Background: an optimization exercise with open tools, aiming at small area, a short achievable clock period and few clock cycles per item. Do not read the settings as production practice.
At most, simulation tests tie the RTL to the original design; equivalence was not proved.
The series may have gaps, and a smaller design here may also do less where the tests do not look.
Only the layout flow was run in runs 2 to 5; the RTL was not checked for function there.

==> flow/design.v <==
`timescale 1ns/1ps
module SPM (
    input wire clk,
    input wire rst,
    input wire start,
    input wire signed [7:0] a,
    input wire signed [7:0] b,
    output wire signed [15:0] prod,
    output reg done,
    output wire sign_flag
);
    reg signed [7:0] ra, rb;
    always @(posedge clk or posedge rst) begin
        if (rst) begin
            ra   <= 8'sd0;
            rb   <= 8'sd0;
            done <= 1'b0;
        end else begin
            done <= start;
            if (start) begin
                ra <= a;
                rb <= b;
            end
        end
    end
    assign prod      = ra * rb;
    assign sign_flag = ra[7] ^ rb[7];
endmodule
==> flow/run.sh <==
#!/bin/bash
# synth_recipe.tcl (not shown) runs the flow's synth.tcl, then flattens the netlist and writes it again
# the make line also repeats each setting of config.mk as NAME=value (left out here)
make -C /OpenROAD-flow-scripts/flow DESIGN_CONFIG=/design/flow/config.mk WORK_HOME=/design/flow/orfs CLKGATE_MAP_FILE= SYNTH_SCRIPT=/design/flow/synth_recipe.tcl finish
==> flow/config.mk <==
export PLATFORM = sky130hd
export DESIGN_NAME = SPM
export DESIGN_NICKNAME = SPM
export VERILOG_FILES = /design/flow/design.v
export SDC_FILE = /design/flow/constraint.sdc
export NUM_CORES = 4
export LEC_CHECK = 0
export CAP_MARGIN = 20
export CORE_MARGIN = 2
export CORE_UTILIZATION = 40
export SLEW_MARGIN = 20
==> flow/constraint.sdc <==
create_clock -name core_clock -period 5.0 [get_ports {clk}]
set_input_delay 1.0000 -clock core_clock [delete_from_list [all_inputs] [get_ports {clk}]]
set_output_delay 1.0000 -clock core_clock [all_outputs]
set_load 0.01 [all_outputs]
Fig. 1: run 1, signal wires by layer
Scale bar: 20 um.
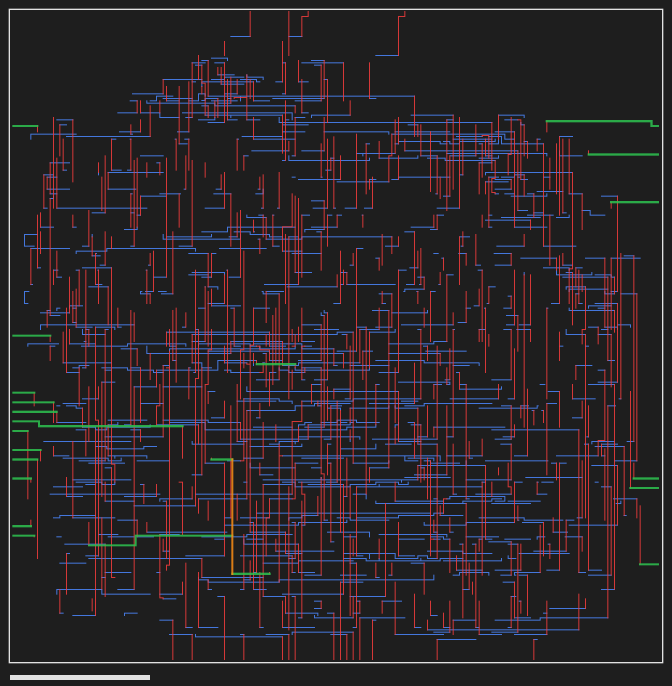
legend:
  metal 1:
    colour: blue
    wire_length: 2860 um
  metal 3:
    colour: green
    wire_length: 145 um
  metal 4:
    colour: orange
    wire_length: 16.3 um
  metal 2:
    colour: red
    wire_length: 3490 um

Fig. 2: run 1, critical path on the layout
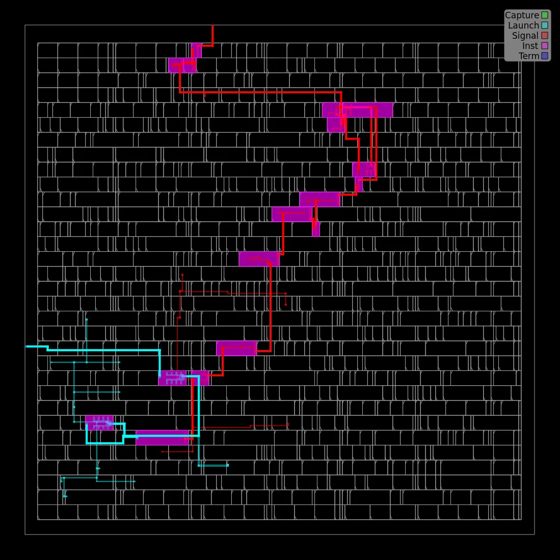
setup TNS: -2.01 ns
Non-Filler Instances: 536

==> summary.txt, run 1 <==
Clock tree
  • Max clock buf depth: 2
  • Clock Tree Root: clkbuf_8
  • H-Tree Depth: 1
  • CTS tree: built
  • Worst-path clk slew: 0.07 ns

Worst setup path
  • Critical path class: reg -> out
  • Most common cell on crit path: fa_1
  • Worst path max stage delay: 0.57 ns
  • CP Launch Type: flip-flop
  • Worst path buffer plus inverter count: 3
  • CP Max Fanout: 6
  • Kind of end point of the critical path: output pin
  • Crit-path leading delay family: adder cells

Synthesis
  • Asr flop ratio synth: 100%
  • Cells after Synth: 331
  • Syn Std Cell Area: 3170 um2
  • Cell variety after synth: 32
  • Sequential area share after synthesis: 13.4%

Global route
  • Grt ovf: 0
  • Initial antenna violation count: 0
  • Largest net degree at the start of global routing: 19
  • GRT Total Usage: 16.9%

Finish
  • Register area: 440 um2
  • Most frequent cells in the layout: inv_1 (73), buf_4 (56), fa_1 (49)
  • Multi-input logic area: 2650 um2
  • Share of post-route cells with drive strength above 1: 39.2%
  • ANT cells: 0
  • P&R area growth vs syn: 40.4%

Place
  • Placed insts: 522

Drt
  • Routed len/inst: 12.1 um
  • Iteration count of the initial detailed-routing pass: 3
  • Via/cell ratio: 4.57
  • DRC errors left: 0
  • Post-route ant nets: 0

STA
  • Slew HR: 50.4%
  • Finish-stage setup viols: 7
  • Worst setup margin: -0.513 ns

Floorplanning
  • Initial Util: 41.3%
  • # IOs: 37
  • Floorplan row count: 32
  • Core ar.: 7690 um2

Status
  • Status: failed layout checks
  • Blocking Checks: negative setup slack

Job
  • Max_cap viols: 0

Worst hold path
  • Worst min path class: reg -> reg
Testbench counts for the RTL of run 1, summed over its fixed seeds: cycles 4,088, items 2,048.
Fig. 3: run 1, placement by cell class
Scale bar: 20 um.
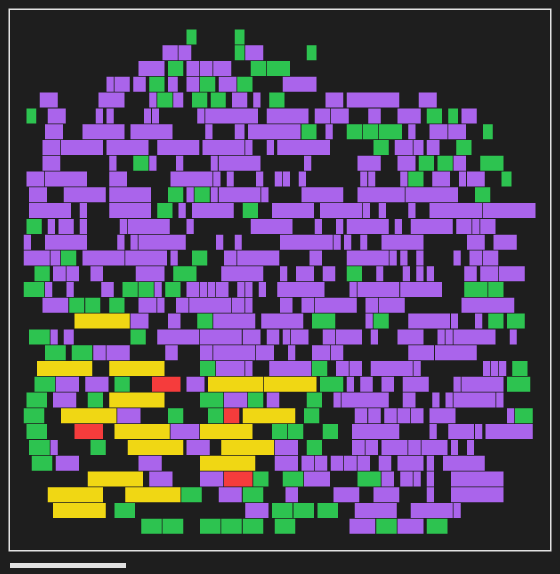
legend:
  clock drivers and dummy loads:
    colour: red
    cells: 4
    share_of_their_area: 1.1%
  sequential cells:
    colour: yellow
    cells: 17
    share_of_their_area: 10%
  combinational and other logic:
    colour: purple
    cells: 312
    share_of_their_area: 69%
  remaining buffers and delay cells:
    colour: green
    cells: 101
    share_of_their_area: 19%

Fig. 4: run 1, met2 routing
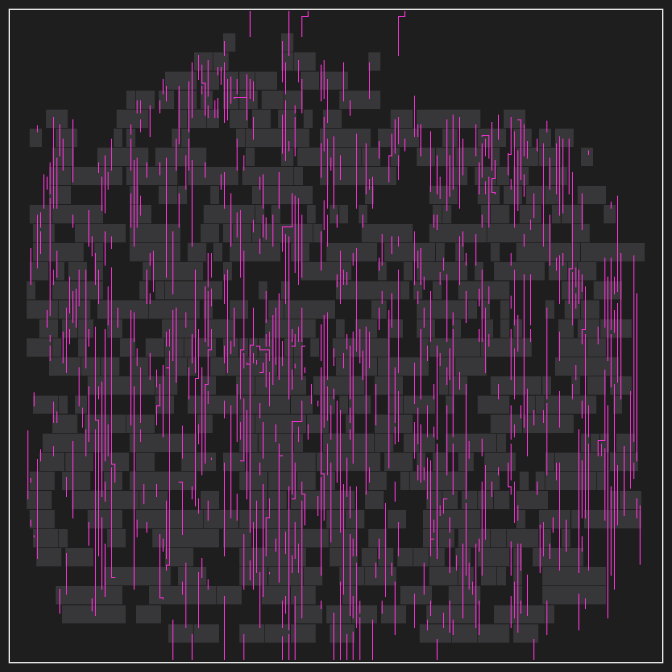
longest straight run: 30.6 um
share of all routed wire: 54%
main direction: vertical
nets with wire on the layer: 475
wire length on this layer: 3490 um

[run 1: metrics by stage]
step	TNS (ns)	util, %	cell area, um2	hold slack (ns)
3_5_place_dp	-4.47	54.2	4170	0.618
4_1_cts	-2.25	56.3	4330	0.634
3_3_place_gp	-4.18	54.2	4170	0.624
6_report	-2.01	57.9	4450	0.632
5_1_grt	-3.48	57.9	4450	0.645
2_1_floorplan	-0.0753	-	3280	0.568
[run 1: cell usage after synthesis (all sizes together) (3+ instances only)]
library cell,number,area share (%)
dfrtp,17,13
nor2b,7,1.4
fa,55,35
inv,91,11
nor2,7,0.83
o21ai,7,1.2
ha,30,12
nand2,15,1.8
and2,43,8.5
mux2,15,5.3
a21oi,6,1.1
xnor2,12,3.3
xor2,3,0.83
[run 1: what timing repair did]
| item | CTS | global route |
|---|---|---|
| buffers inserted | 6 | 4 |
| pin swaps | 29 | 32 |
| gates resized for setup | 76 | 24 |
| endpoints found under the setup margin | 11 | 9 |
[run 1: per-layer routing]
metal  track usage, %  part of all wire, %  up-vias
met2             32.7                   54       24
met4             1.23                 0.25        0
li1                 -                    -     1205
met3             1.93                  2.2        3
met1             21.0                   44     1219
met5                0                    0        -
[run 1: worst paths after layout]
check / start / endpoint / slack [ns] / cells past startpoint
min reg2reg: ra[4] / ra[4] / 0.63 / 1
max: ra[4] / prod[14] / -0.51 / 14
min in group asynchronous: rst / done / 1.12 / 2
max reg2reg: ra[3] / ra[3] / 3.93 / 3
min: ra[4] / ra[4] / 0.63 / 1
max in group asynchronous: rst / rb[3] / 3.42 / 2
[run 1: layout make-up]
type                    instances  share of cell area, %
well taps                     102                   2.87
multi-input cells             221                   59.6
inverters                      91                   7.67
flip-flops and latches         17                   9.89
clock inverters                 1                  0.169
clock buffers                   3                  0.927
repair buffers                101                   18.9
[run 1: kinds of logic after synthesis]
kind of cell    share of synthesized area, %
flops                                   13.4
compound gates                          4.73
fa+ha+maj                               46.5
buf+inv                                 11.0
simple gates                            14.8
mux                                     5.33
xor+xnor                                4.14
[run 1: state kept, by name (all words and copies together), names as in the netlist]
register  count
rb            8
ra            8
done          1
Fig. 5: run 1, close-up of the layout
Region (3, 3) to (43, 43) um. Cells in grey, sequential cells in the stronger grey; small squares are vias.
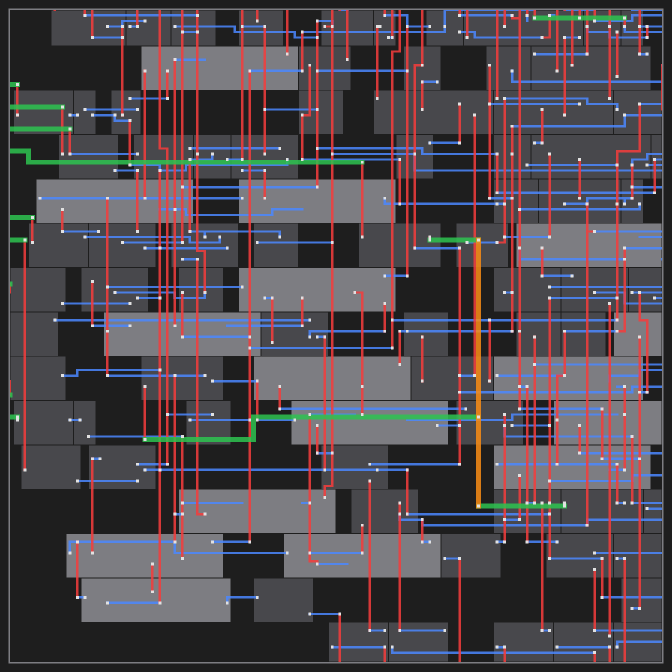

==> run 2: a larger rewrite; changed files in full <==
==> flow/design.v <==
`timescale 1ns/1ps
module d_reg (
    input wire clk,
    input wire rst,
    input wire d,
    output reg q
);
    always @(posedge clk or posedge rst) begin
        if (rst) q <= 1'b0;
        else     q <= d;
    end
endmodule
module full_adder (
    input wire a,
    input wire b,
    input wire cin,
    output wire s,
    output wire cout
);
    assign s = a ^ b ^ cin;
    assign cout = (a & b) | (b & cin) | (a & cin);
endmodule
module pipe (
    input wire clk,
    input wire rst,
    input wire a,    
    input wire b,    
    output wire q    
);
    wire s_wire, cin_wire, cout_wire;
    wire current_cin; 
    full_adder fa_inst (
        .a(a), .b(b), .cin(current_cin), 
        .s(s_wire), .cout(cout_wire)
    );
    d_reg reg_carry (
        .clk(clk), .rst(rst), .d(cout_wire), .q(current_cin)
    );
    d_reg reg_sum (
        .clk(clk), .rst(rst), .d(s_wire), .q(q)
    );
endmodule
module serial_converter #(parameter WIDTH = 8) (
    input wire clk,
    input wire rst,
    input wire load,
    input wire [WIDTH-1:0] d,
    output wire dout
);
    reg [WIDTH-1:0] buffer_s;
    always @(negedge clk or posedge rst) begin
        if (rst) begin
            buffer_s <= 0;
        end else begin
            if (load)
                buffer_s <= d;
            else
                buffer_s <= {1'b0, buffer_s[WIDTH-1:1]};  
        end
    end
    assign dout = buffer_s[0];
endmodule
module shift_reg_out #(parameter WIDTH = 16) (
    input wire clk,
    input wire rst,
    input wire ena,
    input wire d,  
    output wire [WIDTH-1:0] q_reg
);
    reg [WIDTH-1:0] buffer_s;
    always @(posedge clk or posedge rst) begin
        if (rst) begin
            buffer_s <= 0;
        end else if (ena) begin
            buffer_s <= {d, buffer_s[WIDTH-1:1]};
        end
    end
    assign q_reg = buffer_s;
endmodule
module bit_counter #(parameter MAX_COUNT = 16) (
    input wire clk,
    input wire rst,
    input wire ena,
    output reg max_tick
);
    integer count;
    always @(posedge clk or posedge rst) begin
        if (rst) begin
            count <= 0;
            max_tick <= 0;
        end else if (ena) begin
            if (count == MAX_COUNT) begin
                count <= 0;
                max_tick <= 1;  
            end else begin
                count <= count + 1;
                max_tick <= 0;
            end
        end else begin
            max_tick <= 0;
            count <= 0;
        end
    end
endmodule
module sp_multiplier_8bit (
    input wire clk,
    input wire rst,
    input wire ena,
    input wire load,
    input wire [7:0] a,  
    input wire [7:0] b,  
    output wire data_ready,
    output wire [15:0] prod,  
    output wire prod_ser
);
    wire a_s;               
    wire [7:0] and_out;     
    wire [7:0] reg_out;     
    wire [15:0] prod_s;     
    wire ready_s;
    serial_converter #(.WIDTH(8)) U_SER_CONV (
        .clk(clk), .rst(rst), .load(load), .d(a), .dout(a_s)
    );
    genvar i;
    generate
        for (i=0; i<8; i=i+1) begin : AND_ARRAY
            assign and_out[i] = a_s & b[i];
        end
    endgenerate
    d_reg U_MSB_REG (
        .clk(clk), .rst(rst), .d(and_out[7]), .q(reg_out[7])
    );
    pipe U_PIPE_6 (.clk(clk), .rst(rst), .a(reg_out[7]), .b(and_out[6]), .q(reg_out[6]));
    pipe U_PIPE_5 (.clk(clk), .rst(rst), .a(reg_out[6]), .b(and_out[5]), .q(reg_out[5]));
    pipe U_PIPE_4 (.clk(clk), .rst(rst), .a(reg_out[5]), .b(and_out[4]), .q(reg_out[4]));
    pipe U_PIPE_3 (.clk(clk), .rst(rst), .a(reg_out[4]), .b(and_out[3]), .q(reg_out[3]));
    pipe U_PIPE_2 (.clk(clk), .rst(rst), .a(reg_out[3]), .b(and_out[2]), .q(reg_out[2]));
    pipe U_PIPE_1 (.clk(clk), .rst(rst), .a(reg_out[2]), .b(and_out[1]), .q(reg_out[1]));
    pipe U_PIPE_0 (.clk(clk), .rst(rst), .a(reg_out[1]), .b(and_out[0]), .q(reg_out[0]));
    assign prod_ser = reg_out[0];
    shift_reg_out #(.WIDTH(16)) U_SHIFT_OUT (
        .clk(clk), .rst(rst), .ena(ena), .d(reg_out[0]), .q_reg(prod_s)
    );
    bit_counter #(.MAX_COUNT(16)) U_COUNTER (
        .clk(clk), .rst(rst), .ena(ena), .max_tick(ready_s)
    );
    reg [15:0] final_prod_reg;
    always @(posedge clk or posedge rst) begin
        if (rst) final_prod_reg <= 0;
        else if (ready_s) final_prod_reg <= prod_s;
    end
    assign prod = final_prod_reg;
    d_reg U_READY_FLAG (.clk(clk), .rst(rst), .d(ready_s), .q(data_ready));
endmodule
module SPM (
    input wire clk,
    input wire rst,
    input wire start,          
    input wire signed [7:0] a,
    input wire signed [7:0] b,
    output reg signed [15:0] prod,
    output reg done,
    output reg sign_flag
);
    localparam S_IDLE = 2'b00;
    localparam S_WORK = 2'b01;
    localparam S_DONE = 2'b10;
    reg [1:0] state;
    reg core_load;
    reg core_ena;
    wire core_ready;
    wire [15:0] core_prod;
    reg [7:0] abs_a, abs_b;
    reg stored_sign;
    sp_multiplier_8bit U_CORE (
        .clk(clk),
        .rst(rst),
        .ena(core_ena),
        .load(core_load),
        .a(abs_a),
        .b(abs_b),
        .data_ready(core_ready),
        .prod(core_prod),
        .prod_ser()
    );
    always @(posedge clk or posedge rst) begin
        if (rst) begin
            state <= S_IDLE;
            core_load <= 0;
            core_ena <= 0;
            done <= 0;
            prod <= 0;
            sign_flag <= 0;
            abs_a <= 0;
            abs_b <= 0;
            stored_sign <= 0;
        end else begin
            case (state)
                S_IDLE: begin
                    done <= 0;
                    if (start) begin
                        stored_sign <= a[7] ^ b[7];
                        abs_a <= (a[7]) ? (~a + 1) : a;
                        abs_b <= (b[7]) ? (~b + 1) : b;
                        core_load <= 1; 
                        core_ena <= 1;   
                        state <= S_WORK;
                    end
                end
                S_WORK: begin
                    core_load <= 0;  
                    core_ena <= 1;   
                    if (core_ready) begin
                        core_ena <= 0;  
                        if (stored_sign)
                            prod <= (~core_prod + 1);  
                        else
                            prod <= core_prod;
                        sign_flag <= stored_sign;
                        done <= 1;
                        state <= S_DONE;
                    end
                end
                S_DONE: begin
                    state <= S_IDLE;
                    done <= 0; 
                end
            endcase
        end
    end
endmodule
Fig. 6: run 2, close-up of the layout
Region (11, 11) to (51, 51) um. Cells in grey, sequential cells in the stronger grey; small squares are vias.
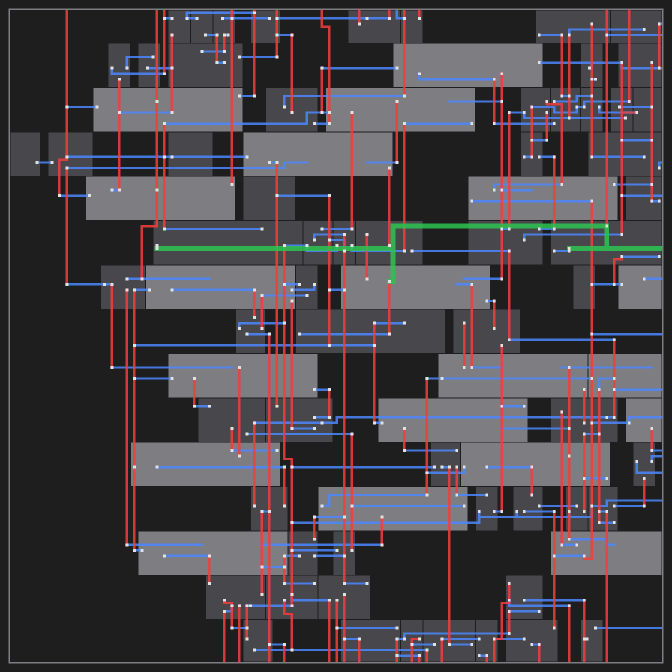
legend:
  metal 2:
    colour: red
  metal 1:
    colour: blue
  metal 3:
    colour: green
cells with their middle in the window: 76
sequential cells in the window: 16
netlist names of flops here include: `U_CORE.U_SER_CONV.buffer_s` (6), `abs_a` (6), `U_CORE.U_COUNTER.count` (2)
most frequent: dfrtp_1 (10), nand2_1 (8), o21ai_0 (7)

Fig. 7: run 2, met2 routing
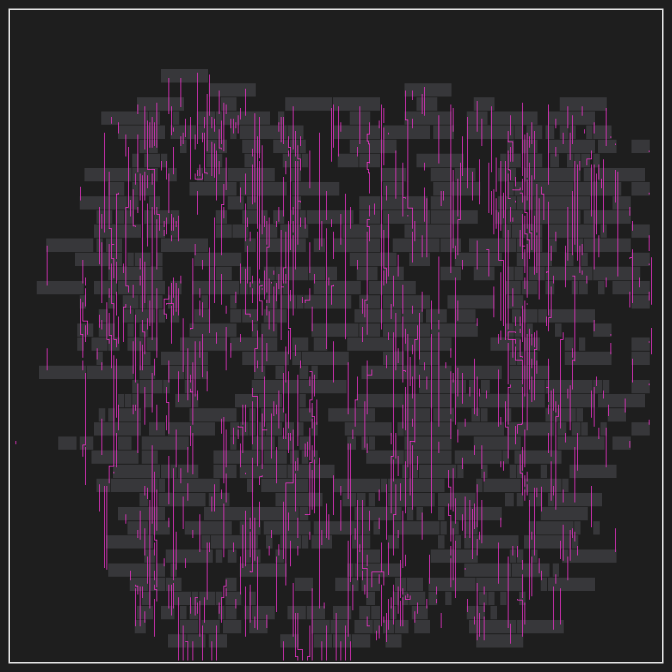
main direction: vertical
share of all routed wire: 48%
nets with wire on the layer: 520
wire length on this layer: 4990 um
longest straight run: 43.2 um

==> summary.txt, run 2 <==
Status
  • Status: no timing/DRC/antenna violations

Worst hold path
  • Worst min path class: reg -> reg

Floorplanning
  • Floorplan row count: 44 (+38%)
  • Core ar.: 14500 um2 (+88%)
  • # IOs: 37 (unchanged)
  • Initial Util: 40.8% (-0.45 points)

Drt
  • DRC errors left: 0 (unchanged)
  • Iteration count of the initial detailed-routing pass: 4 (+1)
  • Post-route ant nets: 0 (unchanged)
  • Via/cell ratio: 4.97 (+8.7%)
  • Total number of vias: 3892
  • Routed len/inst: 13.3 um (+9.6%)

STA
  • Setup TNS: 0 ns (+2.01 ns)
  • Slew HR: 36.9% (-13 points)
  • Final Hold Fails: 0
  • Finish-stage setup viols: 0 (-7)

Clock tree
  • Clock Tree Root: clkbuf_16
  • Worst-path clk slew: 0.06 ns (about the same)
  • H-Tree Depth: 4 (+3)
  • Post-CTS resize count: 0 (-100%)
  • Max clock buf depth: 2 (unchanged)
  • CTS tree: built
  • Hold Buf Count CTS: 0

Finish
  • Multi-input logic area: 2440 um2 (-7.9%)
  • ANT cells: 0 (unchanged)
  • Most frequent cells in the layout: dfrtp_1 (120), nand2_1 (64), inv_1 (45), o21ai_0 (45), mux2_2 (38)
  • Register area: 3200 um2 (+630%)
  • Core Util, Final: 48.7% (-9.2 points)
  • Share of post-route cells with drive strength above 1: 14.0% (-25 points)
  • P&R area growth vs syn: 19.3%
  • Nets@finish: 623
  • Most flops, register: U_CORE.U_COUNTER.count
  • Max reg flops: 32

Job
  • Max_cap viols: 0 (unchanged)

Global route
  • Grt ovf: 0 (unchanged)
  • Initial antenna violation count: 0 (unchanged)
  • GRT Total Usage: 14.7% (-2.2 points)
  • Largest net degree at the start of global routing: 74 (+55)

Synthesis
  • Commonest cells in the netlist: dfrtp_1 (120), nand2_1 (64), inv_1 (46), o21ai_0 (45), mux2_2 (38)
  • Cells after Synth: 551 (+66%)
  • Sequential area share after synthesis: 54.2% (+41 points)
  • Syn Std Cell Area: 5910 um2 (+86%)
  • Cell taking the most area after synthesis: dfrtp_1
  • Synth top area share: 50.8% (+16 points)
  • Most common cell in the synthesized netlist: dfrtp_1
  • Synth top area cells: dfrtp_1 (51%), mux2_2 (7.2%), nand2_1 (4.1%), xor2_1 (4.0%), o21ai_0 (3.8%)
  • Asr flop ratio synth: 100% (unchanged)

Worst setup path
  • Kind of end point of the critical path: flip-flop
  • CP Launch Type: flip-flop
  • Critical path class: reg -> reg
  • CP Max Fanout: 8 (+2)
  • Worst path max stage delay: 0.55 ns (-0.02 ns)
  • Crit-path leading delay family: flip-flops
  • Worst path buffer plus inverter count: 1 (-2)
## run 2: cell types whose count changed in the layout (fill, tap and decap cells not counted), sizes merged, moves of 15 or more
| cell | delta |
|---|---|
| mux2 | +23 |
| nor3 | +15 |
| dfrtp | +103 |
| fa | -48 |
| and2 | -41 |
| inv | -45 |
| xor2 | +24 |
| o21ai | +40 |
| nand2 | +49 |
| nor2 | +32 |
| buf | -71 |
| ha | -19 |
| clkbuf | +18 |
## run 2: area by class of cell
cell class,instances,area share [%]
Clock buffer,21,6.53
Clock inverter,11,2.20
Inverter,46,2.50
Multi-Input combinational cell,354,34.6
Sequential cell,128,45.4
Tap cell,184,3.27
Timing Repair Buffer,39,5.43
## run 2: per-layer routing
metal / vias up / routed length, um / GRT usage, %
met1: 1902 / 4950 / 18.8
met2: 53 / 4990 / 23.5
li1: 1924 / - / -
met5: - / 0 / 0
met3: 13 / 365 / 4.96
met4: 0 / 106 / 4.97
## run 2: stage by stage
step	worst slack (ns)	hold WS, ns	cells
floorplan	0.0240	0.352	551
global placement	0.951	0.418	751
detailed placement	0.933	0.425	751
CTS	1.21	0.419	783
global route	1.15	0.429	783
finish	1.22	0.418	783
## run 2: final timing paths
kind | start | end | slack [ns] | depth (start not counted)
min in group asynchronous | rst | state[1] | 0.92 | 2
max reg2reg | U_CORE.U_SER_CONV.buffer_s[0] | U_CORE.U_PIPE_0.reg_sum.q | 1.22 | 3
max | U_CORE.U_SER_CONV.buffer_s[0] | U_CORE.U_PIPE_0.reg_sum.q | 1.22 | 3
max in group asynchronous | rst | U_CORE.U_SER_CONV.buffer_s[4] | 1.38 | 2
min | U_CORE.U_SER_CONV.buffer_s[4] | U_CORE.U_SER_CONV.buffer_s[3] | 0.42 | 1
min reg2reg | U_CORE.U_SER_CONV.buffer_s[4] | U_CORE.U_SER_CONV.buffer_s[3] | 0.42 | 1
## run 2: cells by family after synthesis
kind of cell | after synthesis | share of synthesized area, %
AO/OA/AOI/OAI | 64 | 6.03
flip-flops | 128 | 54.2
adder cells (fa/ha/maj) | 18 | 4.70
AND/OR/NAND/NOR | 180 | 15.2
buffers and inverters | 69 | 4.53
XOR/XNOR | 51 | 7.56
multiplexers | 41 | 7.75
Fig. 8: run 2, signal wires by layer
Scale bar: 50 um.
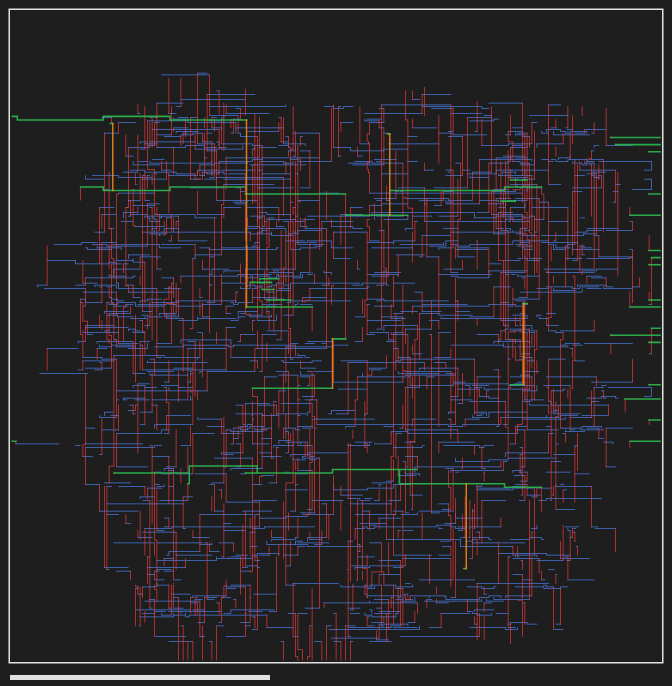

--- run 3 (changed files replaced; the others as in run 2) ---
==> flow/design.v <==
`timescale 1ns/1ps
module SPM (
    input wire clk,
    input wire rst,
    input wire start,
    input wire signed [7:0] a,
    input wire signed [7:0] b,
    output wire signed [15:0] prod,
    output reg done,
    output wire sign_flag
);
    reg [15:0] rp;
    reg rs;
    always @(posedge clk or posedge rst) begin
        if (rst) begin
            done <= 1'b0;
            rp   <= 16'd0;
            rs   <= 1'b0;
        end else begin
            done <= start;
            if (start) begin
                rp <= mprod;
                rs <= a[7] ^ b[7];
            end
        end
    end
    wire [7:0] ma = a;
    wire [7:0] mb = b;
    assign prod = rp;
    assign sign_flag = rs;
    wire pp1 = ma[0] & mb[0];
    wire pp2 = ma[0] & mb[1];
    wire pp3 = ma[0] & mb[2];
    wire pp4 = ma[0] & mb[3];
    wire pp5 = ma[0] & mb[4];
    wire pp6 = ma[0] & mb[5];
    wire pp7 = ma[0] & mb[6];
    wire pp8 = ~(ma[0] & mb[7]);
    wire pp9 = ma[1] & mb[0];
    wire pp10 = ma[1] & mb[1];
    wire pp11 = ma[1] & mb[2];
    wire pp12 = ma[1] & mb[3];
    wire pp13 = ma[1] & mb[4];
    wire pp14 = ma[1] & mb[5];
    wire pp15 = ma[1] & mb[6];
    wire pp16 = ~(ma[1] & mb[7]);
    wire pp17 = ma[2] & mb[0];
    wire pp18 = ma[2] & mb[1];
    wire pp19 = ma[2] & mb[2];
    wire pp20 = ma[2] & mb[3];
    wire pp21 = ma[2] & mb[4];
    wire pp22 = ma[2] & mb[5];
    wire pp23 = ma[2] & mb[6];
    wire pp24 = ~(ma[2] & mb[7]);
    wire pp25 = ma[3] & mb[0];
    wire pp26 = ma[3] & mb[1];
    wire pp27 = ma[3] & mb[2];
    wire pp28 = ma[3] & mb[3];
    wire pp29 = ma[3] & mb[4];
    wire pp30 = ma[3] & mb[5];
    wire pp31 = ma[3] & mb[6];
    wire pp32 = ~(ma[3] & mb[7]);
    wire pp33 = ma[4] & mb[0];
    wire pp34 = ma[4] & mb[1];
    wire pp35 = ma[4] & mb[2];
    wire pp36 = ma[4] & mb[3];
    wire pp37 = ma[4] & mb[4];
    wire pp38 = ma[4] & mb[5];
    wire pp39 = ma[4] & mb[6];
    wire pp40 = ~(ma[4] & mb[7]);
    wire pp41 = ma[5] & mb[0];
    wire pp42 = ma[5] & mb[1];
    wire pp43 = ma[5] & mb[2];
    wire pp44 = ma[5] & mb[3];
    wire pp45 = ma[5] & mb[4];
    wire pp46 = ma[5] & mb[5];
    wire pp47 = ma[5] & mb[6];
    wire pp48 = ~(ma[5] & mb[7]);
    wire pp49 = ma[6] & mb[0];
    wire pp50 = ma[6] & mb[1];
    wire pp51 = ma[6] & mb[2];
    wire pp52 = ma[6] & mb[3];
    wire pp53 = ma[6] & mb[4];
    wire pp54 = ma[6] & mb[5];
    wire pp55 = ma[6] & mb[6];
    wire pp56 = ~(ma[6] & mb[7]);
    wire pp57 = ~(ma[7] & mb[0]);
    wire pp58 = ~(ma[7] & mb[1]);
    wire pp59 = ~(ma[7] & mb[2]);
    wire pp60 = ~(ma[7] & mb[3]);
    wire pp61 = ~(ma[7] & mb[4]);
    wire pp62 = ~(ma[7] & mb[5]);
    wire pp63 = ~(ma[7] & mb[6]);
    wire pp64 = ma[7] & mb[7];
    wire s65 = pp7 ^ pp14;
    wire c66 = pp7 & pp14;
    wire s67 = pp8 ^ pp15 ^ pp22;
    wire c68 = (pp8 & pp15) | (pp8 & pp22) | (pp15 & pp22);
    wire s69 = pp29 ^ pp36;
    wire c70 = pp29 & pp36;
    wire s71 = pp16 ^ pp23 ^ pp30;
    wire c72 = (pp16 & pp23) | (pp16 & pp30) | (pp23 & pp30);
    wire s73 = pp37 ^ pp44 ^ pp51;
    wire c74 = (pp37 & pp44) | (pp37 & pp51) | (pp44 & pp51);
    wire s75 = pp24 ^ pp31 ^ pp38;
    wire c76 = (pp24 & pp31) | (pp24 & pp38) | (pp31 & pp38);
    wire s77 = pp5 ^ pp12;
    wire c78 = pp5 & pp12;
    wire s79 = pp6 ^ pp13 ^ pp20;
    wire c80 = (pp6 & pp13) | (pp6 & pp20) | (pp13 & pp20);
    wire s81 = pp27 ^ pp34;
    wire c82 = pp27 & pp34;
    wire s83 = pp21 ^ pp28 ^ pp35;
    wire c84 = (pp21 & pp28) | (pp21 & pp35) | (pp28 & pp35);
    wire s85 = pp42 ^ pp49 ^ s65;
    wire c86 = (pp42 & pp49) | (pp42 & s65) | (pp49 & s65);
    wire s87 = pp43 ^ pp50 ^ pp57;
    wire c88 = (pp43 & pp50) | (pp43 & pp57) | (pp50 & pp57);
    wire s89 = s67 ^ s69 ^ c66;
    wire c90 = (s67 & s69) | (s67 & c66) | (s69 & c66);
    wire s91 = pp58 ^ 1'b1 ^ s71;
    wire c92 = (pp58 & 1'b1) | (pp58 & s71) | (1'b1 & s71);
    wire s93 = s73 ^ c68 ^ c70;
    wire c94 = (s73 & c68) | (s73 & c70) | (c68 & c70);
    wire s95 = pp45 ^ pp52 ^ pp59;
    wire c96 = (pp45 & pp52) | (pp45 & pp59) | (pp52 & pp59);
    wire s97 = s75 ^ c72 ^ c74;
    wire c98 = (s75 & c72) | (s75 & c74) | (c72 & c74);
    wire s99 = pp32 ^ pp39 ^ pp46;
    wire c100 = (pp32 & pp39) | (pp32 & pp46) | (pp39 & pp46);
    wire s101 = pp53 ^ pp60 ^ c76;
    wire c102 = (pp53 & pp60) | (pp53 & c76) | (pp60 & c76);
    wire s103 = pp40 ^ pp47 ^ pp54;
    wire c104 = (pp40 & pp47) | (pp40 & pp54) | (pp47 & pp54);
    wire s105 = pp4 ^ pp11;
    wire c106 = pp4 & pp11;
    wire s107 = pp19 ^ pp26 ^ pp33;
    wire c108 = (pp19 & pp26) | (pp19 & pp33) | (pp26 & pp33);
    wire s109 = pp41 ^ s79 ^ s81;
    wire c110 = (pp41 & s79) | (pp41 & s81) | (s79 & s81);
    wire s111 = s83 ^ s85 ^ c80;
    wire c112 = (s83 & s85) | (s83 & c80) | (s85 & c80);
    wire s113 = s87 ^ s89 ^ c84;
    wire c114 = (s87 & s89) | (s87 & c84) | (s89 & c84);
    wire s115 = s91 ^ s93 ^ c88;
    wire c116 = (s91 & s93) | (s91 & c88) | (s93 & c88);
    wire s117 = s95 ^ s97 ^ c92;
    wire c118 = (s95 & s97) | (s95 & c92) | (s97 & c92);
    wire s119 = s99 ^ s101 ^ c96;
    wire c120 = (s99 & s101) | (s99 & c96) | (s101 & c96);
    wire s121 = pp61 ^ s103 ^ c100;
    wire c122 = (pp61 & s103) | (pp61 & c100) | (s103 & c100);
    wire s123 = pp48 ^ pp55 ^ pp62;
    wire c124 = (pp48 & pp55) | (pp48 & pp62) | (pp55 & pp62);
    wire s125 = pp3 ^ pp10;
    wire c126 = pp3 & pp10;
    wire s127 = pp18 ^ pp25 ^ s105;
    wire c128 = (pp18 & pp25) | (pp18 & s105) | (pp25 & s105);
    wire s129 = s77 ^ s107 ^ c106;
    wire c130 = (s77 & s107) | (s77 & c106) | (s107 & c106);
    wire s131 = c78 ^ s109 ^ c108;
    wire c132 = (c78 & s109) | (c78 & c108) | (s109 & c108);
    wire s133 = c82 ^ s111 ^ c110;
    wire c134 = (c82 & s111) | (c82 & c110) | (s111 & c110);
    wire s135 = c86 ^ s113 ^ c112;
    wire c136 = (c86 & s113) | (c86 & c112) | (s113 & c112);
    wire s137 = c90 ^ s115 ^ c114;
    wire c138 = (c90 & s115) | (c90 & c114) | (s115 & c114);
    wire s139 = c94 ^ s117 ^ c116;
    wire c140 = (c94 & s117) | (c94 & c116) | (s117 & c116);
    wire s141 = c98 ^ s119 ^ c118;
    wire c142 = (c98 & s119) | (c98 & c118) | (s119 & c118);
    wire s143 = c102 ^ s121 ^ c120;
    wire c144 = (c102 & s121) | (c102 & c120) | (s121 & c120);
    wire s145 = c104 ^ s123 ^ c122;
    wire c146 = (c104 & s123) | (c104 & c122) | (s123 & c122);
    wire s147 = pp56 ^ pp63 ^ c124;
    wire c148 = (pp56 & pp63) | (pp56 & c124) | (pp63 & c124);
    wire [15:0] row0 = {1'b0, pp64, s147, s145, s143, s141, s139, s137, s135, s133, s131, s129, s127, pp17, pp2, pp1};
    wire [15:0] row1 = {1'b0, c148, c146, c144, c142, c140, c138, c136, c134, c132, c130, c128, c126, s125, pp9, 1'b0};
    wire [15:0] sum = row0 + row1;
    wire [15:0] mprod = sum ^ 16'h8000;
endmodule
Fig. 9: run 3, signal wires by layer
Scale bar: 20 um.
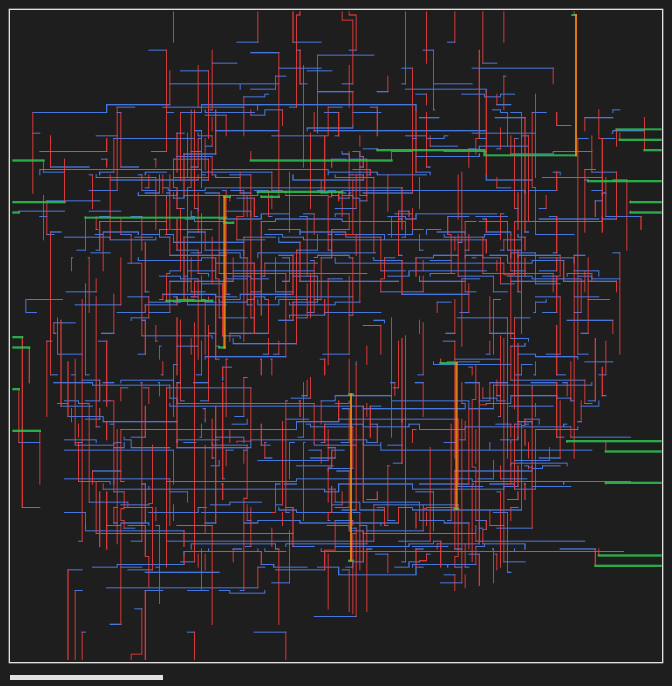
legend:
  metal 1:
    colour: blue
    wire_length: 2870 um
  metal 3:
    colour: green
    wire_length: 180 um
  metal 4:
    colour: orange
    wire_length: 78.9 um
  metal 2:
    colour: red
    wire_length: 2970 um

==> summary.txt, run 3 <==
Status
  • Status: no timing/DRC/antenna violations

Finish
  • Max reg flops: 16 (-50%)
  • Most flops, register: rp
  • Share of post-route cells with drive strength above 1: 16.6% (+2.6 points)
  • Most frequent cells in the layout: inv_1 (56), nand2_1 (42), fa_1 (36)
  • Non-Filler Instances: 439 (-44%)
  • Nets@finish: 440 (-29%)
  • Core Util, Final: 53.7% (+5.0 points)

STA
  • Finish-stage setup viols: 0 (unchanged)
  • Final Hold Fails: 0 (unchanged)

Synthesis
  • Syn Std Cell Area: 2650 um2 (-55%)
  • Cell taking the most area after synthesis: fa_1
  • Most common cell in the synthesized netlist: inv_1
  • Adder-Cell Fraction of Synth Area: 37.7% (+33 points)
  • Post-synthesis mux area share: 3.50% (-4.2 points)
  • Commonest cells in the netlist: inv_1 (56), nand2_1 (42), fa_1 (36), and2_1 (33), ha_1 (22)
  • Asr flop ratio synth: 100% (unchanged)

Worst setup path
  • Kind of end point of the critical path: flip-flop
  • CP Launch Type: input port
  • CP Max Fanout: 4 (-4)
  • Critical path class: in -> reg

Clock tree
  • Max clock buf depth: 2 (unchanged)
  • CTS tree: built
  • H-Tree Depth: 1 (-3)
  • Worst-path clk slew: 0.07 ns (about the same)

Floorplanning
  • Initial Util: 41.4% (+0.60 points)
  • Core ar.: 6390 um2 (-56%)
  • # IOs: 37 (unchanged)

Global route
  • Largest net degree at the start of global routing: 25 (-66%)
  • GRT Total Usage: 18.5% (+3.8 points)

Drt
  • Via/cell ratio: 5.17 (+3.9%)
Fig. 10: run 3, placement by cell class
Scale bar: 20 um.
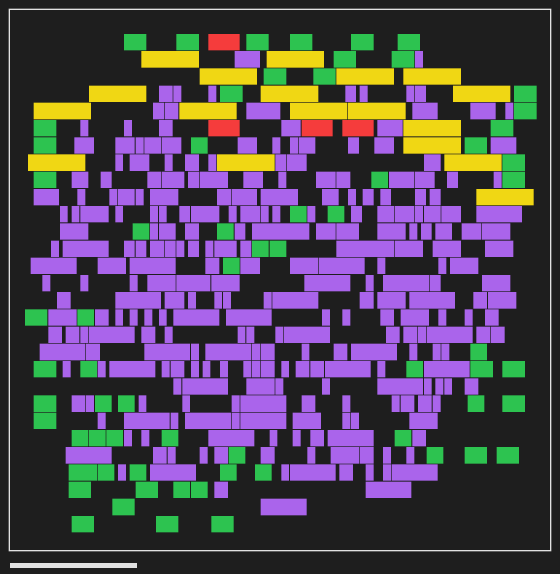
legend:
  combinational and other logic:
    colour: purple
    cells: 275
    share_of_their_area: 67%
  sequential cells:
    colour: yellow
    cells: 18
    share_of_their_area: 14%
  clock drivers and dummy loads:
    colour: red
    cells: 4
    share_of_their_area: 1.7%
  remaining buffers and delay cells:
    colour: green
    cells: 65
    share_of_their_area: 17%

## run 3: critical path, cell delays in order
cell and delay, ns:
clkdlybuf4s50_1 0.43, and2_1 0.18, fa_1 0.53, inv_1 0.05, fa_1 0.50, fa_1 0.51, inv_1 0.05, fa_1 0.49
inv_1 0.06, ha_4 0.23, a21oi_2 0.23, o21ai_2 0.12, a221oi_2 0.31, a21oi_1 0.12, o31ai_2 0.21
## run 3: area by class of cell
cell class	instances	area, um2	share of cell area [%]
Timing Repair Buffer	65	581	16.9
Multi-Input combinational cell	219	2040	59.4
Tap cell	77	96.3	2.81
Clock buffer	4	55.1	1.61
Sequential cell	18	450	13.1
Inverter	56	210	6.13
## run 3: routing by layer
layer	global-route usage [%]	share of wire [%]
met5	0	0
met4	1.88	1.3
met3	2.33	3.0
met2	33.0	49
met1	25.0	47
## run 3: timing repair
action,CTS,global route
pin swaps,0,9
hold buffers,0,0
gates resized for setup,1,11
endpoints found under the setup margin,1,6
## run 3: through the flow
stage | TNS, ns | setup WS (ns)
after floorplan | 0 | 0.370
after global placement | -0.803 | -0.195
after detailed placement | -1.12 | -0.271
after CTS | 0 | 0.0374
after global routing | -0.0461 | -0.0461
final | 0 | 0.132
## run 3: final timing paths
| path | cells past startpoint | to | startpoint | slack [ns] |
|---|---|---|---|---|
| max | 15 | rp[14] | a[2] | 0.13 |
| min | 1 | rp[4] | rp[4] | 0.48 |
| max reg2reg | 2 | rp[9] | rp[9] | 4.05 |
| min reg2reg | 1 | rp[4] | rp[4] | 0.48 |
| max in group asynchronous | 2 | rp[10] | rst | 3.41 |
| min in group asynchronous | 2 | rp[1] | rst | 1.16 |
## run 3: logic make-up after synthesis
group | count (synthesis)
compound gates | 46
xor+xnor | 5
fa+ha+maj | 58
buf+inv | 59
flops | 18
mux | 8
simple gates | 102
Fig. 11: run 3, critical path on the layout
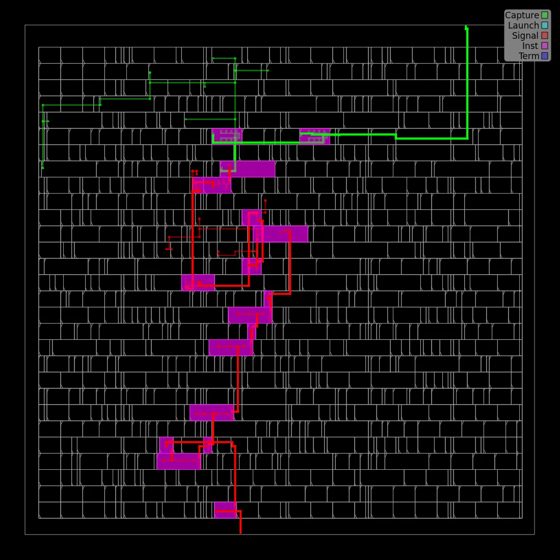

## Run 4: what changed since run 3
--- a/flow/design.v
+++ b/flow/design.v
@@ -11,4 +11,4 @@
 );
-    reg [15:0] rp;
-    reg rs;
+    reg [15:0] r0, r1;
+    reg rs, rc;
     always @(posedge clk or posedge rst) begin
@@ -16,4 +16,6 @@
             done <= 1'b0;
-            rp   <= 16'd0;
+            r0   <= 16'd0;
+            r1   <= 16'd0;
             rs   <= 1'b0;
+            rc   <= 1'b0;
         end else begin
@@ -21,3 +23,5 @@
             if (start) begin
-                rp <= mprod;
+                r0 <= nrow0;
+                r1 <= nrow1;
+                rc <= ncy;
                 rs <= a[7] ^ b[7];
@@ -28,3 +32,4 @@
     wire [7:0] mb = b;
-    assign prod = rp;
+    wire [11:0] hi = r0[15:4] + r1[15:4] + rc;
+    assign prod = {hi, r0[3:0]};
     assign sign_flag = rs;
@@ -180,4 +185,13 @@
     wire [15:0] row1 = {1'b0, c148, c146, c144, c142, c140, c138, c136, c134, c132, c130, c128, c126, s125, pp9, 1'b0};
-    wire [15:0] sum = row0 + row1;
-    wire [15:0] mprod = sum ^ 16'h8000;
+    wire s149 = row0[0] ^ row1[0];
+    wire c150 = row0[0] & row1[0];
+    wire s151 = row0[1] ^ row1[1] ^ c150;
+    wire c152 = (row0[1] & row1[1]) | (row0[1] & c150) | (row1[1] & c150);
+    wire s153 = row0[2] ^ row1[2] ^ c152;
+    wire c154 = (row0[2] & row1[2]) | (row0[2] & c152) | (row1[2] & c152);
+    wire s155 = row0[3] ^ row1[3] ^ c154;
+    wire c156 = (row0[3] & row1[3]) | (row0[3] & c154) | (row1[3] & c154);
+    wire [15:0] nrow0 = {row0[15:4] ^ 12'b100000000000, s155, s153, s151, s149};
+    wire [15:0] nrow1 = row1;
+    wire ncy = c156;
 endmodule
Fig. 12: run 4, critical path on the layout
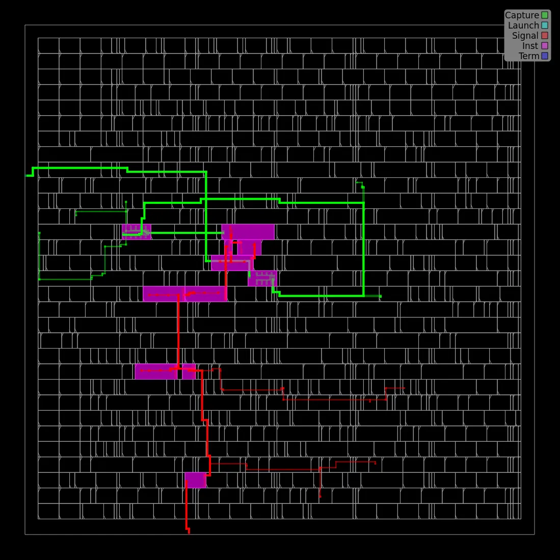
Final min period: 3.95 ns
worst setup margin: 1.05 ns

==> summary.txt, run 4 <==
Synthesis
  • Asr flop ratio synth: 100% (unchanged)
  • Commonest cells in the netlist: and2_1 (40), fa_1 (39), inv_1 (37), dfrtp_1 (30), nand2_1 (29)
  • Cell taking the most area after synthesis: fa_1
  • Syn Std Cell Area: 2910 um2 (+10%)
  • Most common cell in the synthesized netlist: and2_1

Drt
  • Via/cell ratio: 4.82 (-6.7%)

Worst setup path
  • CP Launch Type: input port
  • Kind of end point of the critical path: flip-flop
  • CP Max Fanout: 8 (+4)

Global route
  • GRT Total Usage: 16.7% (-1.8 points)
  • Initial antenna violation count: 0

Finish
  • Register area: 751 um2 (+67%)
  • Most frequent cells in the layout: and2_1 (40), fa_1 (39), inv_1 (37)
  • Core Util, Final: 48.3% (-5.4 points)
  • Share of post-route cells with drive strength above 1: 11.6% (-5.0 points)
  • Multi-input logic area: 1970 um2 (-3.2%)
  • Nets@finish: 386 (-12%)

Clock tree
  • Max clock buf depth: 2 (unchanged)
  • Hold Buf Count CTS: 0 (unchanged)
  • H-Tree Depth: 2 (+1)
  • Worst-path clk slew: 0.06 ns (about the same)
  • CTS tree: built
  • Post-CTS resize count: 0 (-1)

Floorplanning
  • Die width: 89.3 um
  • # IOs: 37 (unchanged)
  • Initial Util: 40.8% (-0.62 points)

Status
  • Status: no timing/DRC/antenna violations

STA
  • Setup TNS: 0 ns (unchanged)
  • Finish-stage setup viols: 0 (unchanged)
  • RSZ-0062 raised after global routing: false
Fig. 13: run 4, signal wires by layer
Scale bar: 20 um.
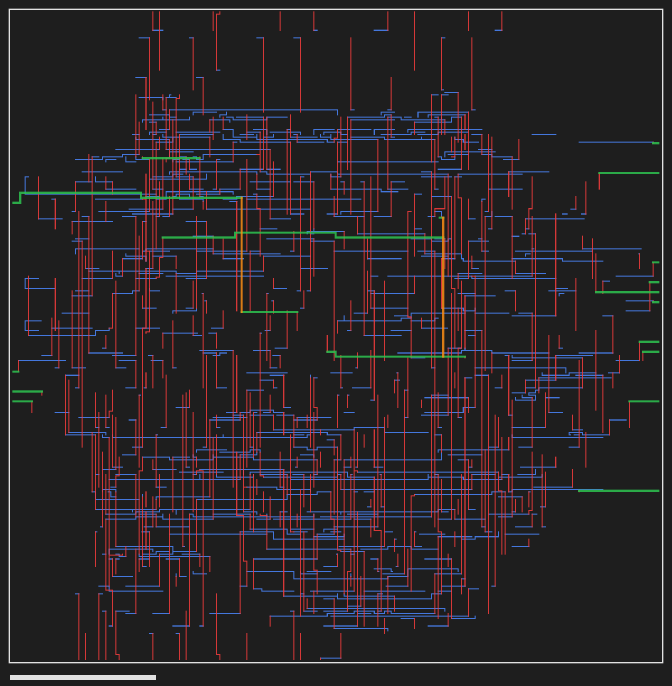
legend:
  metal 4:
    colour: orange
    wire_length: 34.7 um
  metal 2:
    colour: red
    wire_length: 3040 um
  metal 1:
    colour: blue
    wire_length: 2420 um
  metal 3:
    colour: green
    wire_length: 155 um

-- run 4: final cells by class --
type,count,share of cell area (%)
multi-input combinational,197,57.2
sequential,30,21.8
timing repair buffer,38,10.7
inverter,37,4.03
tap,99,3.59
clock buffer,7,2.50
clock inverter,1,0.145
-- run 4: kinds of logic (layout without fill, tap and decap cells) --
family | after synthesis | after routing | synth area share [%]
XOR/XNOR | 9 | 9 | 2.71
flip-flops | 30 | 30 | 25.8
multiplexers | 24 | 24 | 9.24
AO/OA/AOI/OAI | 28 | 28 | 6.92
AND/OR/NAND/NOR | 78 | 78 | 13.9
adder cells (fa/ha/maj) | 58 | 58 | 35.0
buffers and inverters | 46 | 83 | 6.49
-- run 4: routing by layer --
metal  global-route usage, %  part of all wire (%)  vias to the layer above
met3                    3.88                   2.7                        5
met1                    20.2                    43                     1013
met4                    2.58                  0.60                        0
met2                    30.8                    54                       21
met5                       0                     0                        -
li1                        -                     -                      932
-- run 4: final timing paths --
path | slack [ns] | to | cells past startpoint | start
worst min register to register | 0.51 | r0[15] | 1 | r0[15]
worst max-delay path | 1.05 | r0[9] | 8 | a[2]
worst min-delay path | 0.51 | r0[15] | 1 | r0[15]
worst max register to register | 4.20 | r1[5] | 1 | r1[5]
max in group asynchronous | 3.62 | r1[12] | 3 | rst
min in group asynchronous | 1.10 | r0[4] | 3 | rst
-- run 4: through the flow --
step | hold WS [ns] | std cells
final | 0.505 | 409
after global routing | 0.510 | 409
after CTS | 0.507 | 409
after detailed placement | 0.486 | 401
after global placement | 0.495 | 401
after floorplan | 0.458 | 273
-- run 4: worst max-delay path, cell delays in order --
cell and delay (ns):
clkdlybuf4s50_1 0.56, and2_1 0.26, fa_1 0.51, fa_1 0.51, fa_1 0.52, inv_1 0.05
fa_1 0.43, mux2_2 0.26
Fig. 14: run 4, met2 routing
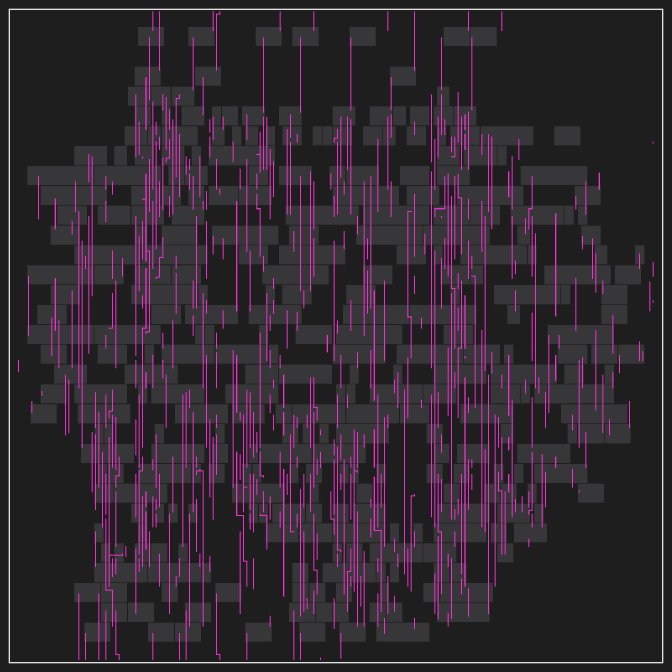

## Run 5: what changed since run 4
--- a/flow/design.v
+++ b/flow/design.v
@@ -32,4 +32,4 @@
     wire [7:0] mb = b;
-    wire [11:0] hi = r0[15:4] + r1[15:4] + rc;
-    assign prod = {hi, r0[3:0]};
+    wire [9:0] hi = r0[15:6] + r1[15:6] + rc;
+    assign prod = {hi, r0[5:0]};
     assign sign_flag = rs;
@@ -193,5 +193,9 @@
     wire c156 = (row0[3] & row1[3]) | (row0[3] & c154) | (row1[3] & c154);
-    wire [15:0] nrow0 = {row0[15:4] ^ 12'b100000000000, s155, s153, s151, s149};
+    wire s157 = row0[4] ^ row1[4] ^ c156;
+    wire c158 = (row0[4] & row1[4]) | (row0[4] & c156) | (row1[4] & c156);
+    wire s159 = row0[5] ^ row1[5] ^ c158;
+    wire c160 = (row0[5] & row1[5]) | (row0[5] & c158) | (row1[5] & c158);
+    wire [15:0] nrow0 = {row0[15:6] ^ 10'b1000000000, s159, s157, s155, s153, s151, s149};
     wire [15:0] nrow1 = row1;
-    wire ncy = c156;
+    wire ncy = c160;
 endmodule
Fig. 15: run 5, met2 routing
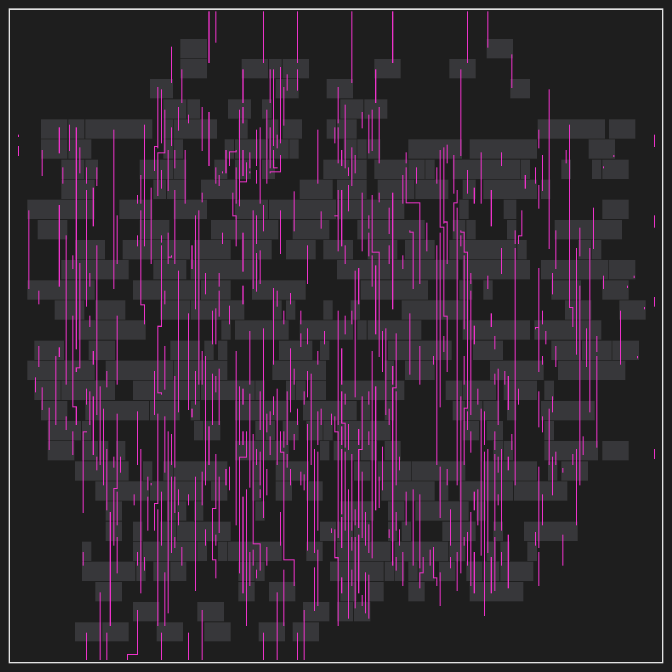
longest straight run: 37.4 um
share of all routed wire: 55%
main direction: vertical

Fig. 16: run 5, signal wires by layer
Scale bar: 20 um.
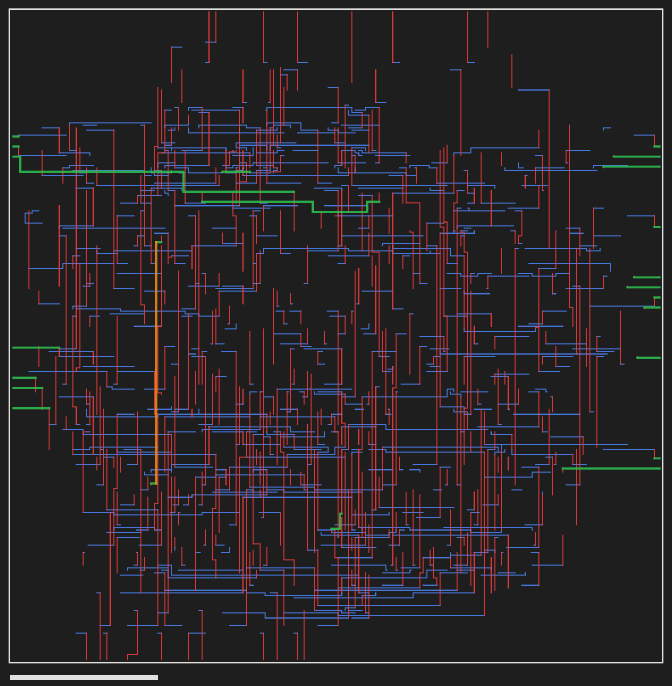
legend:
  metal 2:
    colour: red
    wire_length: 2910 um
  metal 1:
    colour: blue
    wire_length: 2230 um
  metal 4:
    colour: orange
    wire_length: 32.6 um
  metal 3:
    colour: green
    wire_length: 140 um

==> summary.txt, run 5 <==
Status
  • Status: no timing/DRC/antenna violations

Clock tree
  • Worst-path clk slew: 0.09 ns (+0.03 ns)
  • CTS tree: built
  • Hold Buf Count CTS: 0 (unchanged)
  • Max clock buf depth: 2 (unchanged)

Finish
  • Nets@finish: 383 (-0.78%)
  • Most frequent cells in the layout: inv_1 (45), fa_1 (41), and2_1 (39)
  • Share of post-route cells with drive strength above 1: 9.84% (-1.8 points)
  • Register area: 701 um2 (-6.7%)
  • Multi-input logic area: 1900 um2 (-3.7%)
  • Core Util, Final: 48.5% (+0.22 points)

Worst setup path
  • Reg-to-Reg End: r0[7]
  • Crit-path slowest cell: clkdlybuf4s50_1
  • Crit-path leading delay family: adder cells
  • RR Startpoint: r0[7]
  • Worst path max stage delay: 0.65 ns (+0.09 ns)
  • Worst Setup SP: a[4]
  • Kind of end point of the critical path: flip-flop
  • Reg2Reg Setup Slack: 4.18 ns (-0.02 ns)
  • Crit-path cells: clkdlybuf4s50_1 > nand2_1 > fa_1 > inv_1 > fa_1 > inv_1 > fa_1 > inv_1 > fa_1 > mux2_2
  • Most common cell on crit path: fa_1
  • Worst Reg-to-Reg Cells: 1 (unchanged)

STA
  • Worst setup margin: 0.963 ns (-0.0912 ns)
  • Hold_ws: 0.501 ns (-0.00390 ns)
  • Final min period: 4.04 ns (+0.0912 ns)
  • RSZ-0062 raised after global routing: false

Worst hold path
  • Hold Path End: r1[10]
  • Hold path cells: 1 (unchanged)

Floorplanning
  • Initial Util: 41.5% (+0.69 points)
  • # IOs: 37 (unchanged)

Global route
  • GRT Total Usage: 16.0% (-0.70 points)
  • Initial antenna violation count: 0 (unchanged)

Synthesis
  • Commonest cells in the netlist: inv_1 (46), fa_1 (41), and2_1 (39), dfrtp_1 (28), nand2_1 (28)
  • Asr flop ratio synth: 100% (unchanged)
  • Syn Std Cell Area: 2830 um2 (-2.7%)
==> run 5: how the worst max path moves through the flow <==
stage / to / slack [ns] / cells past startpoint
final: r0[8] / 0.96 / 10
after global routing: r0[8] / 0.85 / 10
after CTS: r0[8] / 0.95 / 10
after detailed placement: r0[8] / 0.66 / 10
after global placement: r0[8] / 0.69 / 10
after floorplan: r0[7] / 1.36 / 9
==> run 5: final cells by class <==
class / instances / area share [%]
Inverter: 46 / 5.21
Sequential cell: 28 / 21.1
Tap cell: 96 / 3.62
Clock buffer: 4 / 1.66
Timing Repair Buffer: 37 / 11.1
Multi-Input combinational cell: 190 / 57.3
==> run 5: cells by family after synthesis <==
family	count (synthesis)	share of synthesized area (%)
and+or+nand+nor	84	15.2
xor gates and xnor gates	7	2.16
buffers and inverters	56	8.30
muxes	21	8.34
adders and majority gates	58	36.5
AOI/OAI and AO/OA	20	4.81
DFF	28	24.7
==> run 5: per-stage QoR <==
| stage | std cells |
|---|---|
| final | 401 |
| after global routing | 401 |
| after CTS | 401 |
| after detailed placement | 397 |
| after global placement | 397 |
| after floorplan | 274 |
==> run 5: per-layer routing <==
layer,wire [um],vias up,track usage (%)
li1,-,904,-
met5,0,-,0
met4,32,0,1.79
met3,139,2,2.64
met2,2910,27,29.5
met1,2230,980,20.3
Fig. 17: run 5, critical path on the layout
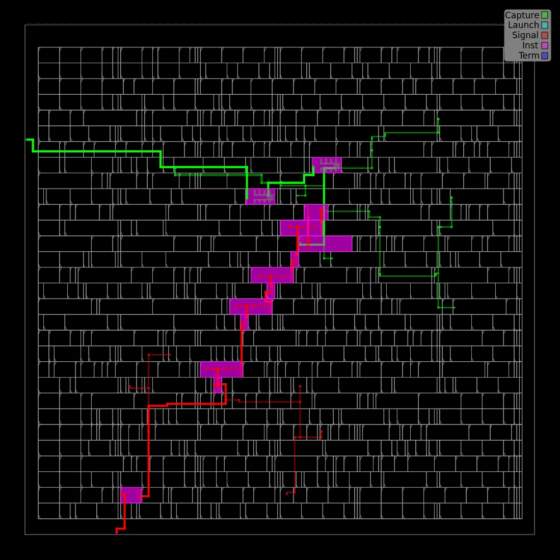

==> run 6: a larger rewrite; changed files in full <==
==> flow/design.v <==
`timescale 1ns/1ps
module SPM (
    input wire clk,
    input wire rst,
    input wire start,
    input wire signed [7:0] a,
    input wire signed [7:0] b,
    output wire signed [15:0] prod,
    output reg done,
    output wire sign_flag
);
    reg [15:0] r0, r1;
    reg rs, rc;
    always @(posedge clk or posedge rst) begin
        if (rst) begin
            done <= 1'b0;
            r0   <= 16'd0;
            r1   <= 16'd0;
            rs   <= 1'b0;
            rc   <= 1'b0;
        end else begin
            done <= start;
            if (start) begin
                r0 <= nrow0;
                r1 <= nrow1;
                rc <= ncy;
                rs <= a[7] ^ b[7];
            end
        end
    end
    wire [7:0] ma = a;
    wire [7:0] mb = b;
    wire [9:0] hi = r0[15:6] + r1[15:6] + rc;
    assign prod = {hi, r0[5:0]};
    assign sign_flag = rs;
    wire pp1 = ma[0] & mb[0];
    wire pp2 = ma[0] & mb[1];
    wire pp3 = ma[0] & mb[2];
    wire pp4 = ma[0] & mb[3];
    wire pp5 = ma[0] & mb[4];
    wire pp6 = ma[0] & mb[5];
    wire pp7 = ma[0] & mb[6];
    wire pp8 = ~(ma[0] & mb[7]);
    wire pp9 = ma[1] & mb[0];
    wire pp10 = ma[1] & mb[1];
    wire pp11 = ma[1] & mb[2];
    wire pp12 = ma[1] & mb[3];
    wire pp13 = ma[1] & mb[4];
    wire pp14 = ma[1] & mb[5];
    wire pp15 = ma[1] & mb[6];
    wire pp16 = ~(ma[1] & mb[7]);
    wire pp17 = ma[2] & mb[0];
    wire pp18 = ma[2] & mb[1];
    wire pp19 = ma[2] & mb[2];
    wire pp20 = ma[2] & mb[3];
    wire pp21 = ma[2] & mb[4];
    wire pp22 = ma[2] & mb[5];
    wire pp23 = ma[2] & mb[6];
    wire pp24 = ~(ma[2] & mb[7]);
    wire pp25 = ma[3] & mb[0];
    wire pp26 = ma[3] & mb[1];
    wire pp27 = ma[3] & mb[2];
    wire pp28 = ma[3] & mb[3];
    wire pp29 = ma[3] & mb[4];
    wire pp30 = ma[3] & mb[5];
    wire pp31 = ma[3] & mb[6];
    wire pp32 = ~(ma[3] & mb[7]);
    wire pp33 = ma[4] & mb[0];
    wire pp34 = ma[4] & mb[1];
    wire pp35 = ma[4] & mb[2];
    wire pp36 = ma[4] & mb[3];
    wire pp37 = ma[4] & mb[4];
    wire pp38 = ma[4] & mb[5];
    wire pp39 = ma[4] & mb[6];
    wire pp40 = ~(ma[4] & mb[7]);
    wire pp41 = ma[5] & mb[0];
    wire pp42 = ma[5] & mb[1];
    wire pp43 = ma[5] & mb[2];
    wire pp44 = ma[5] & mb[3];
    wire pp45 = ma[5] & mb[4];
    wire pp46 = ma[5] & mb[5];
    wire pp47 = ma[5] & mb[6];
    wire pp48 = ~(ma[5] & mb[7]);
    wire pp49 = ma[6] & mb[0];
    wire pp50 = ma[6] & mb[1];
    wire pp51 = ma[6] & mb[2];
    wire pp52 = ma[6] & mb[3];
    wire pp53 = ma[6] & mb[4];
    wire pp54 = ma[6] & mb[5];
    wire pp55 = ma[6] & mb[6];
    wire pp56 = ~(ma[6] & mb[7]);
    wire pp57 = ~(ma[7] & mb[0]);
    wire pp58 = ~(ma[7] & mb[1]);
    wire pp59 = ~(ma[7] & mb[2]);
    wire pp60 = ~(ma[7] & mb[3]);
    wire pp61 = ~(ma[7] & mb[4]);
    wire pp62 = ~(ma[7] & mb[5]);
    wire pp63 = ~(ma[7] & mb[6]);
    wire pp64 = ma[7] & mb[7];
    wire s65, c66;
    spm_ha u_s65 (.a(pp7), .b(pp14), .s(s65), .co(c66));
    wire s67, c68;
    spm_fa u_s67 (.a(pp8), .b(pp15), .ci(pp22), .s(s67), .co(c68));
    wire s69, c70;
    spm_ha u_s69 (.a(pp29), .b(pp36), .s(s69), .co(c70));
    wire s71, c72;
    spm_fa u_s71 (.a(pp16), .b(pp23), .ci(pp30), .s(s71), .co(c72));
    wire s73, c74;
    spm_fa u_s73 (.a(pp37), .b(pp44), .ci(pp51), .s(s73), .co(c74));
    wire s75, c76;
    spm_fa u_s75 (.a(pp24), .b(pp31), .ci(pp38), .s(s75), .co(c76));
    wire s77, c78;
    spm_ha u_s77 (.a(pp5), .b(pp12), .s(s77), .co(c78));
    wire s79, c80;
    spm_fa u_s79 (.a(pp6), .b(pp13), .ci(pp20), .s(s79), .co(c80));
    wire s81, c82;
    spm_ha u_s81 (.a(pp27), .b(pp34), .s(s81), .co(c82));
    wire s83, c84;
    spm_fa u_s83 (.a(pp21), .b(pp28), .ci(pp35), .s(s83), .co(c84));
    wire s85, c86;
    spm_fa u_s85 (.a(pp42), .b(pp49), .ci(s65), .s(s85), .co(c86));
    wire s87, c88;
    spm_fa u_s87 (.a(pp43), .b(pp50), .ci(pp57), .s(s87), .co(c88));
    wire s89, c90;
    spm_fa u_s89 (.a(s67), .b(s69), .ci(c66), .s(s89), .co(c90));
    wire s91 = ~(pp58 ^ s71);
    wire c92 = pp58 | s71;
    wire s93, c94;
    spm_fa u_s93 (.a(s73), .b(c68), .ci(c70), .s(s93), .co(c94));
    wire s95, c96;
    spm_fa u_s95 (.a(pp45), .b(pp52), .ci(pp59), .s(s95), .co(c96));
    wire s97, c98;
    spm_fa u_s97 (.a(s75), .b(c72), .ci(c74), .s(s97), .co(c98));
    wire s99, c100;
    spm_fa u_s99 (.a(pp32), .b(pp39), .ci(pp46), .s(s99), .co(c100));
    wire s101, c102;
    spm_fa u_s101 (.a(pp53), .b(pp60), .ci(c76), .s(s101), .co(c102));
    wire s103, c104;
    spm_fa u_s103 (.a(pp40), .b(pp47), .ci(pp54), .s(s103), .co(c104));
    wire s105, c106;
    spm_ha u_s105 (.a(pp4), .b(pp11), .s(s105), .co(c106));
    wire s107, c108;
    spm_fa u_s107 (.a(pp19), .b(pp26), .ci(pp33), .s(s107), .co(c108));
    wire s109, c110;
    spm_fa u_s109 (.a(pp41), .b(s79), .ci(s81), .s(s109), .co(c110));
    wire s111, c112;
    spm_fa u_s111 (.a(s83), .b(s85), .ci(c80), .s(s111), .co(c112));
    wire s113, c114;
    spm_fa u_s113 (.a(s87), .b(s89), .ci(c84), .s(s113), .co(c114));
    wire s115, c116;
    spm_fa u_s115 (.a(s91), .b(s93), .ci(c88), .s(s115), .co(c116));
    wire s117, c118;
    spm_fa u_s117 (.a(s95), .b(s97), .ci(c92), .s(s117), .co(c118));
    wire s119, c120;
    spm_fa u_s119 (.a(s99), .b(s101), .ci(c96), .s(s119), .co(c120));
    wire s121, c122;
    spm_fa u_s121 (.a(pp61), .b(s103), .ci(c100), .s(s121), .co(c122));
    wire s123, c124;
    spm_fa u_s123 (.a(pp48), .b(pp55), .ci(pp62), .s(s123), .co(c124));
    wire s125, c126;
    spm_ha u_s125 (.a(pp3), .b(pp10), .s(s125), .co(c126));
    wire s127, c128;
    spm_fa u_s127 (.a(pp18), .b(pp25), .ci(s105), .s(s127), .co(c128));
    wire s129, c130;
    spm_fa u_s129 (.a(s77), .b(s107), .ci(c106), .s(s129), .co(c130));
    wire s131, c132;
    spm_fa u_s131 (.a(c78), .b(s109), .ci(c108), .s(s131), .co(c132));
    wire s133, c134;
    spm_fa u_s133 (.a(c82), .b(s111), .ci(c110), .s(s133), .co(c134));
    wire s135, c136;
    spm_fa u_s135 (.a(c86), .b(s113), .ci(c112), .s(s135), .co(c136));
    wire s137, c138;
    spm_fa u_s137 (.a(c90), .b(s115), .ci(c114), .s(s137), .co(c138));
    wire s139, c140;
    spm_fa u_s139 (.a(c94), .b(s117), .ci(c116), .s(s139), .co(c140));
    wire s141, c142;
    spm_fa u_s141 (.a(c98), .b(s119), .ci(c118), .s(s141), .co(c142));
    wire s143, c144;
    spm_fa u_s143 (.a(c102), .b(s121), .ci(c120), .s(s143), .co(c144));
    wire s145, c146;
    spm_fa u_s145 (.a(c104), .b(s123), .ci(c122), .s(s145), .co(c146));
    wire s147, c148;
    spm_fa u_s147 (.a(pp56), .b(pp63), .ci(c124), .s(s147), .co(c148));
    wire [15:0] row0 = {1'b0, pp64, s147, s145, s143, s141, s139, s137, s135, s133, s131, s129, s127, pp17, pp2, pp1};
    wire [15:0] row1 = {1'b0, c148, c146, c144, c142, c140, c138, c136, c134, c132, c130, c128, c126, s125, pp9, 1'b0};
    wire s149, c150;
    spm_ha u_s149 (.a(row0[0]), .b(row1[0]), .s(s149), .co(c150));
    wire s151, c152;
    spm_fa u_s151 (.a(row0[1]), .b(row1[1]), .ci(c150), .s(s151), .co(c152));
    wire s153, c154;
    spm_fa u_s153 (.a(row0[2]), .b(row1[2]), .ci(c152), .s(s153), .co(c154));
    wire s155, c156;
    spm_fa u_s155 (.a(row0[3]), .b(row1[3]), .ci(c154), .s(s155), .co(c156));
    wire s157, c158;
    spm_fa u_s157 (.a(row0[4]), .b(row1[4]), .ci(c156), .s(s157), .co(c158));
    wire s159, c160;
    spm_fa u_s159 (.a(row0[5]), .b(row1[5]), .ci(c158), .s(s159), .co(c160));
    wire [15:0] nrow0 = {row0[15:6] ^ 10'b1000000000, s159, s157, s155, s153, s151, s149};
    wire [15:0] nrow1 = row1;
    wire ncy = c160;
endmodule
module spm_fa (input wire a, input wire b, input wire ci, output wire s, output wire co);
    assign s  = a ^ b ^ ci;
    assign co = (a & b) | (a & ci) | (b & ci);
endmodule
module spm_ha (input wire a, input wire b, output wire s, output wire co);
    assign s  = a ^ b;
    assign co = a & b;
endmodule
==> flow/config.mk <==
export PLATFORM = sky130hd
export DESIGN_NAME = SPM
export DESIGN_NICKNAME = SPM
export VERILOG_FILES = /design/flow/design.v
export SDC_FILE = /design/flow/constraint.sdc
export NUM_CORES = 4
export LEC_CHECK = 0
export CAP_MARGIN = 20
export CORE_MARGIN = 2
export CORE_UTILIZATION = 40
export SETUP_SLACK_MARGIN = 1.5
export SLEW_MARGIN = 20
export SYNTH_HIERARCHICAL = 1
export SYNTH_MINIMUM_KEEP_SIZE = 0
Fig. 18: run 6, critical path on the layout
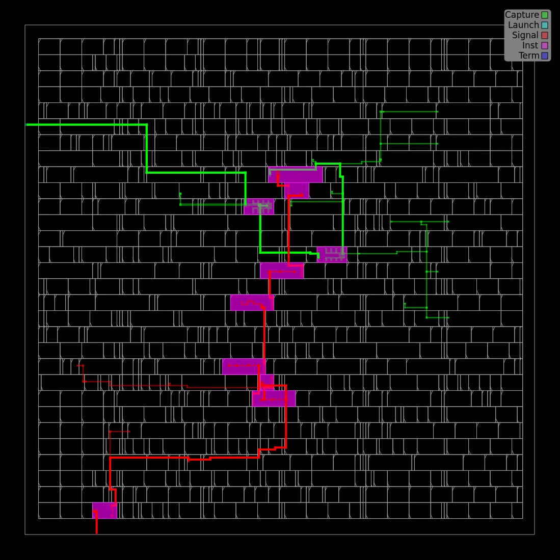
worst setup margin: 1.56 ns
setup TNS: 0 ns
Non-Filler Instances: 351
Final min period: 3.44 ns
Core Util, Final: 47.5%

Fig. 19: run 6, met2 routing
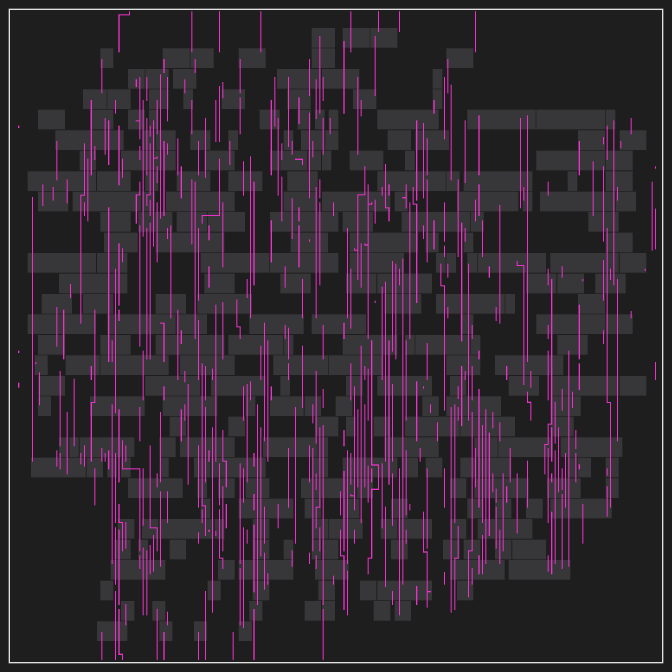
main direction: vertical
nets with wire on the layer: 315

==> summary.txt, run 6 <==
Floorplanning
  • Core ar.: 6720 um2
  • Die Span Y: 86.7 um
  • Die Area: 7510 um2
  • # IOs: 37 (unchanged)
  • Initial Util: 40.7% (-0.81 points)

Place
  • Port bufs: 36
  • Detail Placement HPWL: 4300 um

Status
  • Status: no timing/DRC/antenna violations

Worst setup path
  • Worst path arrival time: 3.60 ns
  • CP Max Fanout: 8
  • Crit-path slowest cell: fa_1
  • Kind of end point of the critical path: flip-flop
  • Reg2Reg Setup Slack: 4.22 ns (+0.04 ns)
  • Crit-path leading delay family: adder cells
  • Most common cell on crit path: fa_1
  • Crit-path cells: clkdlybuf4s15_2 > and2_1 > fa_1 > fa_1 > fa_1 > fa_1 > mux2_2
  • Worst path max stage delay: 0.57 ns (-0.08 ns)

STA
  • Final Hold Fails: 0
  • Setup Skew: 0 ns
  • Max Clk Rate: 0.291 GHz
  • RSZ-0062 raised after global routing: false
  • Finish-stage setup viols: 0
  • Pins Over Slew Limit: 0

Finish
  • Nets@finish: 351 (-8.4%)
  • Share of post-route cells with drive strength above 1: 21.4% (+12 points)
  • Most common cell after layout, fill and taps aside: and2_1
  • ANT cells: 0
  • Most frequent cells in the layout: and2_1 (46), fa_1 (37), dfrtp_1 (28)

Synthesis
  • Cell variety after synth: 26
  • Asr flop ratio synth: 100% (unchanged)
  • Commonest cells in the netlist: and2_1 (50), fa_1 (42), dfrtp_1 (28), mux2_2 (21), nand2_1 (21)
  • Syn Std Cell Area: 2730 um2 (-3.6%)
  • Number of synthesis warnings: 7
  • Post-synthesis register bit count: 28
  • Post-synth EDFFs: 0
  • Sequential area share after synthesis: 25.6%
  • Synth Flop Type: dfrtp_1
  • Post-synth net total: 317

Clock tree
  • Max clock buf depth: 2 (unchanged)
  • Worst-path clk slew: 0.09 ns (about the same)
  • CTS tree: built
  • CTS Buf Count: 3
  • Clock Tree Root: clkbuf_8
  • Hold Buf Count CTS: 0 (unchanged)

Global route
  • Grt ovf: 0
  • Initial antenna violation count: 0 (unchanged)
  • GRT Total Usage: 16.2% (+0.22 points)
  • Vias in the first global route: 2038
  • First-pass GRT wire length: 9510 um

Job
  • Max_cap viols: 0

Drt
  • Iteration count of the initial detailed-routing pass: 4
Testbench counts for the RTL of run 6, summed over its fixed seeds: cycles 4,088, items 2,048.
[run 6: changes by cell type after synthesis, moves of 3 or more]
cell / change
nor2_1: -3
inv_1: -34
and2_1: +11
xnor2_1: +3
nand2_1: -7
[run 6: modules after synthesis (local to each module, per instance)]
module	flip-flops and latches	times used	cells	cell area (um2)
spm_fa	0	40	1	20.0
spm_ha	0	7	1	12.5
SPM	28	1	192	1840
[run 6: final cells by class]
| type | count | area, um2 |
|---|---|---|
| fillers | 649 | 3530 |
| well taps | 80 | 100 |
| clock buffers | 3 | 41.3 |
| inverters | 12 | 45.0 |
| multi-input cells | 190 | 1980 |
| flip-flops and latches | 28 | 701 |
| repair buffers | 38 | 319 |
[run 6: kinds of logic (layout without fill, tap and decap cells)]
family | count (synthesis) | after routing | share of synthesized area [%]
buf+inv | 21 | 53 | 3.80
compound gates | 18 | 18 | 4.17
flops | 28 | 28 | 25.6
fa+ha+maj | 59 | 59 | 38.6
xor+xnor | 8 | 8 | 2.56
other cells | 1 | 1 | 0.137
simple gates | 83 | 83 | 16.5
mux | 21 | 21 | 8.65
[run 6: repair_timing]
action                                  4_1_cts  5_1_grt
pin swaps                                     5       14
endpoints found under the setup margin       17       12
setup buffers                                 0        0
resized for setup                            58       34
[run 6: routing by layer]
metal  vias up  wire length (um)  GRT usage, %
li1        834                 -             -
met1       896              2260          19.6
met2        30              2890          30.6
met3         8               144          2.76
met4         0                57          2.70
met5         -                 0             0
[run 6: stage by stage]
step / area [um2] / setup slack (ns) / util [%] / hold slack, ns / instances
2_1_floorplan: 2740 / 1.52 / - / 0.459 / 239
3_3_place_gp: 3140 / 0.773 / 46.8 / 0.473 / 347
3_5_place_dp: 3170 / 0.757 / 47.2 / 0.478 / 348
4_1_cts: 3230 / 1.45 / 48.1 / 0.503 / 351
5_1_grt: 3190 / 1.50 / 47.5 / 0.524 / 351
6_report: 3190 / 1.56 / 47.5 / 0.504 / 351
[run 6: final timing paths]
kind	from	end	depth (start not counted)
max	b[6]	r0[8]	7
min	r0[15]	r0[15]	1
max reg2reg	r0[15]	r0[15]	1
min reg2reg	r0[15]	r0[15]	1
max in group asynchronous	rst	r0[12]	3
min in group asynchronous	rst	done	2
Fig. 20: run 6, routing view
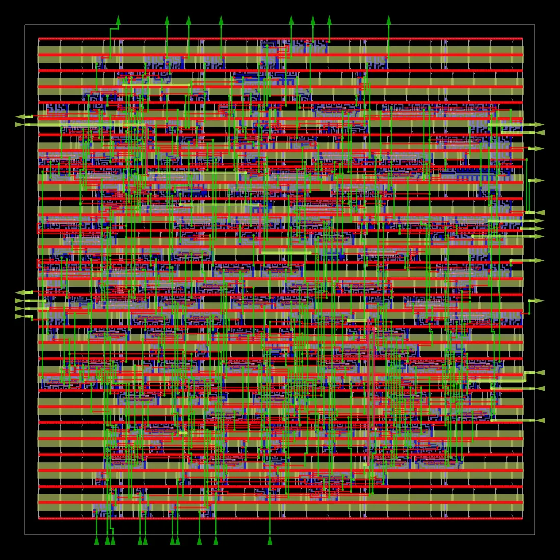

## Run 7: what changed since run 6
--- a/flow/config.mk
+++ b/flow/config.mk
@@ -10,3 +10,3 @@
 export CORE_UTILIZATION = 40
-export SETUP_SLACK_MARGIN = 1.5
+export SETUP_SLACK_MARGIN = 0
 export SLEW_MARGIN = 20
Fig. 21: run 7, routing view
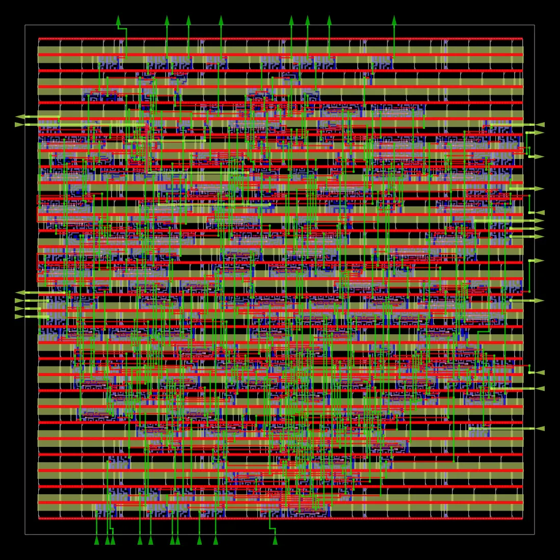
Highest Signal Layer: met4
routed len/inst: 14.3 um

Fig. 22: run 7, critical path on the layout
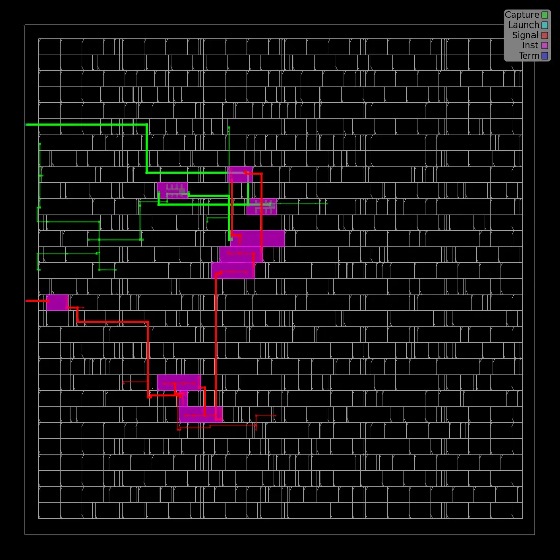
Core Util, Final: 47.4%
worst setup margin: 1.08 ns
Non-Filler Instances: 350

==> summary.txt, run 7 <==
STA
  • Finish-stage setup viols: 0 (unchanged)
  • Pins Over Slew Limit: 0 (unchanged)
  • Setup TNS: 0 ns (unchanged)
  • Setup Skew: 0 ns (unchanged)
  • Final min period: 3.92 ns (+0.486 ns)
  • Hold_ws: 0.490 ns (-0.0139 ns)
  • Final Hold Fails: 0 (unchanged)
  • Max Clk Rate: 0.255 GHz (-12%)
  • RSZ-0062 raised after global routing: false

Synthesis
  • Post-synthesis xor/xnor area fraction: 2.56% (unchanged)
  • Commonest cells in the netlist: and2_1 (50), fa_1 (42), dfrtp_1 (28), mux2_2 (21), nand2_1 (21)
  • Synth Flop Type: dfrtp_1
  • Number of synthesis warnings: 7 (unchanged)
  • Post-synthesis register bit count: 28 (unchanged)
  • Adder-Cell Fraction of Synth Area: 38.6% (unchanged)
  • Asr flop ratio synth: 100% (unchanged)
  • Post-synth net total: 317 (unchanged)
  • Post-synthesis compound-gate area fraction: 4.17% (unchanged)
  • Largest family of logic cells by synthesized area: adder cells
  • Syn Std Cell Area: 2730 um2 (unchanged)
  • Post-synth EDFFs: 0 (unchanged)

Floorplanning
  • Core ar.: 6720 um2 (unchanged)
  • Die Span Y: 86.7 um (unchanged)
  • Die Area: 7510 um2 (unchanged)

Finish
  • Nets@finish: 350 (-0.28%)
  • Share of post-route cells with drive strength above 1: 10.4% (-11 points)
  • ANT cells: 0 (unchanged)
  • Register area: 701 um2 (unchanged)
  • Most common cell after layout, fill and taps aside: and2_1
  • # fillers: 656 (+1.1%)
  • Post-route cell area: 3180 um2 (-0.20%)
  • Most frequent cells in the layout: and2_1 (50), fa_1 (42), clkdlybuf4s50_1 (36)

Place
  • Detail Placement HPWL: 4160 um (-3.2%)
  • Placed inst area: 3140 um2 (-0.95%)
  • Placement Setup Slack: 0.783 ns (+0.0251 ns)

Global route
  • GRT Max-Usage Layer: met2
  • GRT Total Usage: 15.0% (-1.2 points)
  • Grt met2 use: 29.0% (-1.6 points)
  • First-pass GRT wire length: 8880 um (-6.6%)
  • Grt met3 use: 2.67% (-0.095 points)
  • Initial antenna violation count: 0 (unchanged)
  • Vias in the first global route: 1945 (-4.6%)
  • Grt ovf: 0 (unchanged)
  • Met1 usage: 18.0% (-1.6 points)

Status
  • Status: no timing/DRC/antenna violations

Worst setup path
  • Kind of end point of the critical path: flip-flop
  • Worst Reg-to-Reg Cells: 1 (unchanged)
  • Worst path max stage delay: 0.64 ns (+0.07 ns)

Clock tree
  • Hold Buf Count CTS: 0 (unchanged)
  • Worst-path clk slew: 0.08 ns (about the same)
  • CTS tree: built
  • Clock Tree Root: clkbuf_8

Job
  • Max_cap viols: 0 (unchanged)
-- run 7: kinds of logic after synthesis --
| family | after synthesis |
|---|---|
| other | 1 |
| AOI/OAI and AO/OA | 18 |
| DFF | 28 |
| adders and majority gates | 59 |
| and+or+nand+nor | 83 |
| buffers and inverters | 21 |
| xor gates and xnor gates | 8 |
| muxes | 21 |
-- run 7: path summary, 6_finish.rpt --
| kind | startpoint | slack (ns) | to |
|---|---|---|---|
| setup / recovery | b[7] | 1.08 | r0[9] |
| hold / removal | r0[15] | 0.49 | r0[15] |
| setup reg to reg | r0[15] | 4.23 | r0[15] |
| hold reg to reg | r0[15] | 0.49 | r0[15] |
| max in group asynchronous | rst | 3.50 | r1[10] |
| min in group asynchronous | rst | 1.11 | done |
-- run 7: layout make-up --
cell class | instances | area share [%]
well taps | 80 | 3.14
clock buffers | 3 | 1.30
flip-flops and latches | 28 | 22.0
inverters | 12 | 1.42
multi-input cells | 190 | 60.6
repair buffers | 37 | 11.6
-- run 7: Yosys stat by module, one instance, submodules excluded --
module | cells | flip-flops and latches | times used | cell area [um2]
spm_fa | 1 | 0 | 40 | 20.0
spm_ha | 1 | 0 | 7 | 12.5
SPM | 192 | 28 | 1 | 1840
-- run 7: stage by stage --
stage / instances
5_1_grt: 350
2_1_floorplan: 239
4_1_cts: 350
6_report: 350
3_3_place_gp: 347
3_5_place_dp: 347
-- run 7: metal layers --
layer | vias up | part of all wire [%]
li1 | 829 | -
met4 | 0 | 0.16
met5 | - | 0
met1 | 885 | 41
met2 | 23 | 56
met3 | 2 | 2.8
Fig. 23: run 7, met2 routing
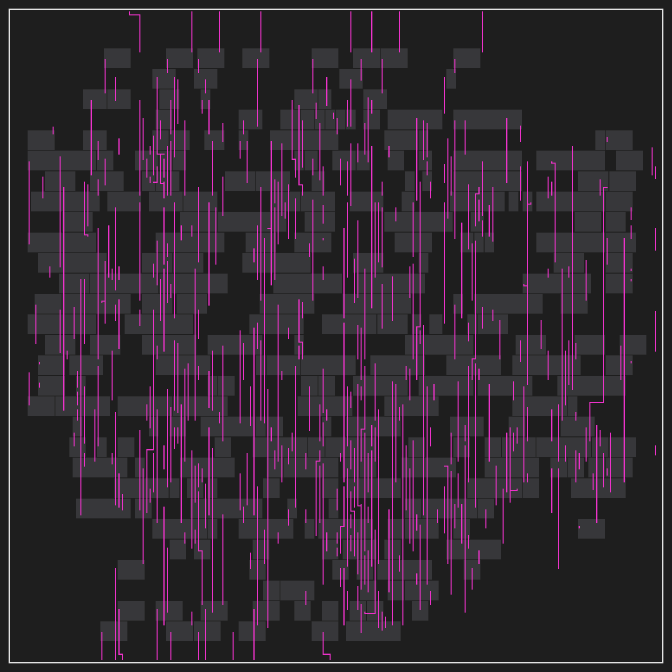

## Run 8: what changed since run 7
--- a/flow/config.mk
+++ b/flow/config.mk
@@ -10,3 +10,3 @@
 export CORE_UTILIZATION = 40
-export SETUP_SLACK_MARGIN = 0
+export SETUP_SLACK_MARGIN = 2
 export SLEW_MARGIN = 20
Fig. 24: run 8, met2 routing
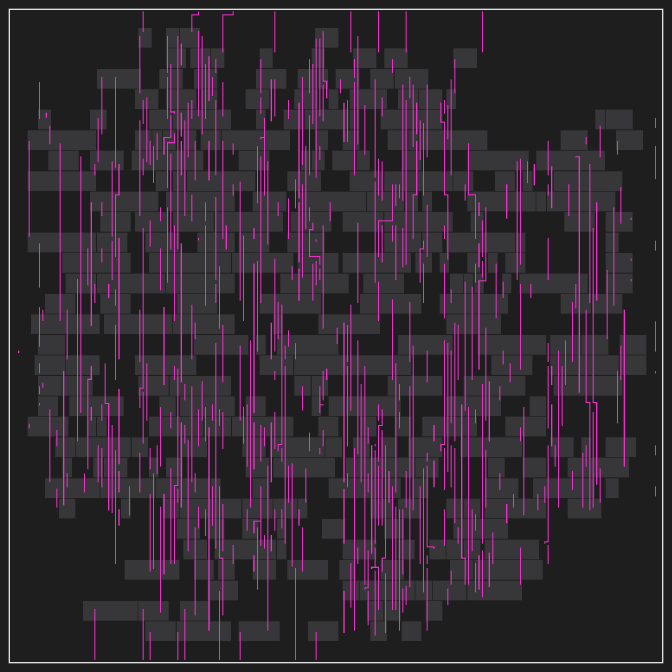
wire length on this layer: 3200 um
longest straight run: 34.0 um
share of all routed wire: 57%
nets with wire on the layer: 344
main direction: vertical

Fig. 25: run 8, critical path on the layout
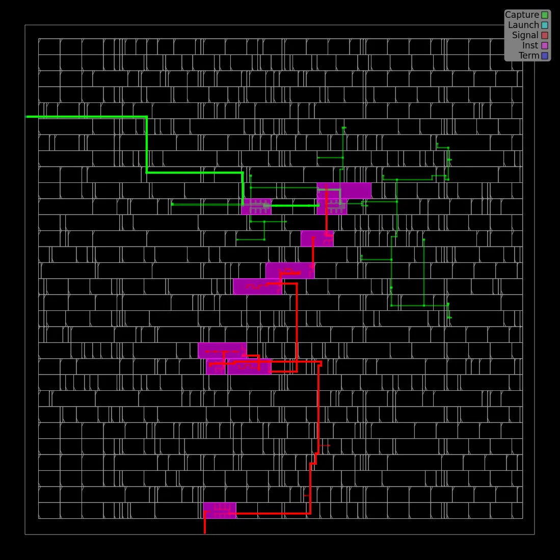
Non-Filler Instances: 368
Final min period: 3.33 ns

==> summary.txt, run 8 <==
Status
  • Status: no timing/DRC/antenna violations

Floorplanning
  • Die Area: 7510 um2 (unchanged)
  • Initial Util: 40.7%
  • # IOs: 37
  • Core ar.: 6720 um2 (unchanged)
  • Die Span Y: 86.7 um (unchanged)

STA
  • Final Hold Fails: 0 (unchanged)
  • Finish-stage setup viols: 0 (unchanged)
  • Worst setup margin: 1.67 ns (+0.591 ns)
  • Setup Skew: 0 ns (unchanged)
  • RSZ-0062 raised after global routing: true
  • Setup TNS: 0 ns (unchanged)
  • Max Clk Rate: 0.300 GHz (+18%)

Worst setup path
  • CP Launch Type: input port
  • Kind of end point of the critical path: flip-flop
  • Worst Setup SP: b[2]
  • Critical path class: in -> reg

Global route
  • Grt met2 use: 31.4% (+2.4 points)
  • GRT Max-Usage Layer: met2
  • Met1 usage: 19.7% (+1.7 points)
  • Vias in the first global route: 2051 (+5.4%)
  • Initial antenna violation count: 0 (unchanged)
  • Grt met3 use: 2.57% (-0.095 points)
  • First-pass GRT wire length: 9570 um (+7.8%)
  • GRT Total Usage: 16.2% (+1.2 points)
  • Grt ovf: 0 (unchanged)

Clock tree
  • Hold Buf Count CTS: 0 (unchanged)
  • CTS tree: built
  • Clock Tree Root: clkbuf_8
  • Worst-path clk slew: 0.10 ns (+0.02 ns)

Drt
  • Total number of vias: 1853
  • Routed len/inst: 15.2 um (+6.3%)
  • Iteration-0 DRC Markers: 60
  • Iteration count of the initial detailed-routing pass: 4

Place
  • Placement Setup Slack: 0.832 ns (+0.0492 ns)
  • Port bufs: 36
  • Detail Placement HPWL: 4310 um (+3.7%)

Finish
  • Nets@finish: 367 (+4.9%)
  • # fillers: 605 (-7.8%)
  • Share of post-route cells with drive strength above 1: 41.7% (+31 points)
  • Most common cell after layout, fill and taps aside: and2_1
  • Most frequent cells in the layout: and2_1 (35), dfrtp_1 (28), fa_1 (22)
  • ANT cells: 0 (unchanged)

Synthesis
  • Post-synth EDFFs: 0 (unchanged)
  • Asr flop ratio synth: 100% (unchanged)
  • Syn Std Cell Area: 2730 um2 (unchanged)
  • Commonest cells in the netlist: and2_1 (50), fa_1 (42), dfrtp_1 (28), mux2_2 (21), nand2_1 (21)
  • Synth Flop Type: dfrtp_1
  • Post-synth net total: 317 (unchanged)
  • Number of synthesis warnings: 7 (unchanged)
  • Sequential area share after synthesis: 25.6%
  • Post-synthesis register bit count: 28 (unchanged)

Worst hold path
  • Min-delay src: r0[2]

Job
  • Max_cap viols: 0 (unchanged)
[run 8: cell counts after synthesis]
No cell type changed its count.
[run 8: layout make-up]
cell class | count | area, um2 | area share [%]
Sequential cell | 28 | 701 | 19.5
Tap cell | 80 | 100 | 2.79
Clock buffer | 3 | 41.3 | 1.15
Inverter | 12 | 45.0 | 1.26
Clock inverter | 1 | 30.0 | 0.837
Multi-Input combinational cell | 190 | 2170 | 60.4
Timing Repair Buffer | 54 | 504 | 14.1
[run 8: modules after synthesis, one instance, submodules excluded]
| module | cells inside | times used |
|---|---|---|
| SPM | 192 | 1 |
| spm_fa | 1 | 40 |
| spm_ha | 1 | 7 |
[run 8: what timing repair did]
action                                  CTS  global route
endpoints found under the setup margin   28            19
pin swaps                                26            42
endpoints found under the hold margin     0             0
gates resized for setup                 140            27
setup buffers                             7            10
[run 8: worst paths after layout]
path | cells past startpoint | endpoint | slack, ns
min | 1 | r0[2] | 0.52
max in group asynchronous | 2 | r0[12] | 3.50
min reg2reg | 1 | r0[2] | 0.52
max reg2reg | 1 | r0[11] | 4.19
min in group asynchronous | 2 | done | 1.10
max | 7 | r0[8] | 1.67
[run 8: logic make-up (layout without fill, tap and decap cells)]
group / count (synthesis) / count (layout) / synth area share, %
compound gates: 18 / 18 / 4.17
xor+xnor: 8 / 8 / 2.56
fa+ha+maj: 59 / 59 / 38.6
buf+inv: 21 / 70 / 3.80
flops: 28 / 28 / 25.6
mux: 21 / 21 / 8.65
other cells: 1 / 1 / 0.137
simple gates: 83 / 83 / 16.5
[run 8: metal layers]
metal	share of wire, %	routed length, um	vias to the layer above
met2	57	3200	24
li1	-	-	866
met5	0	0	-
met3	2.2	125	2
met4	0.16	9	0
met1	41	2280	961
[run 8: metrics by stage]
step	utilization (%)	hold slack, ns	std cells	area (um2)
5_1_grt	53.4	0.527	368	3590
2_1_floorplan	-	0.459	239	2820
4_1_cts	51.1	0.498	358	3430
3_5_place_dp	48.0	0.476	347	3230
6_report	53.4	0.516	368	3590
3_3_place_gp	48.0	0.474	347	3230
[run 8: critical path: stages]
cell	delay, ns
buf_8	0.11
and2_4	0.15
fa_2	0.56
fa_1	0.45
fa_2	0.55
fa_2	0.42
mux2_4	0.26
Fig. 26: run 8, signal wires by layer
Scale bar: 20 um.
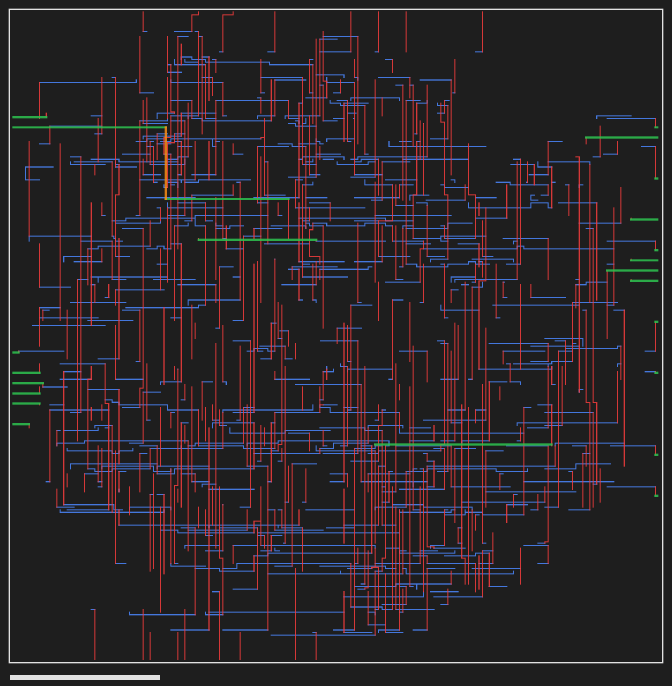

## Run 9: what changed since run 8
--- a/flow/config.mk
+++ b/flow/config.mk
@@ -10,3 +10,3 @@
 export CORE_UTILIZATION = 40
-export SETUP_SLACK_MARGIN = 2
+export SETUP_SLACK_MARGIN = 2.5
 export SLEW_MARGIN = 20
Fig. 27: run 9, signal wires by layer
Scale bar: 20 um.
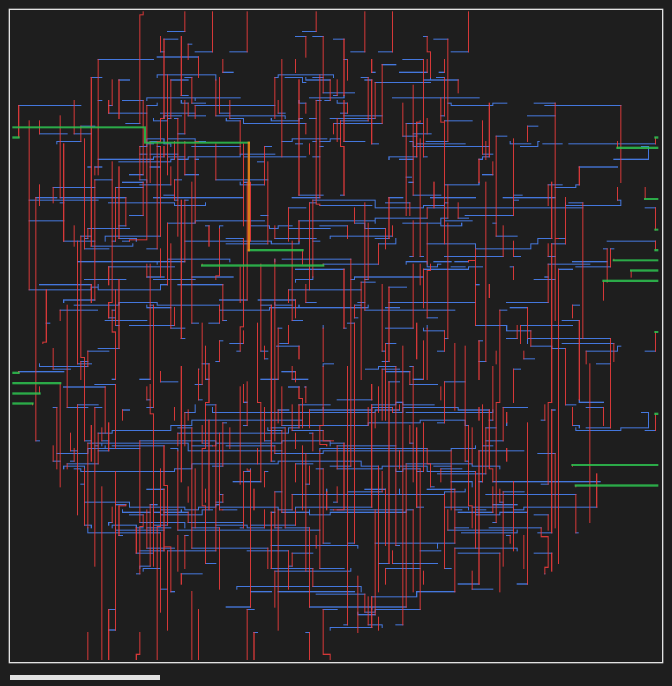
legend:
  metal 4:
    colour: orange
    wire_length: 14.3 um
  metal 2:
    colour: red
    wire_length: 3150 um
  metal 1:
    colour: blue
    wire_length: 2300 um
  metal 3:
    colour: green
    wire_length: 117 um

Fig. 28: run 9, close-up of the layout
Region (2, 2) to (42, 42) um. Cells in grey, sequential cells in the stronger grey; small squares are vias.
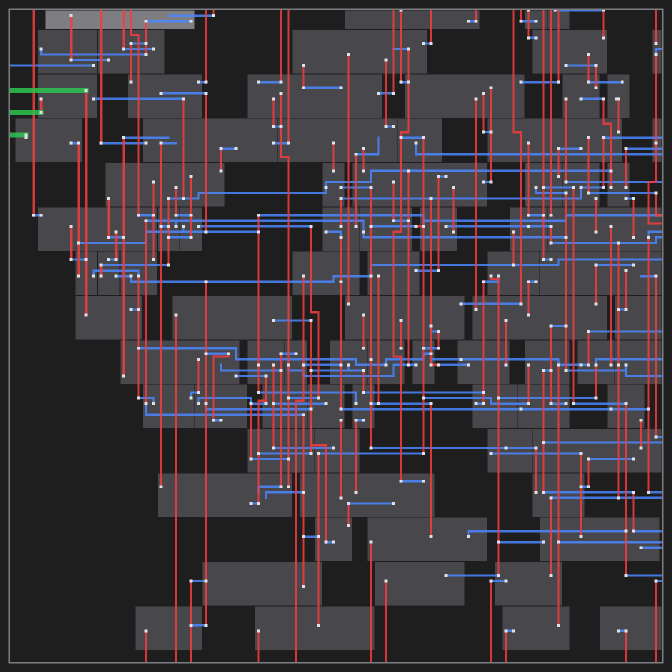
legend:
  metal 1:
    colour: blue
  metal 2:
    colour: red
  metal 3:
    colour: green
most frequent: and2_1 (12)
cells with their middle in the window: 75
sequential cells in the window: 0

==> summary.txt, run 9 <==
Synthesis
  • Post-synth EDFFs: 0 (unchanged)
  • Asr flop ratio synth: 100% (unchanged)
  • Post-synthesis register bit count: 28 (unchanged)
  • Post-synth net total: 317 (unchanged)
  • Commonest cells in the netlist: and2_1 (50), fa_1 (42), dfrtp_1 (28), mux2_2 (21), nand2_1 (21)
  • Number of synthesis warnings: 7 (unchanged)

Place
  • Detail Placement HPWL: 4330 um (+0.39%)
  • Port bufs: 36 (unchanged)

Drt
  • Iteration count of the initial detailed-routing pass: 4 (unchanged)
  • Routed len/inst: 15.1 um (-0.91%)
  • Total number of vias: 1849 (-0.22%)

Worst setup path
  • CP Launch Type: flip-flop
  • Kind of end point of the critical path: output pin
  • Reg2Reg Setup Slack: 4.21 ns (+0.02 ns)
  • Critical path class: reg -> out

Clock tree
  • Hold Buf Count CTS: 0 (unchanged)
  • Clock Tree Root: clkbuf_8
  • Worst-path clk slew: 0.09 ns (about the same)

Finish
  • Share of post-route cells with drive strength above 1: 47.4% (+5.7 points)
  • ANT cells: 0 (unchanged)

Job
  • Max_cap viols: 0 (unchanged)

Status
  • Status: no timing/DRC/antenna violations

Global route
  • Initial antenna violation count: 0 (unchanged)
  • GRT Total Usage: 16.5% (+0.30 points)
  • Grt ovf: 0 (unchanged)

STA
  • Finish-stage setup viols: 0 (unchanged)
  • RSZ-0062 raised after global routing: true
  • Final Hold Fails: 0 (unchanged)
  • Max Clk Rate: 0.299 GHz (-0.50%)

Floorplanning
  • Die Area: 7510 um2 (unchanged)
  • # IOs: 37 (unchanged)
## run 9: cell counts after synthesis
No cell type changed its count.
## run 9: repair_timing
| action | CTS | global route |
|---|---|---|
| gates resized for setup | 160 | 26 |
| pin swaps | 27 | 21 |
| endpoints found under the setup margin | 36 | 30 |
| setup buffers | 12 | 6 |
## run 9: modules after synthesis, one instance, submodules excluded
module / flip-flops and latches / cell area [um2]
spm_ha: 0 / 12.5
spm_fa: 0 / 20.0
SPM: 28 / 1840
## run 9: logic make-up (layout without fill, tap and decap cells)
kind of cell,count (synthesis),in the layout,share of synthesized area [%]
AND/OR/NAND/NOR,83,83,16.5
adder cells (fa/ha/maj),59,59,38.6
flip-flops,28,28,25.6
multiplexers,21,21,8.65
buffers and inverters,21,71,3.80
AO/OA/AOI/OAI,18,18,4.17
XOR/XNOR,8,8,2.56
other,1,1,0.137
## run 9: final cells by class
class / count / area, um2
Tap cell: 80 / 100
Inverter: 12 / 45.0
Clock buffer: 4 / 55.1
Fill cell: 583 / 3080
Multi-Input combinational cell: 190 / 2200
Sequential cell: 28 / 701
Timing Repair Buffer: 55 / 541
## run 9: final timing paths
kind	from	end	cells after the start
min reg2reg	r0[15]	r0[15]	1
max in group asynchronous	rst	r0[12]	2
min in group asynchronous	rst	r0[2]	2
max	rc	prod[14]	10
min	r0[15]	r0[15]	1
max reg2reg	r0[7]	r0[7]	3
## run 9: critical path: stages, from the launching register on
cell and delay (ns):
dfrtp_1 0.35, inv_2 0.05, fa_2 0.41, fa_2 0.38
nand2b_4 0.16, buf_6 0.12, a21oi_4 0.14, a21o_1 0.14
a21oi_2 0.06, xnor2_2 0.13, buf_2 0.14
## run 9: routing by layer
layer / up-vias / track usage, % / share of wire [%]
li1: 867 / - / -
met1: 960 / 19.2 / 41
met2: 20 / 32.4 / 56
met3: 2 / 2.76 / 2.1
met4: 0 / 1.70 / 0.25
met5: - / 0 / 0
## run 9: through the flow
step	std cells	setup WS [ns]	cell area, um2	util [%]
global route	369	1.53	3640	54.2
detailed placement	347	0.835	3290	49.0
CTS	363	1.59	3530	52.5
global placement	347	0.843	3290	49.0
floorplan	239	1.58	2890	-
finish	369	1.65	3640	54.2
Fig. 29: run 9, placement by cell class
Scale bar: 20 um.
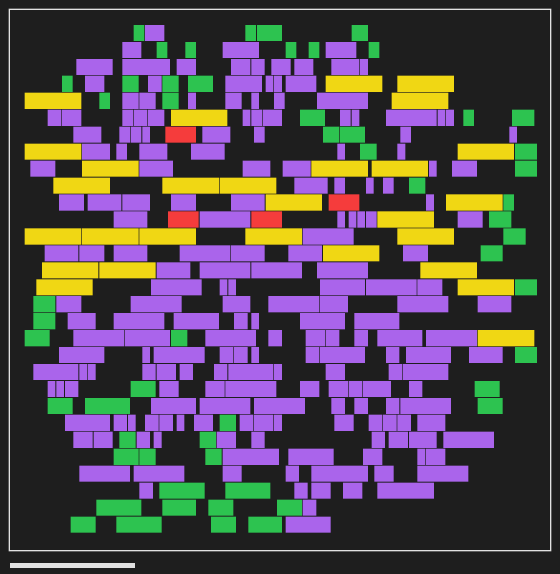

## Run 10: what changed since run 9
==> flow/flow/run.sh (new file) <==
#!/bin/bash
# The standard layout, with the port buffers made of sky130_fd_sc_hd__buf_2 cells
# instead of the delay-cell buffers buffer_ports picks by default.
set -euo pipefail
export BUFFER_PORTS_ARGS="-buffer_cell sky130_fd_sc_hd__buf_2"
bash standard.sh > standard.log 2>&1
==> flow/standard.sh (new file) <==
#!/bin/bash
# synth_recipe.tcl (not shown) runs the flow's synth.tcl, then flattens the netlist and writes it again
# the make line also repeats each setting of config.mk as NAME=value (left out here)
make -C /OpenROAD-flow-scripts/flow DESIGN_CONFIG=/design/flow/config.mk WORK_HOME=/design/flow/orfs CLKGATE_MAP_FILE= SYNTH_SCRIPT=/design/flow/synth_recipe.tcl "${@:-finish}"
--- a/flow/config.mk
+++ b/flow/config.mk
@@ -10,3 +10,3 @@
 export CORE_UTILIZATION = 40
-export SETUP_SLACK_MARGIN = 2.5
+export SETUP_SLACK_MARGIN = 1.5
 export SLEW_MARGIN = 20
removed: flow/run.sh
Fig. 30: run 10, placement by cell class
Scale bar: 20 um.
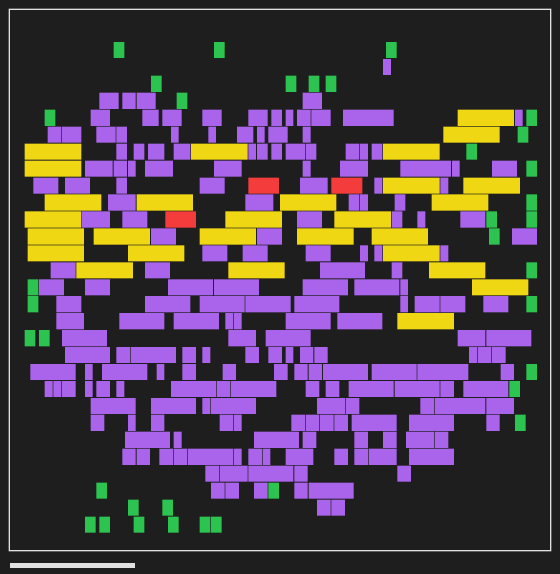
legend:
  remaining buffers and delay cells:
    colour: green
    cells: 36
    share_of_their_area: 6.2%
  clock drivers:
    colour: red
    cells: 3
    share_of_their_area: 1.4%
  combinational and other logic:
    colour: purple
    cells: 202
    share_of_their_area: 68%
  sequential cells:
    colour: yellow
    cells: 28
    share_of_their_area: 24%

Fig. 31: run 10, signal wires by layer
Scale bar: 20 um.
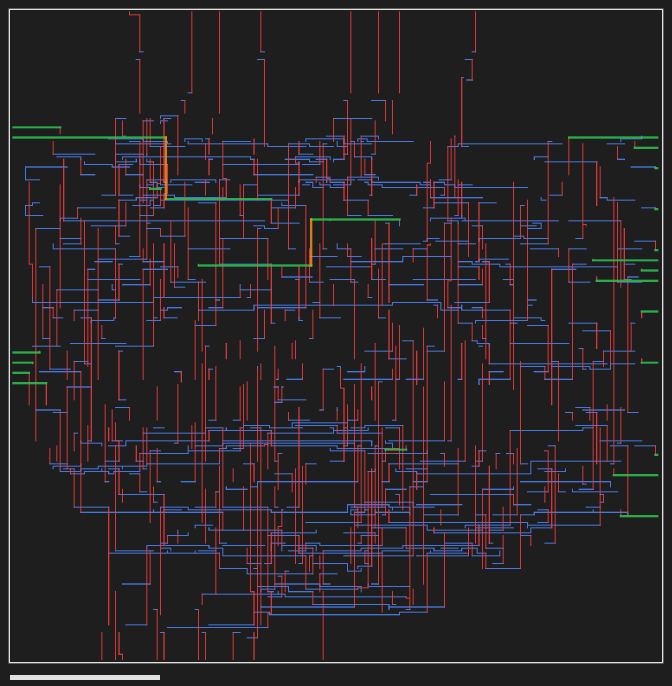
legend:
  metal 1:
    colour: blue
    wire_length: 2110 um
  metal 3:
    colour: green
    wire_length: 133 um
  metal 2:
    colour: red
    wire_length: 2580 um
  metal 4:
    colour: orange
    wire_length: 14.3 um

==> summary.txt, run 10 <==
Status
  • Status: no timing/DRC/antenna violations

Global route
  • Grt ovf: 0 (unchanged)
  • Initial antenna violation count: 0 (unchanged)

Finish
  • ANT cells: 0 (unchanged)
  • Register area: 701 um2 (unchanged)
  • # fillers: 647 (+11%)
  • Post-route cell area: 3010 um2 (-17%)
  • Share of post-route cells with drive strength above 1: 25.3% (-22 points)

Clock tree
  • Post-CTS resize count: 0 (-100%)
  • Post-CTS setup buffers: 0 (-12)
  • Hold Buf Count CTS: 0 (unchanged)
  • Clock Tree Root: clkbuf_8
  • Worst-path clk slew: 0.08 ns (about the same)

Drt
  • Iteration count of the initial detailed-routing pass: 4 (unchanged)
  • Total number of vias: 1752 (-5.2%)
  • Routed len/inst: 13.9 um (-8.3%)

Worst hold path
  • Hold path cells: 1 (unchanged)
  • Hold Path End: r0[15]
  • Min-delay src: r0[15]

Worst setup path
  • Critical path class: in -> reg
  • Reg-to-Reg End: r0[15]
  • Worst Reg-to-Reg Cells: 1 (-2)
  • Kind of end point of the critical path: flip-flop

Place
  • Placed inst area: 2960 um2 (-10%)
  • Port bufs: 36 (unchanged)
  • Detail Placement HPWL: 4030 um (-7.0%)

Synthesis
  • Post-synthesis register bit count: 28 (unchanged)
  • Post-synth net total: 317 (unchanged)
  • Commonest cells in the netlist: and2_1 (50), fa_1 (42), dfrtp_1 (28), mux2_2 (21), nand2_1 (21)
  • Asr flop ratio synth: 100% (unchanged)
  • Post-synth EDFFs: 0 (unchanged)
  • Number of synthesis warnings: 7 (unchanged)

STA
  • Final Hold Fails: 0 (unchanged)
  • RSZ-0062 raised after global routing: false
  • Max Clk Rate: 0.293 GHz (-1.8%)
  • Finish-stage setup viols: 0 (unchanged)

Floorplanning
  • Die Area: 7510 um2 (unchanged)
  • # IOs: 37 (unchanged)

Job
  • Max_cap viols: 0 (unchanged)
## run 10: cell type report
| type | count | area share (%) |
|---|---|---|
| sequential | 28 | 23.3 |
| multi-input combinational | 190 | 64.5 |
| timing repair buffer | 36 | 5.99 |
| tap | 80 | 3.33 |
| inverter | 12 | 1.50 |
| clock buffer | 3 | 1.37 |
## run 10: how the worst max path moves through the flow
stage	startpoint	end	slack, ns	cells after the start
final	b[3]	r0[5]	1.59	8
after detailed placement	b[4]	r0[8]	1.28	7
after floorplan	b[5]	r0[5]	1.52	6
after global routing	a[3]	r0[9]	1.51	7
after global placement	a[4]	r0[8]	1.30	7
after CTS	r0[6]	prod[14]	1.57	9
## run 10: per-layer routing
layer  vias to the layer above  GRT usage, %  share of wire (%)
met3                         4          2.67                2.7
met5                         -             0                  0
met1                       892          19.0                 44
met4                         0          1.28               0.29
met2                        26          28.3                 53
li1                        830             -                  -
## run 10: through the flow
step	hold WS, ns	std cells	setup WS [ns]	utilization (%)
2_1_floorplan	0.459	239	1.52	-
6_report	0.496	349	1.59	44.8
3_5_place_dp	0.474	346	1.28	44.0
3_3_place_gp	0.473	346	1.30	44.0
4_1_cts	0.498	349	1.57	44.6
5_1_grt	0.519	349	1.51	44.8
## run 10: critical path, stage by stage
cell and delay, ns:
buf_2 0.15, and2_1 0.17, ha_1 0.31, fa_1 0.49, fa_2 0.40, fa_2 0.34, fa_1 0.43, mux2_2 0.27
## run 10: cell families (layout without fill, tap and decap cells)
| kind of cell | count (synthesis) | in the layout | share of synthesized area, % |
|---|---|---|---|
| muxes | 21 | 21 | 8.65 |
| DFF | 28 | 28 | 25.6 |
| AOI/OAI and AO/OA | 18 | 18 | 4.17 |
| xor gates and xnor gates | 8 | 8 | 2.56 |
| buffers and inverters | 21 | 51 | 3.80 |
| adders and majority gates | 59 | 59 | 38.6 |
| other | 1 | 1 | 0.137 |
| and+or+nand+nor | 83 | 83 | 16.5 |
## run 10: modules after synthesis (local to each module, per instance)
module / cells inside / cell area, um2 / times used
spm_ha: 1 / 12.5 / 7
spm_fa: 1 / 20.0 / 40
SPM: 192 / 1840 / 1
Fig. 32: run 10, critical path on the layout
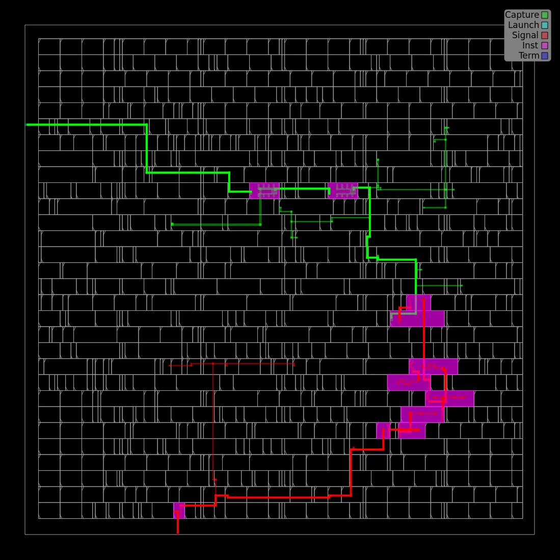

## Run 11: what changed since run 10
==> flow/flow/run.sh (replaced) <==
#!/bin/bash
# The standard layout, with the port buffers made of sky130_fd_sc_hd__buf_1 cells
# instead of the delay-cell buffers buffer_ports picks by default.
set -euo pipefail
export BUFFER_PORTS_ARGS="-buffer_cell sky130_fd_sc_hd__buf_1"
bash standard.sh > standard.log 2>&1
Fig. 33: run 11, critical path on the layout
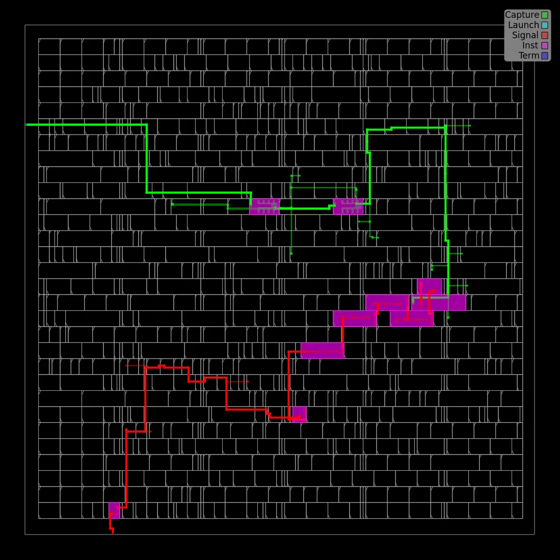
Final min period: 3.42 ns
worst setup margin: 1.58 ns
Non-Filler Instances: 350
Core Util, Final: 44.6%

Fig. 34: run 11, met2 routing
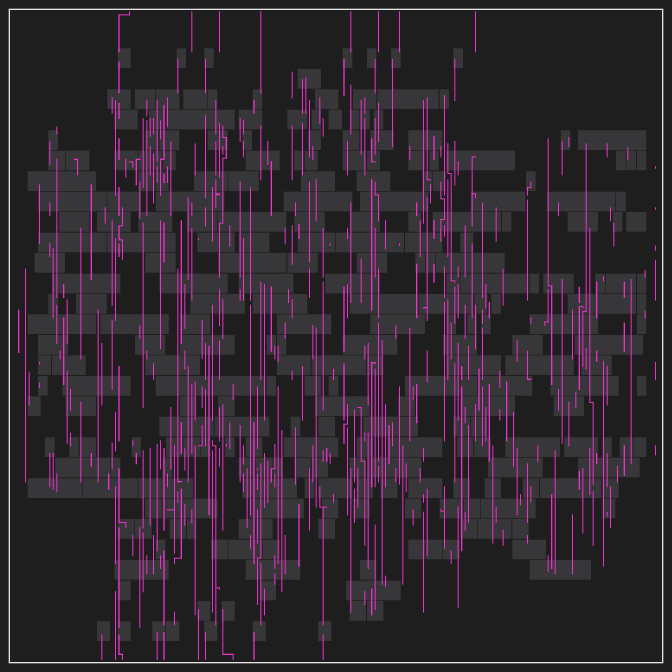
wire length on this layer: 2820 um
main direction: vertical
nets with wire on the layer: 320
longest straight run: 32.3 um

==> summary.txt, run 11 <==
Synthesis
  • Number of synthesis warnings: 7 (unchanged)
  • Largest family of logic cells by synthesized area: adder cells
  • Post-synthesis mux area share: 8.65% (unchanged)
  • Commonest cells in the netlist: and2_1 (50), fa_1 (42), dfrtp_1 (28), mux2_2 (21), nand2_1 (21)
  • Post-synthesis xor/xnor area fraction: 2.56% (unchanged)
  • Post-synth EDFFs: 0 (unchanged)
  • Post-synthesis register bit count: 28 (unchanged)
  • Post-synth net total: 317 (unchanged)
  • Adder-Cell Fraction of Synth Area: 38.6% (unchanged)
  • Post-synthesis compound-gate area fraction: 4.17% (unchanged)
  • Asr flop ratio synth: 100% (unchanged)

Drt
  • Iteration count of the initial detailed-routing pass: 4 (unchanged)
  • Total number of vias: 1774 (+1.3%)

Clock tree
  • Worst-path clk slew: 0.09 ns (about the same)
  • Clock Tree Root: clkbuf_8
  • Hold Buf Count CTS: 0 (unchanged)

STA
  • RSZ-0062 raised after global routing: true
  • Final Hold Fails: 0 (unchanged)
  • Max Clk Rate: 0.292 GHz (-0.46%)
  • Finish-stage setup viols: 0 (unchanged)

Worst setup path
  • Worst Reg-to-Reg Cells: 1 (unchanged)
  • Worst Setup SP: b[5]
  • Critical path class: in -> reg
  • Kind of end point of the critical path: flip-flop
  • Crit-path leading delay family: adder cells
  • Most common cell on crit path: fa_1
  • Worst path buffer plus inverter count: 1 (unchanged)
  • Worst path max stage delay: 0.56 ns (+0.07 ns)
  • Reg-to-Reg End: r0[15]
  • Crit-path cells: clkbuf_2 > and2_1 > fa_1 > fa_1 > fa_1 > fa_1 > mux2_2
  • Crit-path slowest cell: fa_1

Place
  • Port bufs: 36 (unchanged)
  • Detail Placement HPWL: 4150 um (+3.0%)
  • Placement Setup Slack: 1.14 ns (-0.142 ns)
  • Placed insts: 347 (+0.29%)

Worst hold path
  • Min-delay src: r0[15]
  • Hold path cells: 1 (unchanged)
  • Hold Path End: r0[15]

Status
  • Status: no timing/DRC/antenna violations

Floorplanning
  • Die Area: 7510 um2 (unchanged)
  • # IOs: 37 (unchanged)

Finish
  • ANT cells: 0 (unchanged)
  • Most frequent cells in the layout: and2_1 (49), fa_1 (38), dfrtp_1 (28)
  • Register area: 701 um2 (unchanged)
  • Share of post-route cells with drive strength above 1: 18.5% (-6.8 points)
  • Multi-input logic area: 1940 um2
  • Most common cell after layout, fill and taps aside: and2_1

Job
  • Max_cap viols: 0 (unchanged)

Global route
  • Grt ovf: 0 (unchanged)
  • Initial antenna violation count: 0 (unchanged)
-- run 11: changes by cell type in the layout (fill, tap and decap cells not counted), sizes merged --
| cell | previous run | this run |
|---|---|---|
| buf | 36 | 31 |
| clkbuf | 3 | 9 |
-- run 11: worst max-delay path by stage --
stage          depth (start not counted)       end
2_1_floorplan                          6     r0[5]
3_3_place_gp                           7     r0[8]
3_5_place_dp                           7     r0[8]
4_1_cts                                7     r0[9]
5_1_grt                                9  prod[14]
6_report                               7     r0[5]
-- run 11: kinds of logic after synthesis --
logic type	Yosys count
and+or+nand+nor	83
other	1
DFF	28
buffers and inverters	21
xor gates and xnor gates	8
AOI/OAI and AO/OA	18
muxes	21
adders and majority gates	59
-- run 11: final cells by class --
cell class                 count  share of cell area [%]
multi-input combinational    190                    64.9
timing repair buffer          37                    5.43
inverter                      12                    1.50
tap                           80                    3.34
sequential                    28                    23.4
clock buffer                   3                    1.38
-- run 11: through the flow --
stage	util [%]	hold slack (ns)	cell area, um2
global route	44.6	0.515	2990
CTS	44.3	0.500	2980
global placement	43.4	0.475	2920
detailed placement	43.4	0.474	2920
floorplan	-	0.459	2740
finish	44.6	0.497	2990
-- run 11: layer usage --
| metal | global-route usage (%) | vias up | wire, um |
|---|---|---|---|
| met5 | 0 | - | 0 |
| met2 | 29.4 | 30 | 2820 |
| li1 | - | 832 | - |
| met3 | 2.67 | 2 | 161 |
| met1 | 19.9 | 910 | 2150 |
| met4 | 0.852 | 0 | 11 |
-- run 11: modules after synthesis (local to each module, per instance) --
module | area [um2] | flip-flops and latches
spm_fa | 20.0 | 0
SPM | 1840 | 28
spm_ha | 12.5 | 0
-- run 11: what timing repair did --
item                       CTS  global route
buffers inserted             0             0
resized for setup           11            10
setup endpoints to repair    5             7
pin swaps                    0             6

==> gallery <==
Met2 routing.
shot_01.png
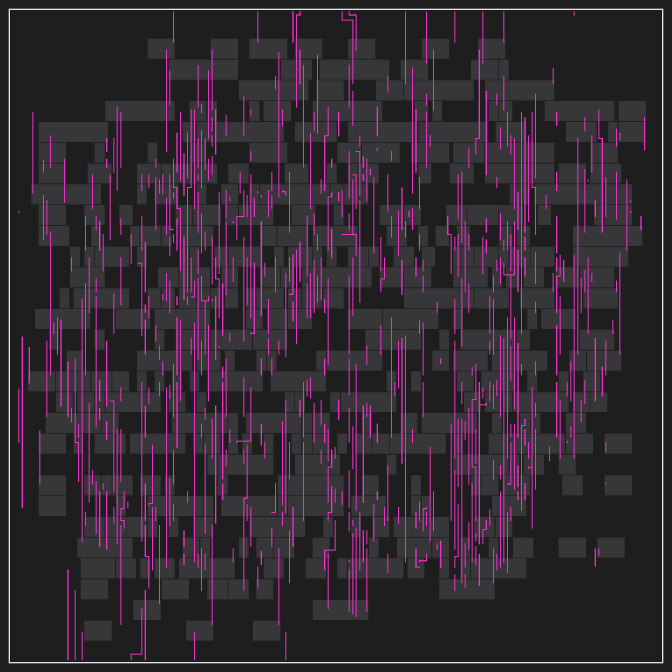
shot_02.png
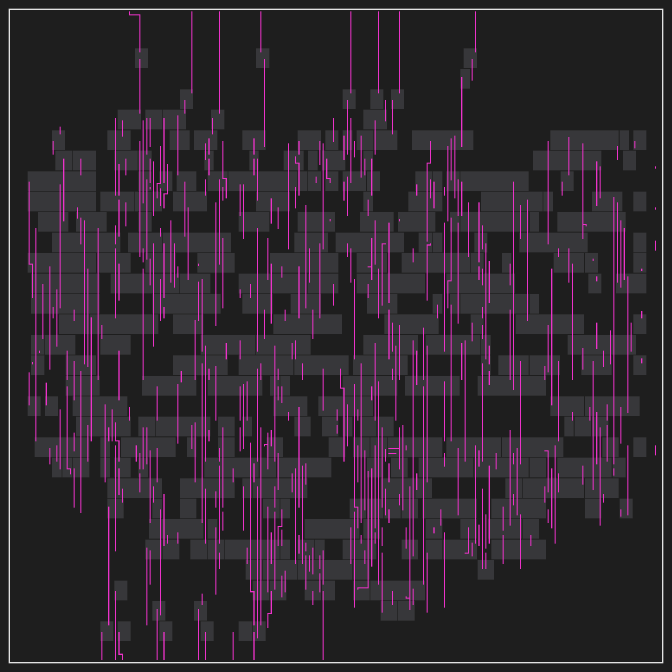
shot_03.png
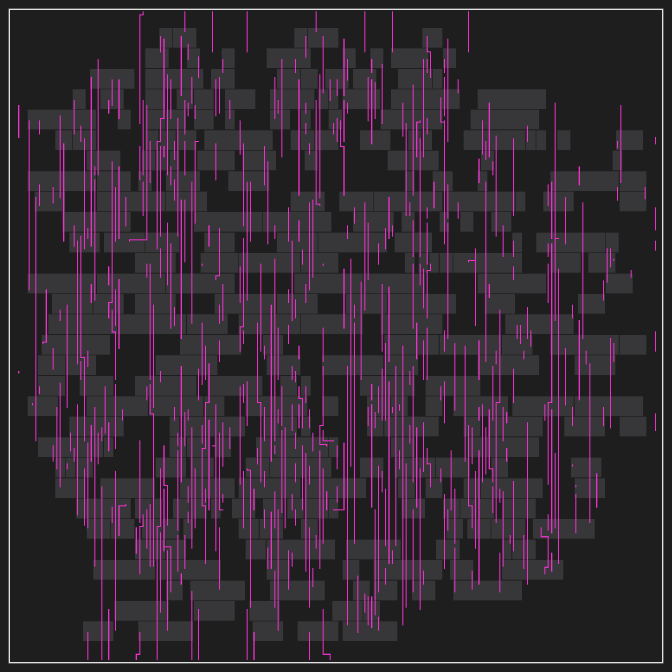
shot_02.png -> run 10
shot_03.png -> run 9
shot_01.png -> run 3


## Gallery

Routing view.
image #1
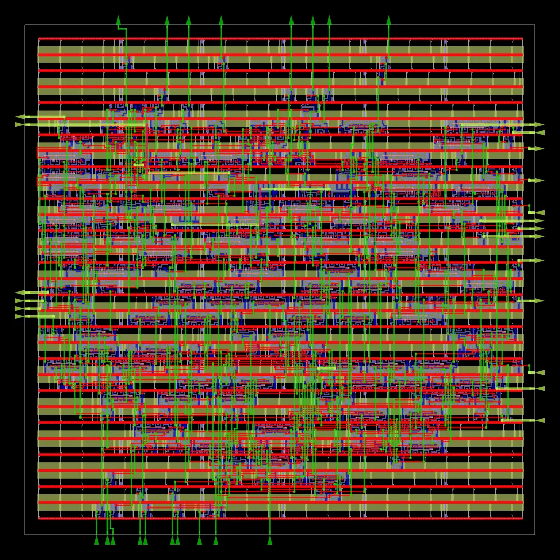
image #2
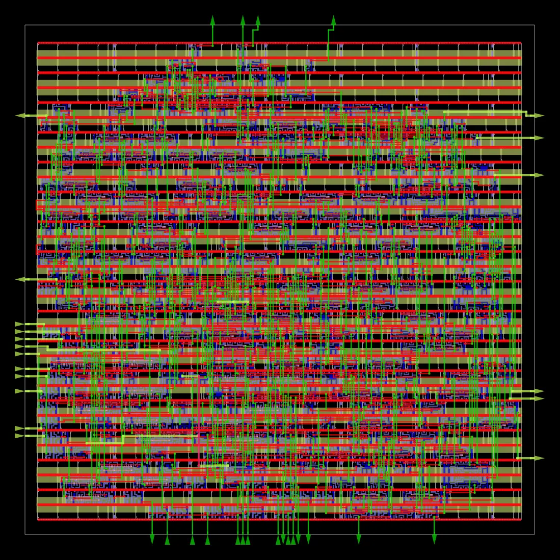
image #3
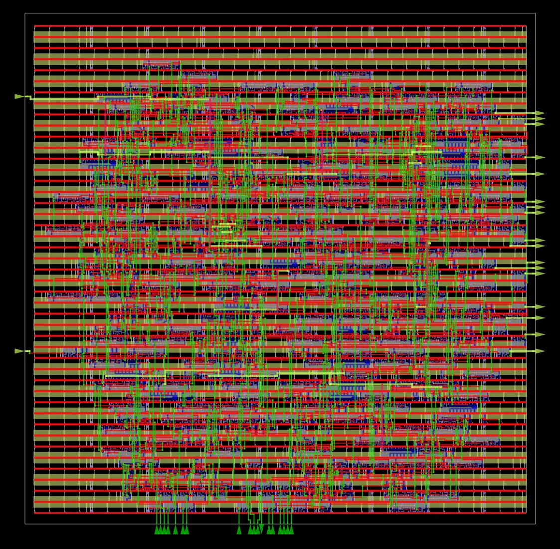
image #4
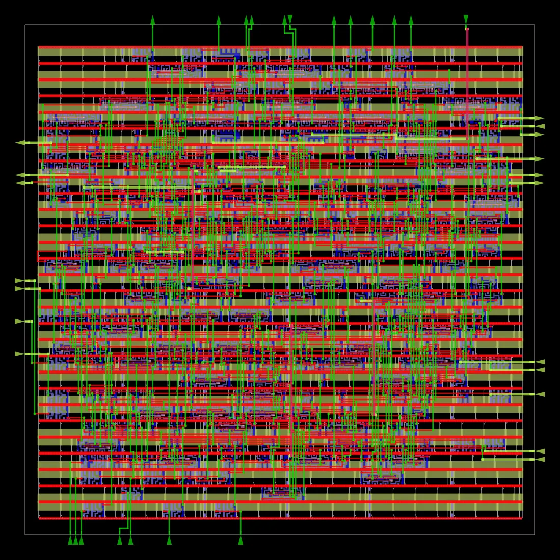
- image #1 = run 10
- image #3 = run 2
- image #4 = run 3
- image #2 = run 1
The one with the most wire is image #3.

## static timing again, ports no longer ideal
The flow's constraints put no driver on any port. The routed layouts listed below were extracted and timed again, unchanged, in two steps.
Step 1 assumes that a clkbuf_16 drives the clock port and a buf_2 every other input.
Step 2, shift: input delay + t, output delay - t, t = (earliest + latest rising clock arrival at the registers) / 2. This alone moves slack from input paths to output paths.
a / b / c = ideal ports / drivers / drivers and shift; a / b = the first two.
| run | t (ns) | setup WS [ns] | worst hold slack (ns) | worst setup path at the end | pins driven straight from the clock port |
|---|---|---|---|---|---|
| run 1 | 0.276 | -0.513 / -0.534 / -0.258 | 0.632 / 0.632 / 0.632 | register to output | 1 |
| run 3 | 0.272 | 0.132 / 0.134 / -0.138 | 0.481 / 0.481 / 0.481 | input to register | 1 |
| run 4 | 0.307 | 1.055 / 1.059 / 0.752 | 0.505 / 0.505 / 0.505 | input to register | 1 |
| run 5 | 0.290 | 0.963 / 0.964 / 0.674 | 0.501 / 0.501 / 0.501 | input to register | 1 |
| run 6 | 0.290 | 1.565 / 1.570 / 1.280 | 0.504 / 0.504 / 0.504 | input to register | 1 |
| run 7 | 0.287 | 1.079 / 1.082 / 0.795 | 0.490 / 0.490 / 0.490 | input to register | 1 |
| run 8 | 0.293 | 1.670 / 1.659 / 1.366 | 0.516 / 0.516 / 0.516 | input to register | 1 |
| run 9 | 0.294 | 1.653 / 1.626 / 1.334 | 0.493 / 0.493 / 0.493 | input to register | 1 |
| run 10 | 0.288 | 1.592 / 1.598 / 1.310 | 0.496 / 0.496 / 0.496 | input to register | 1 |
| run 11 | 0.290 | 1.576 / 1.580 / 1.290 | 0.497 / 0.497 / 0.497 | input to register | 1 |
With both steps, setup timing fails in run 3, where it was met with ideal ports. The setup slack of run 9, which loses most, moves by -0.027 ns with the drivers and by -0.319 ns with both steps.
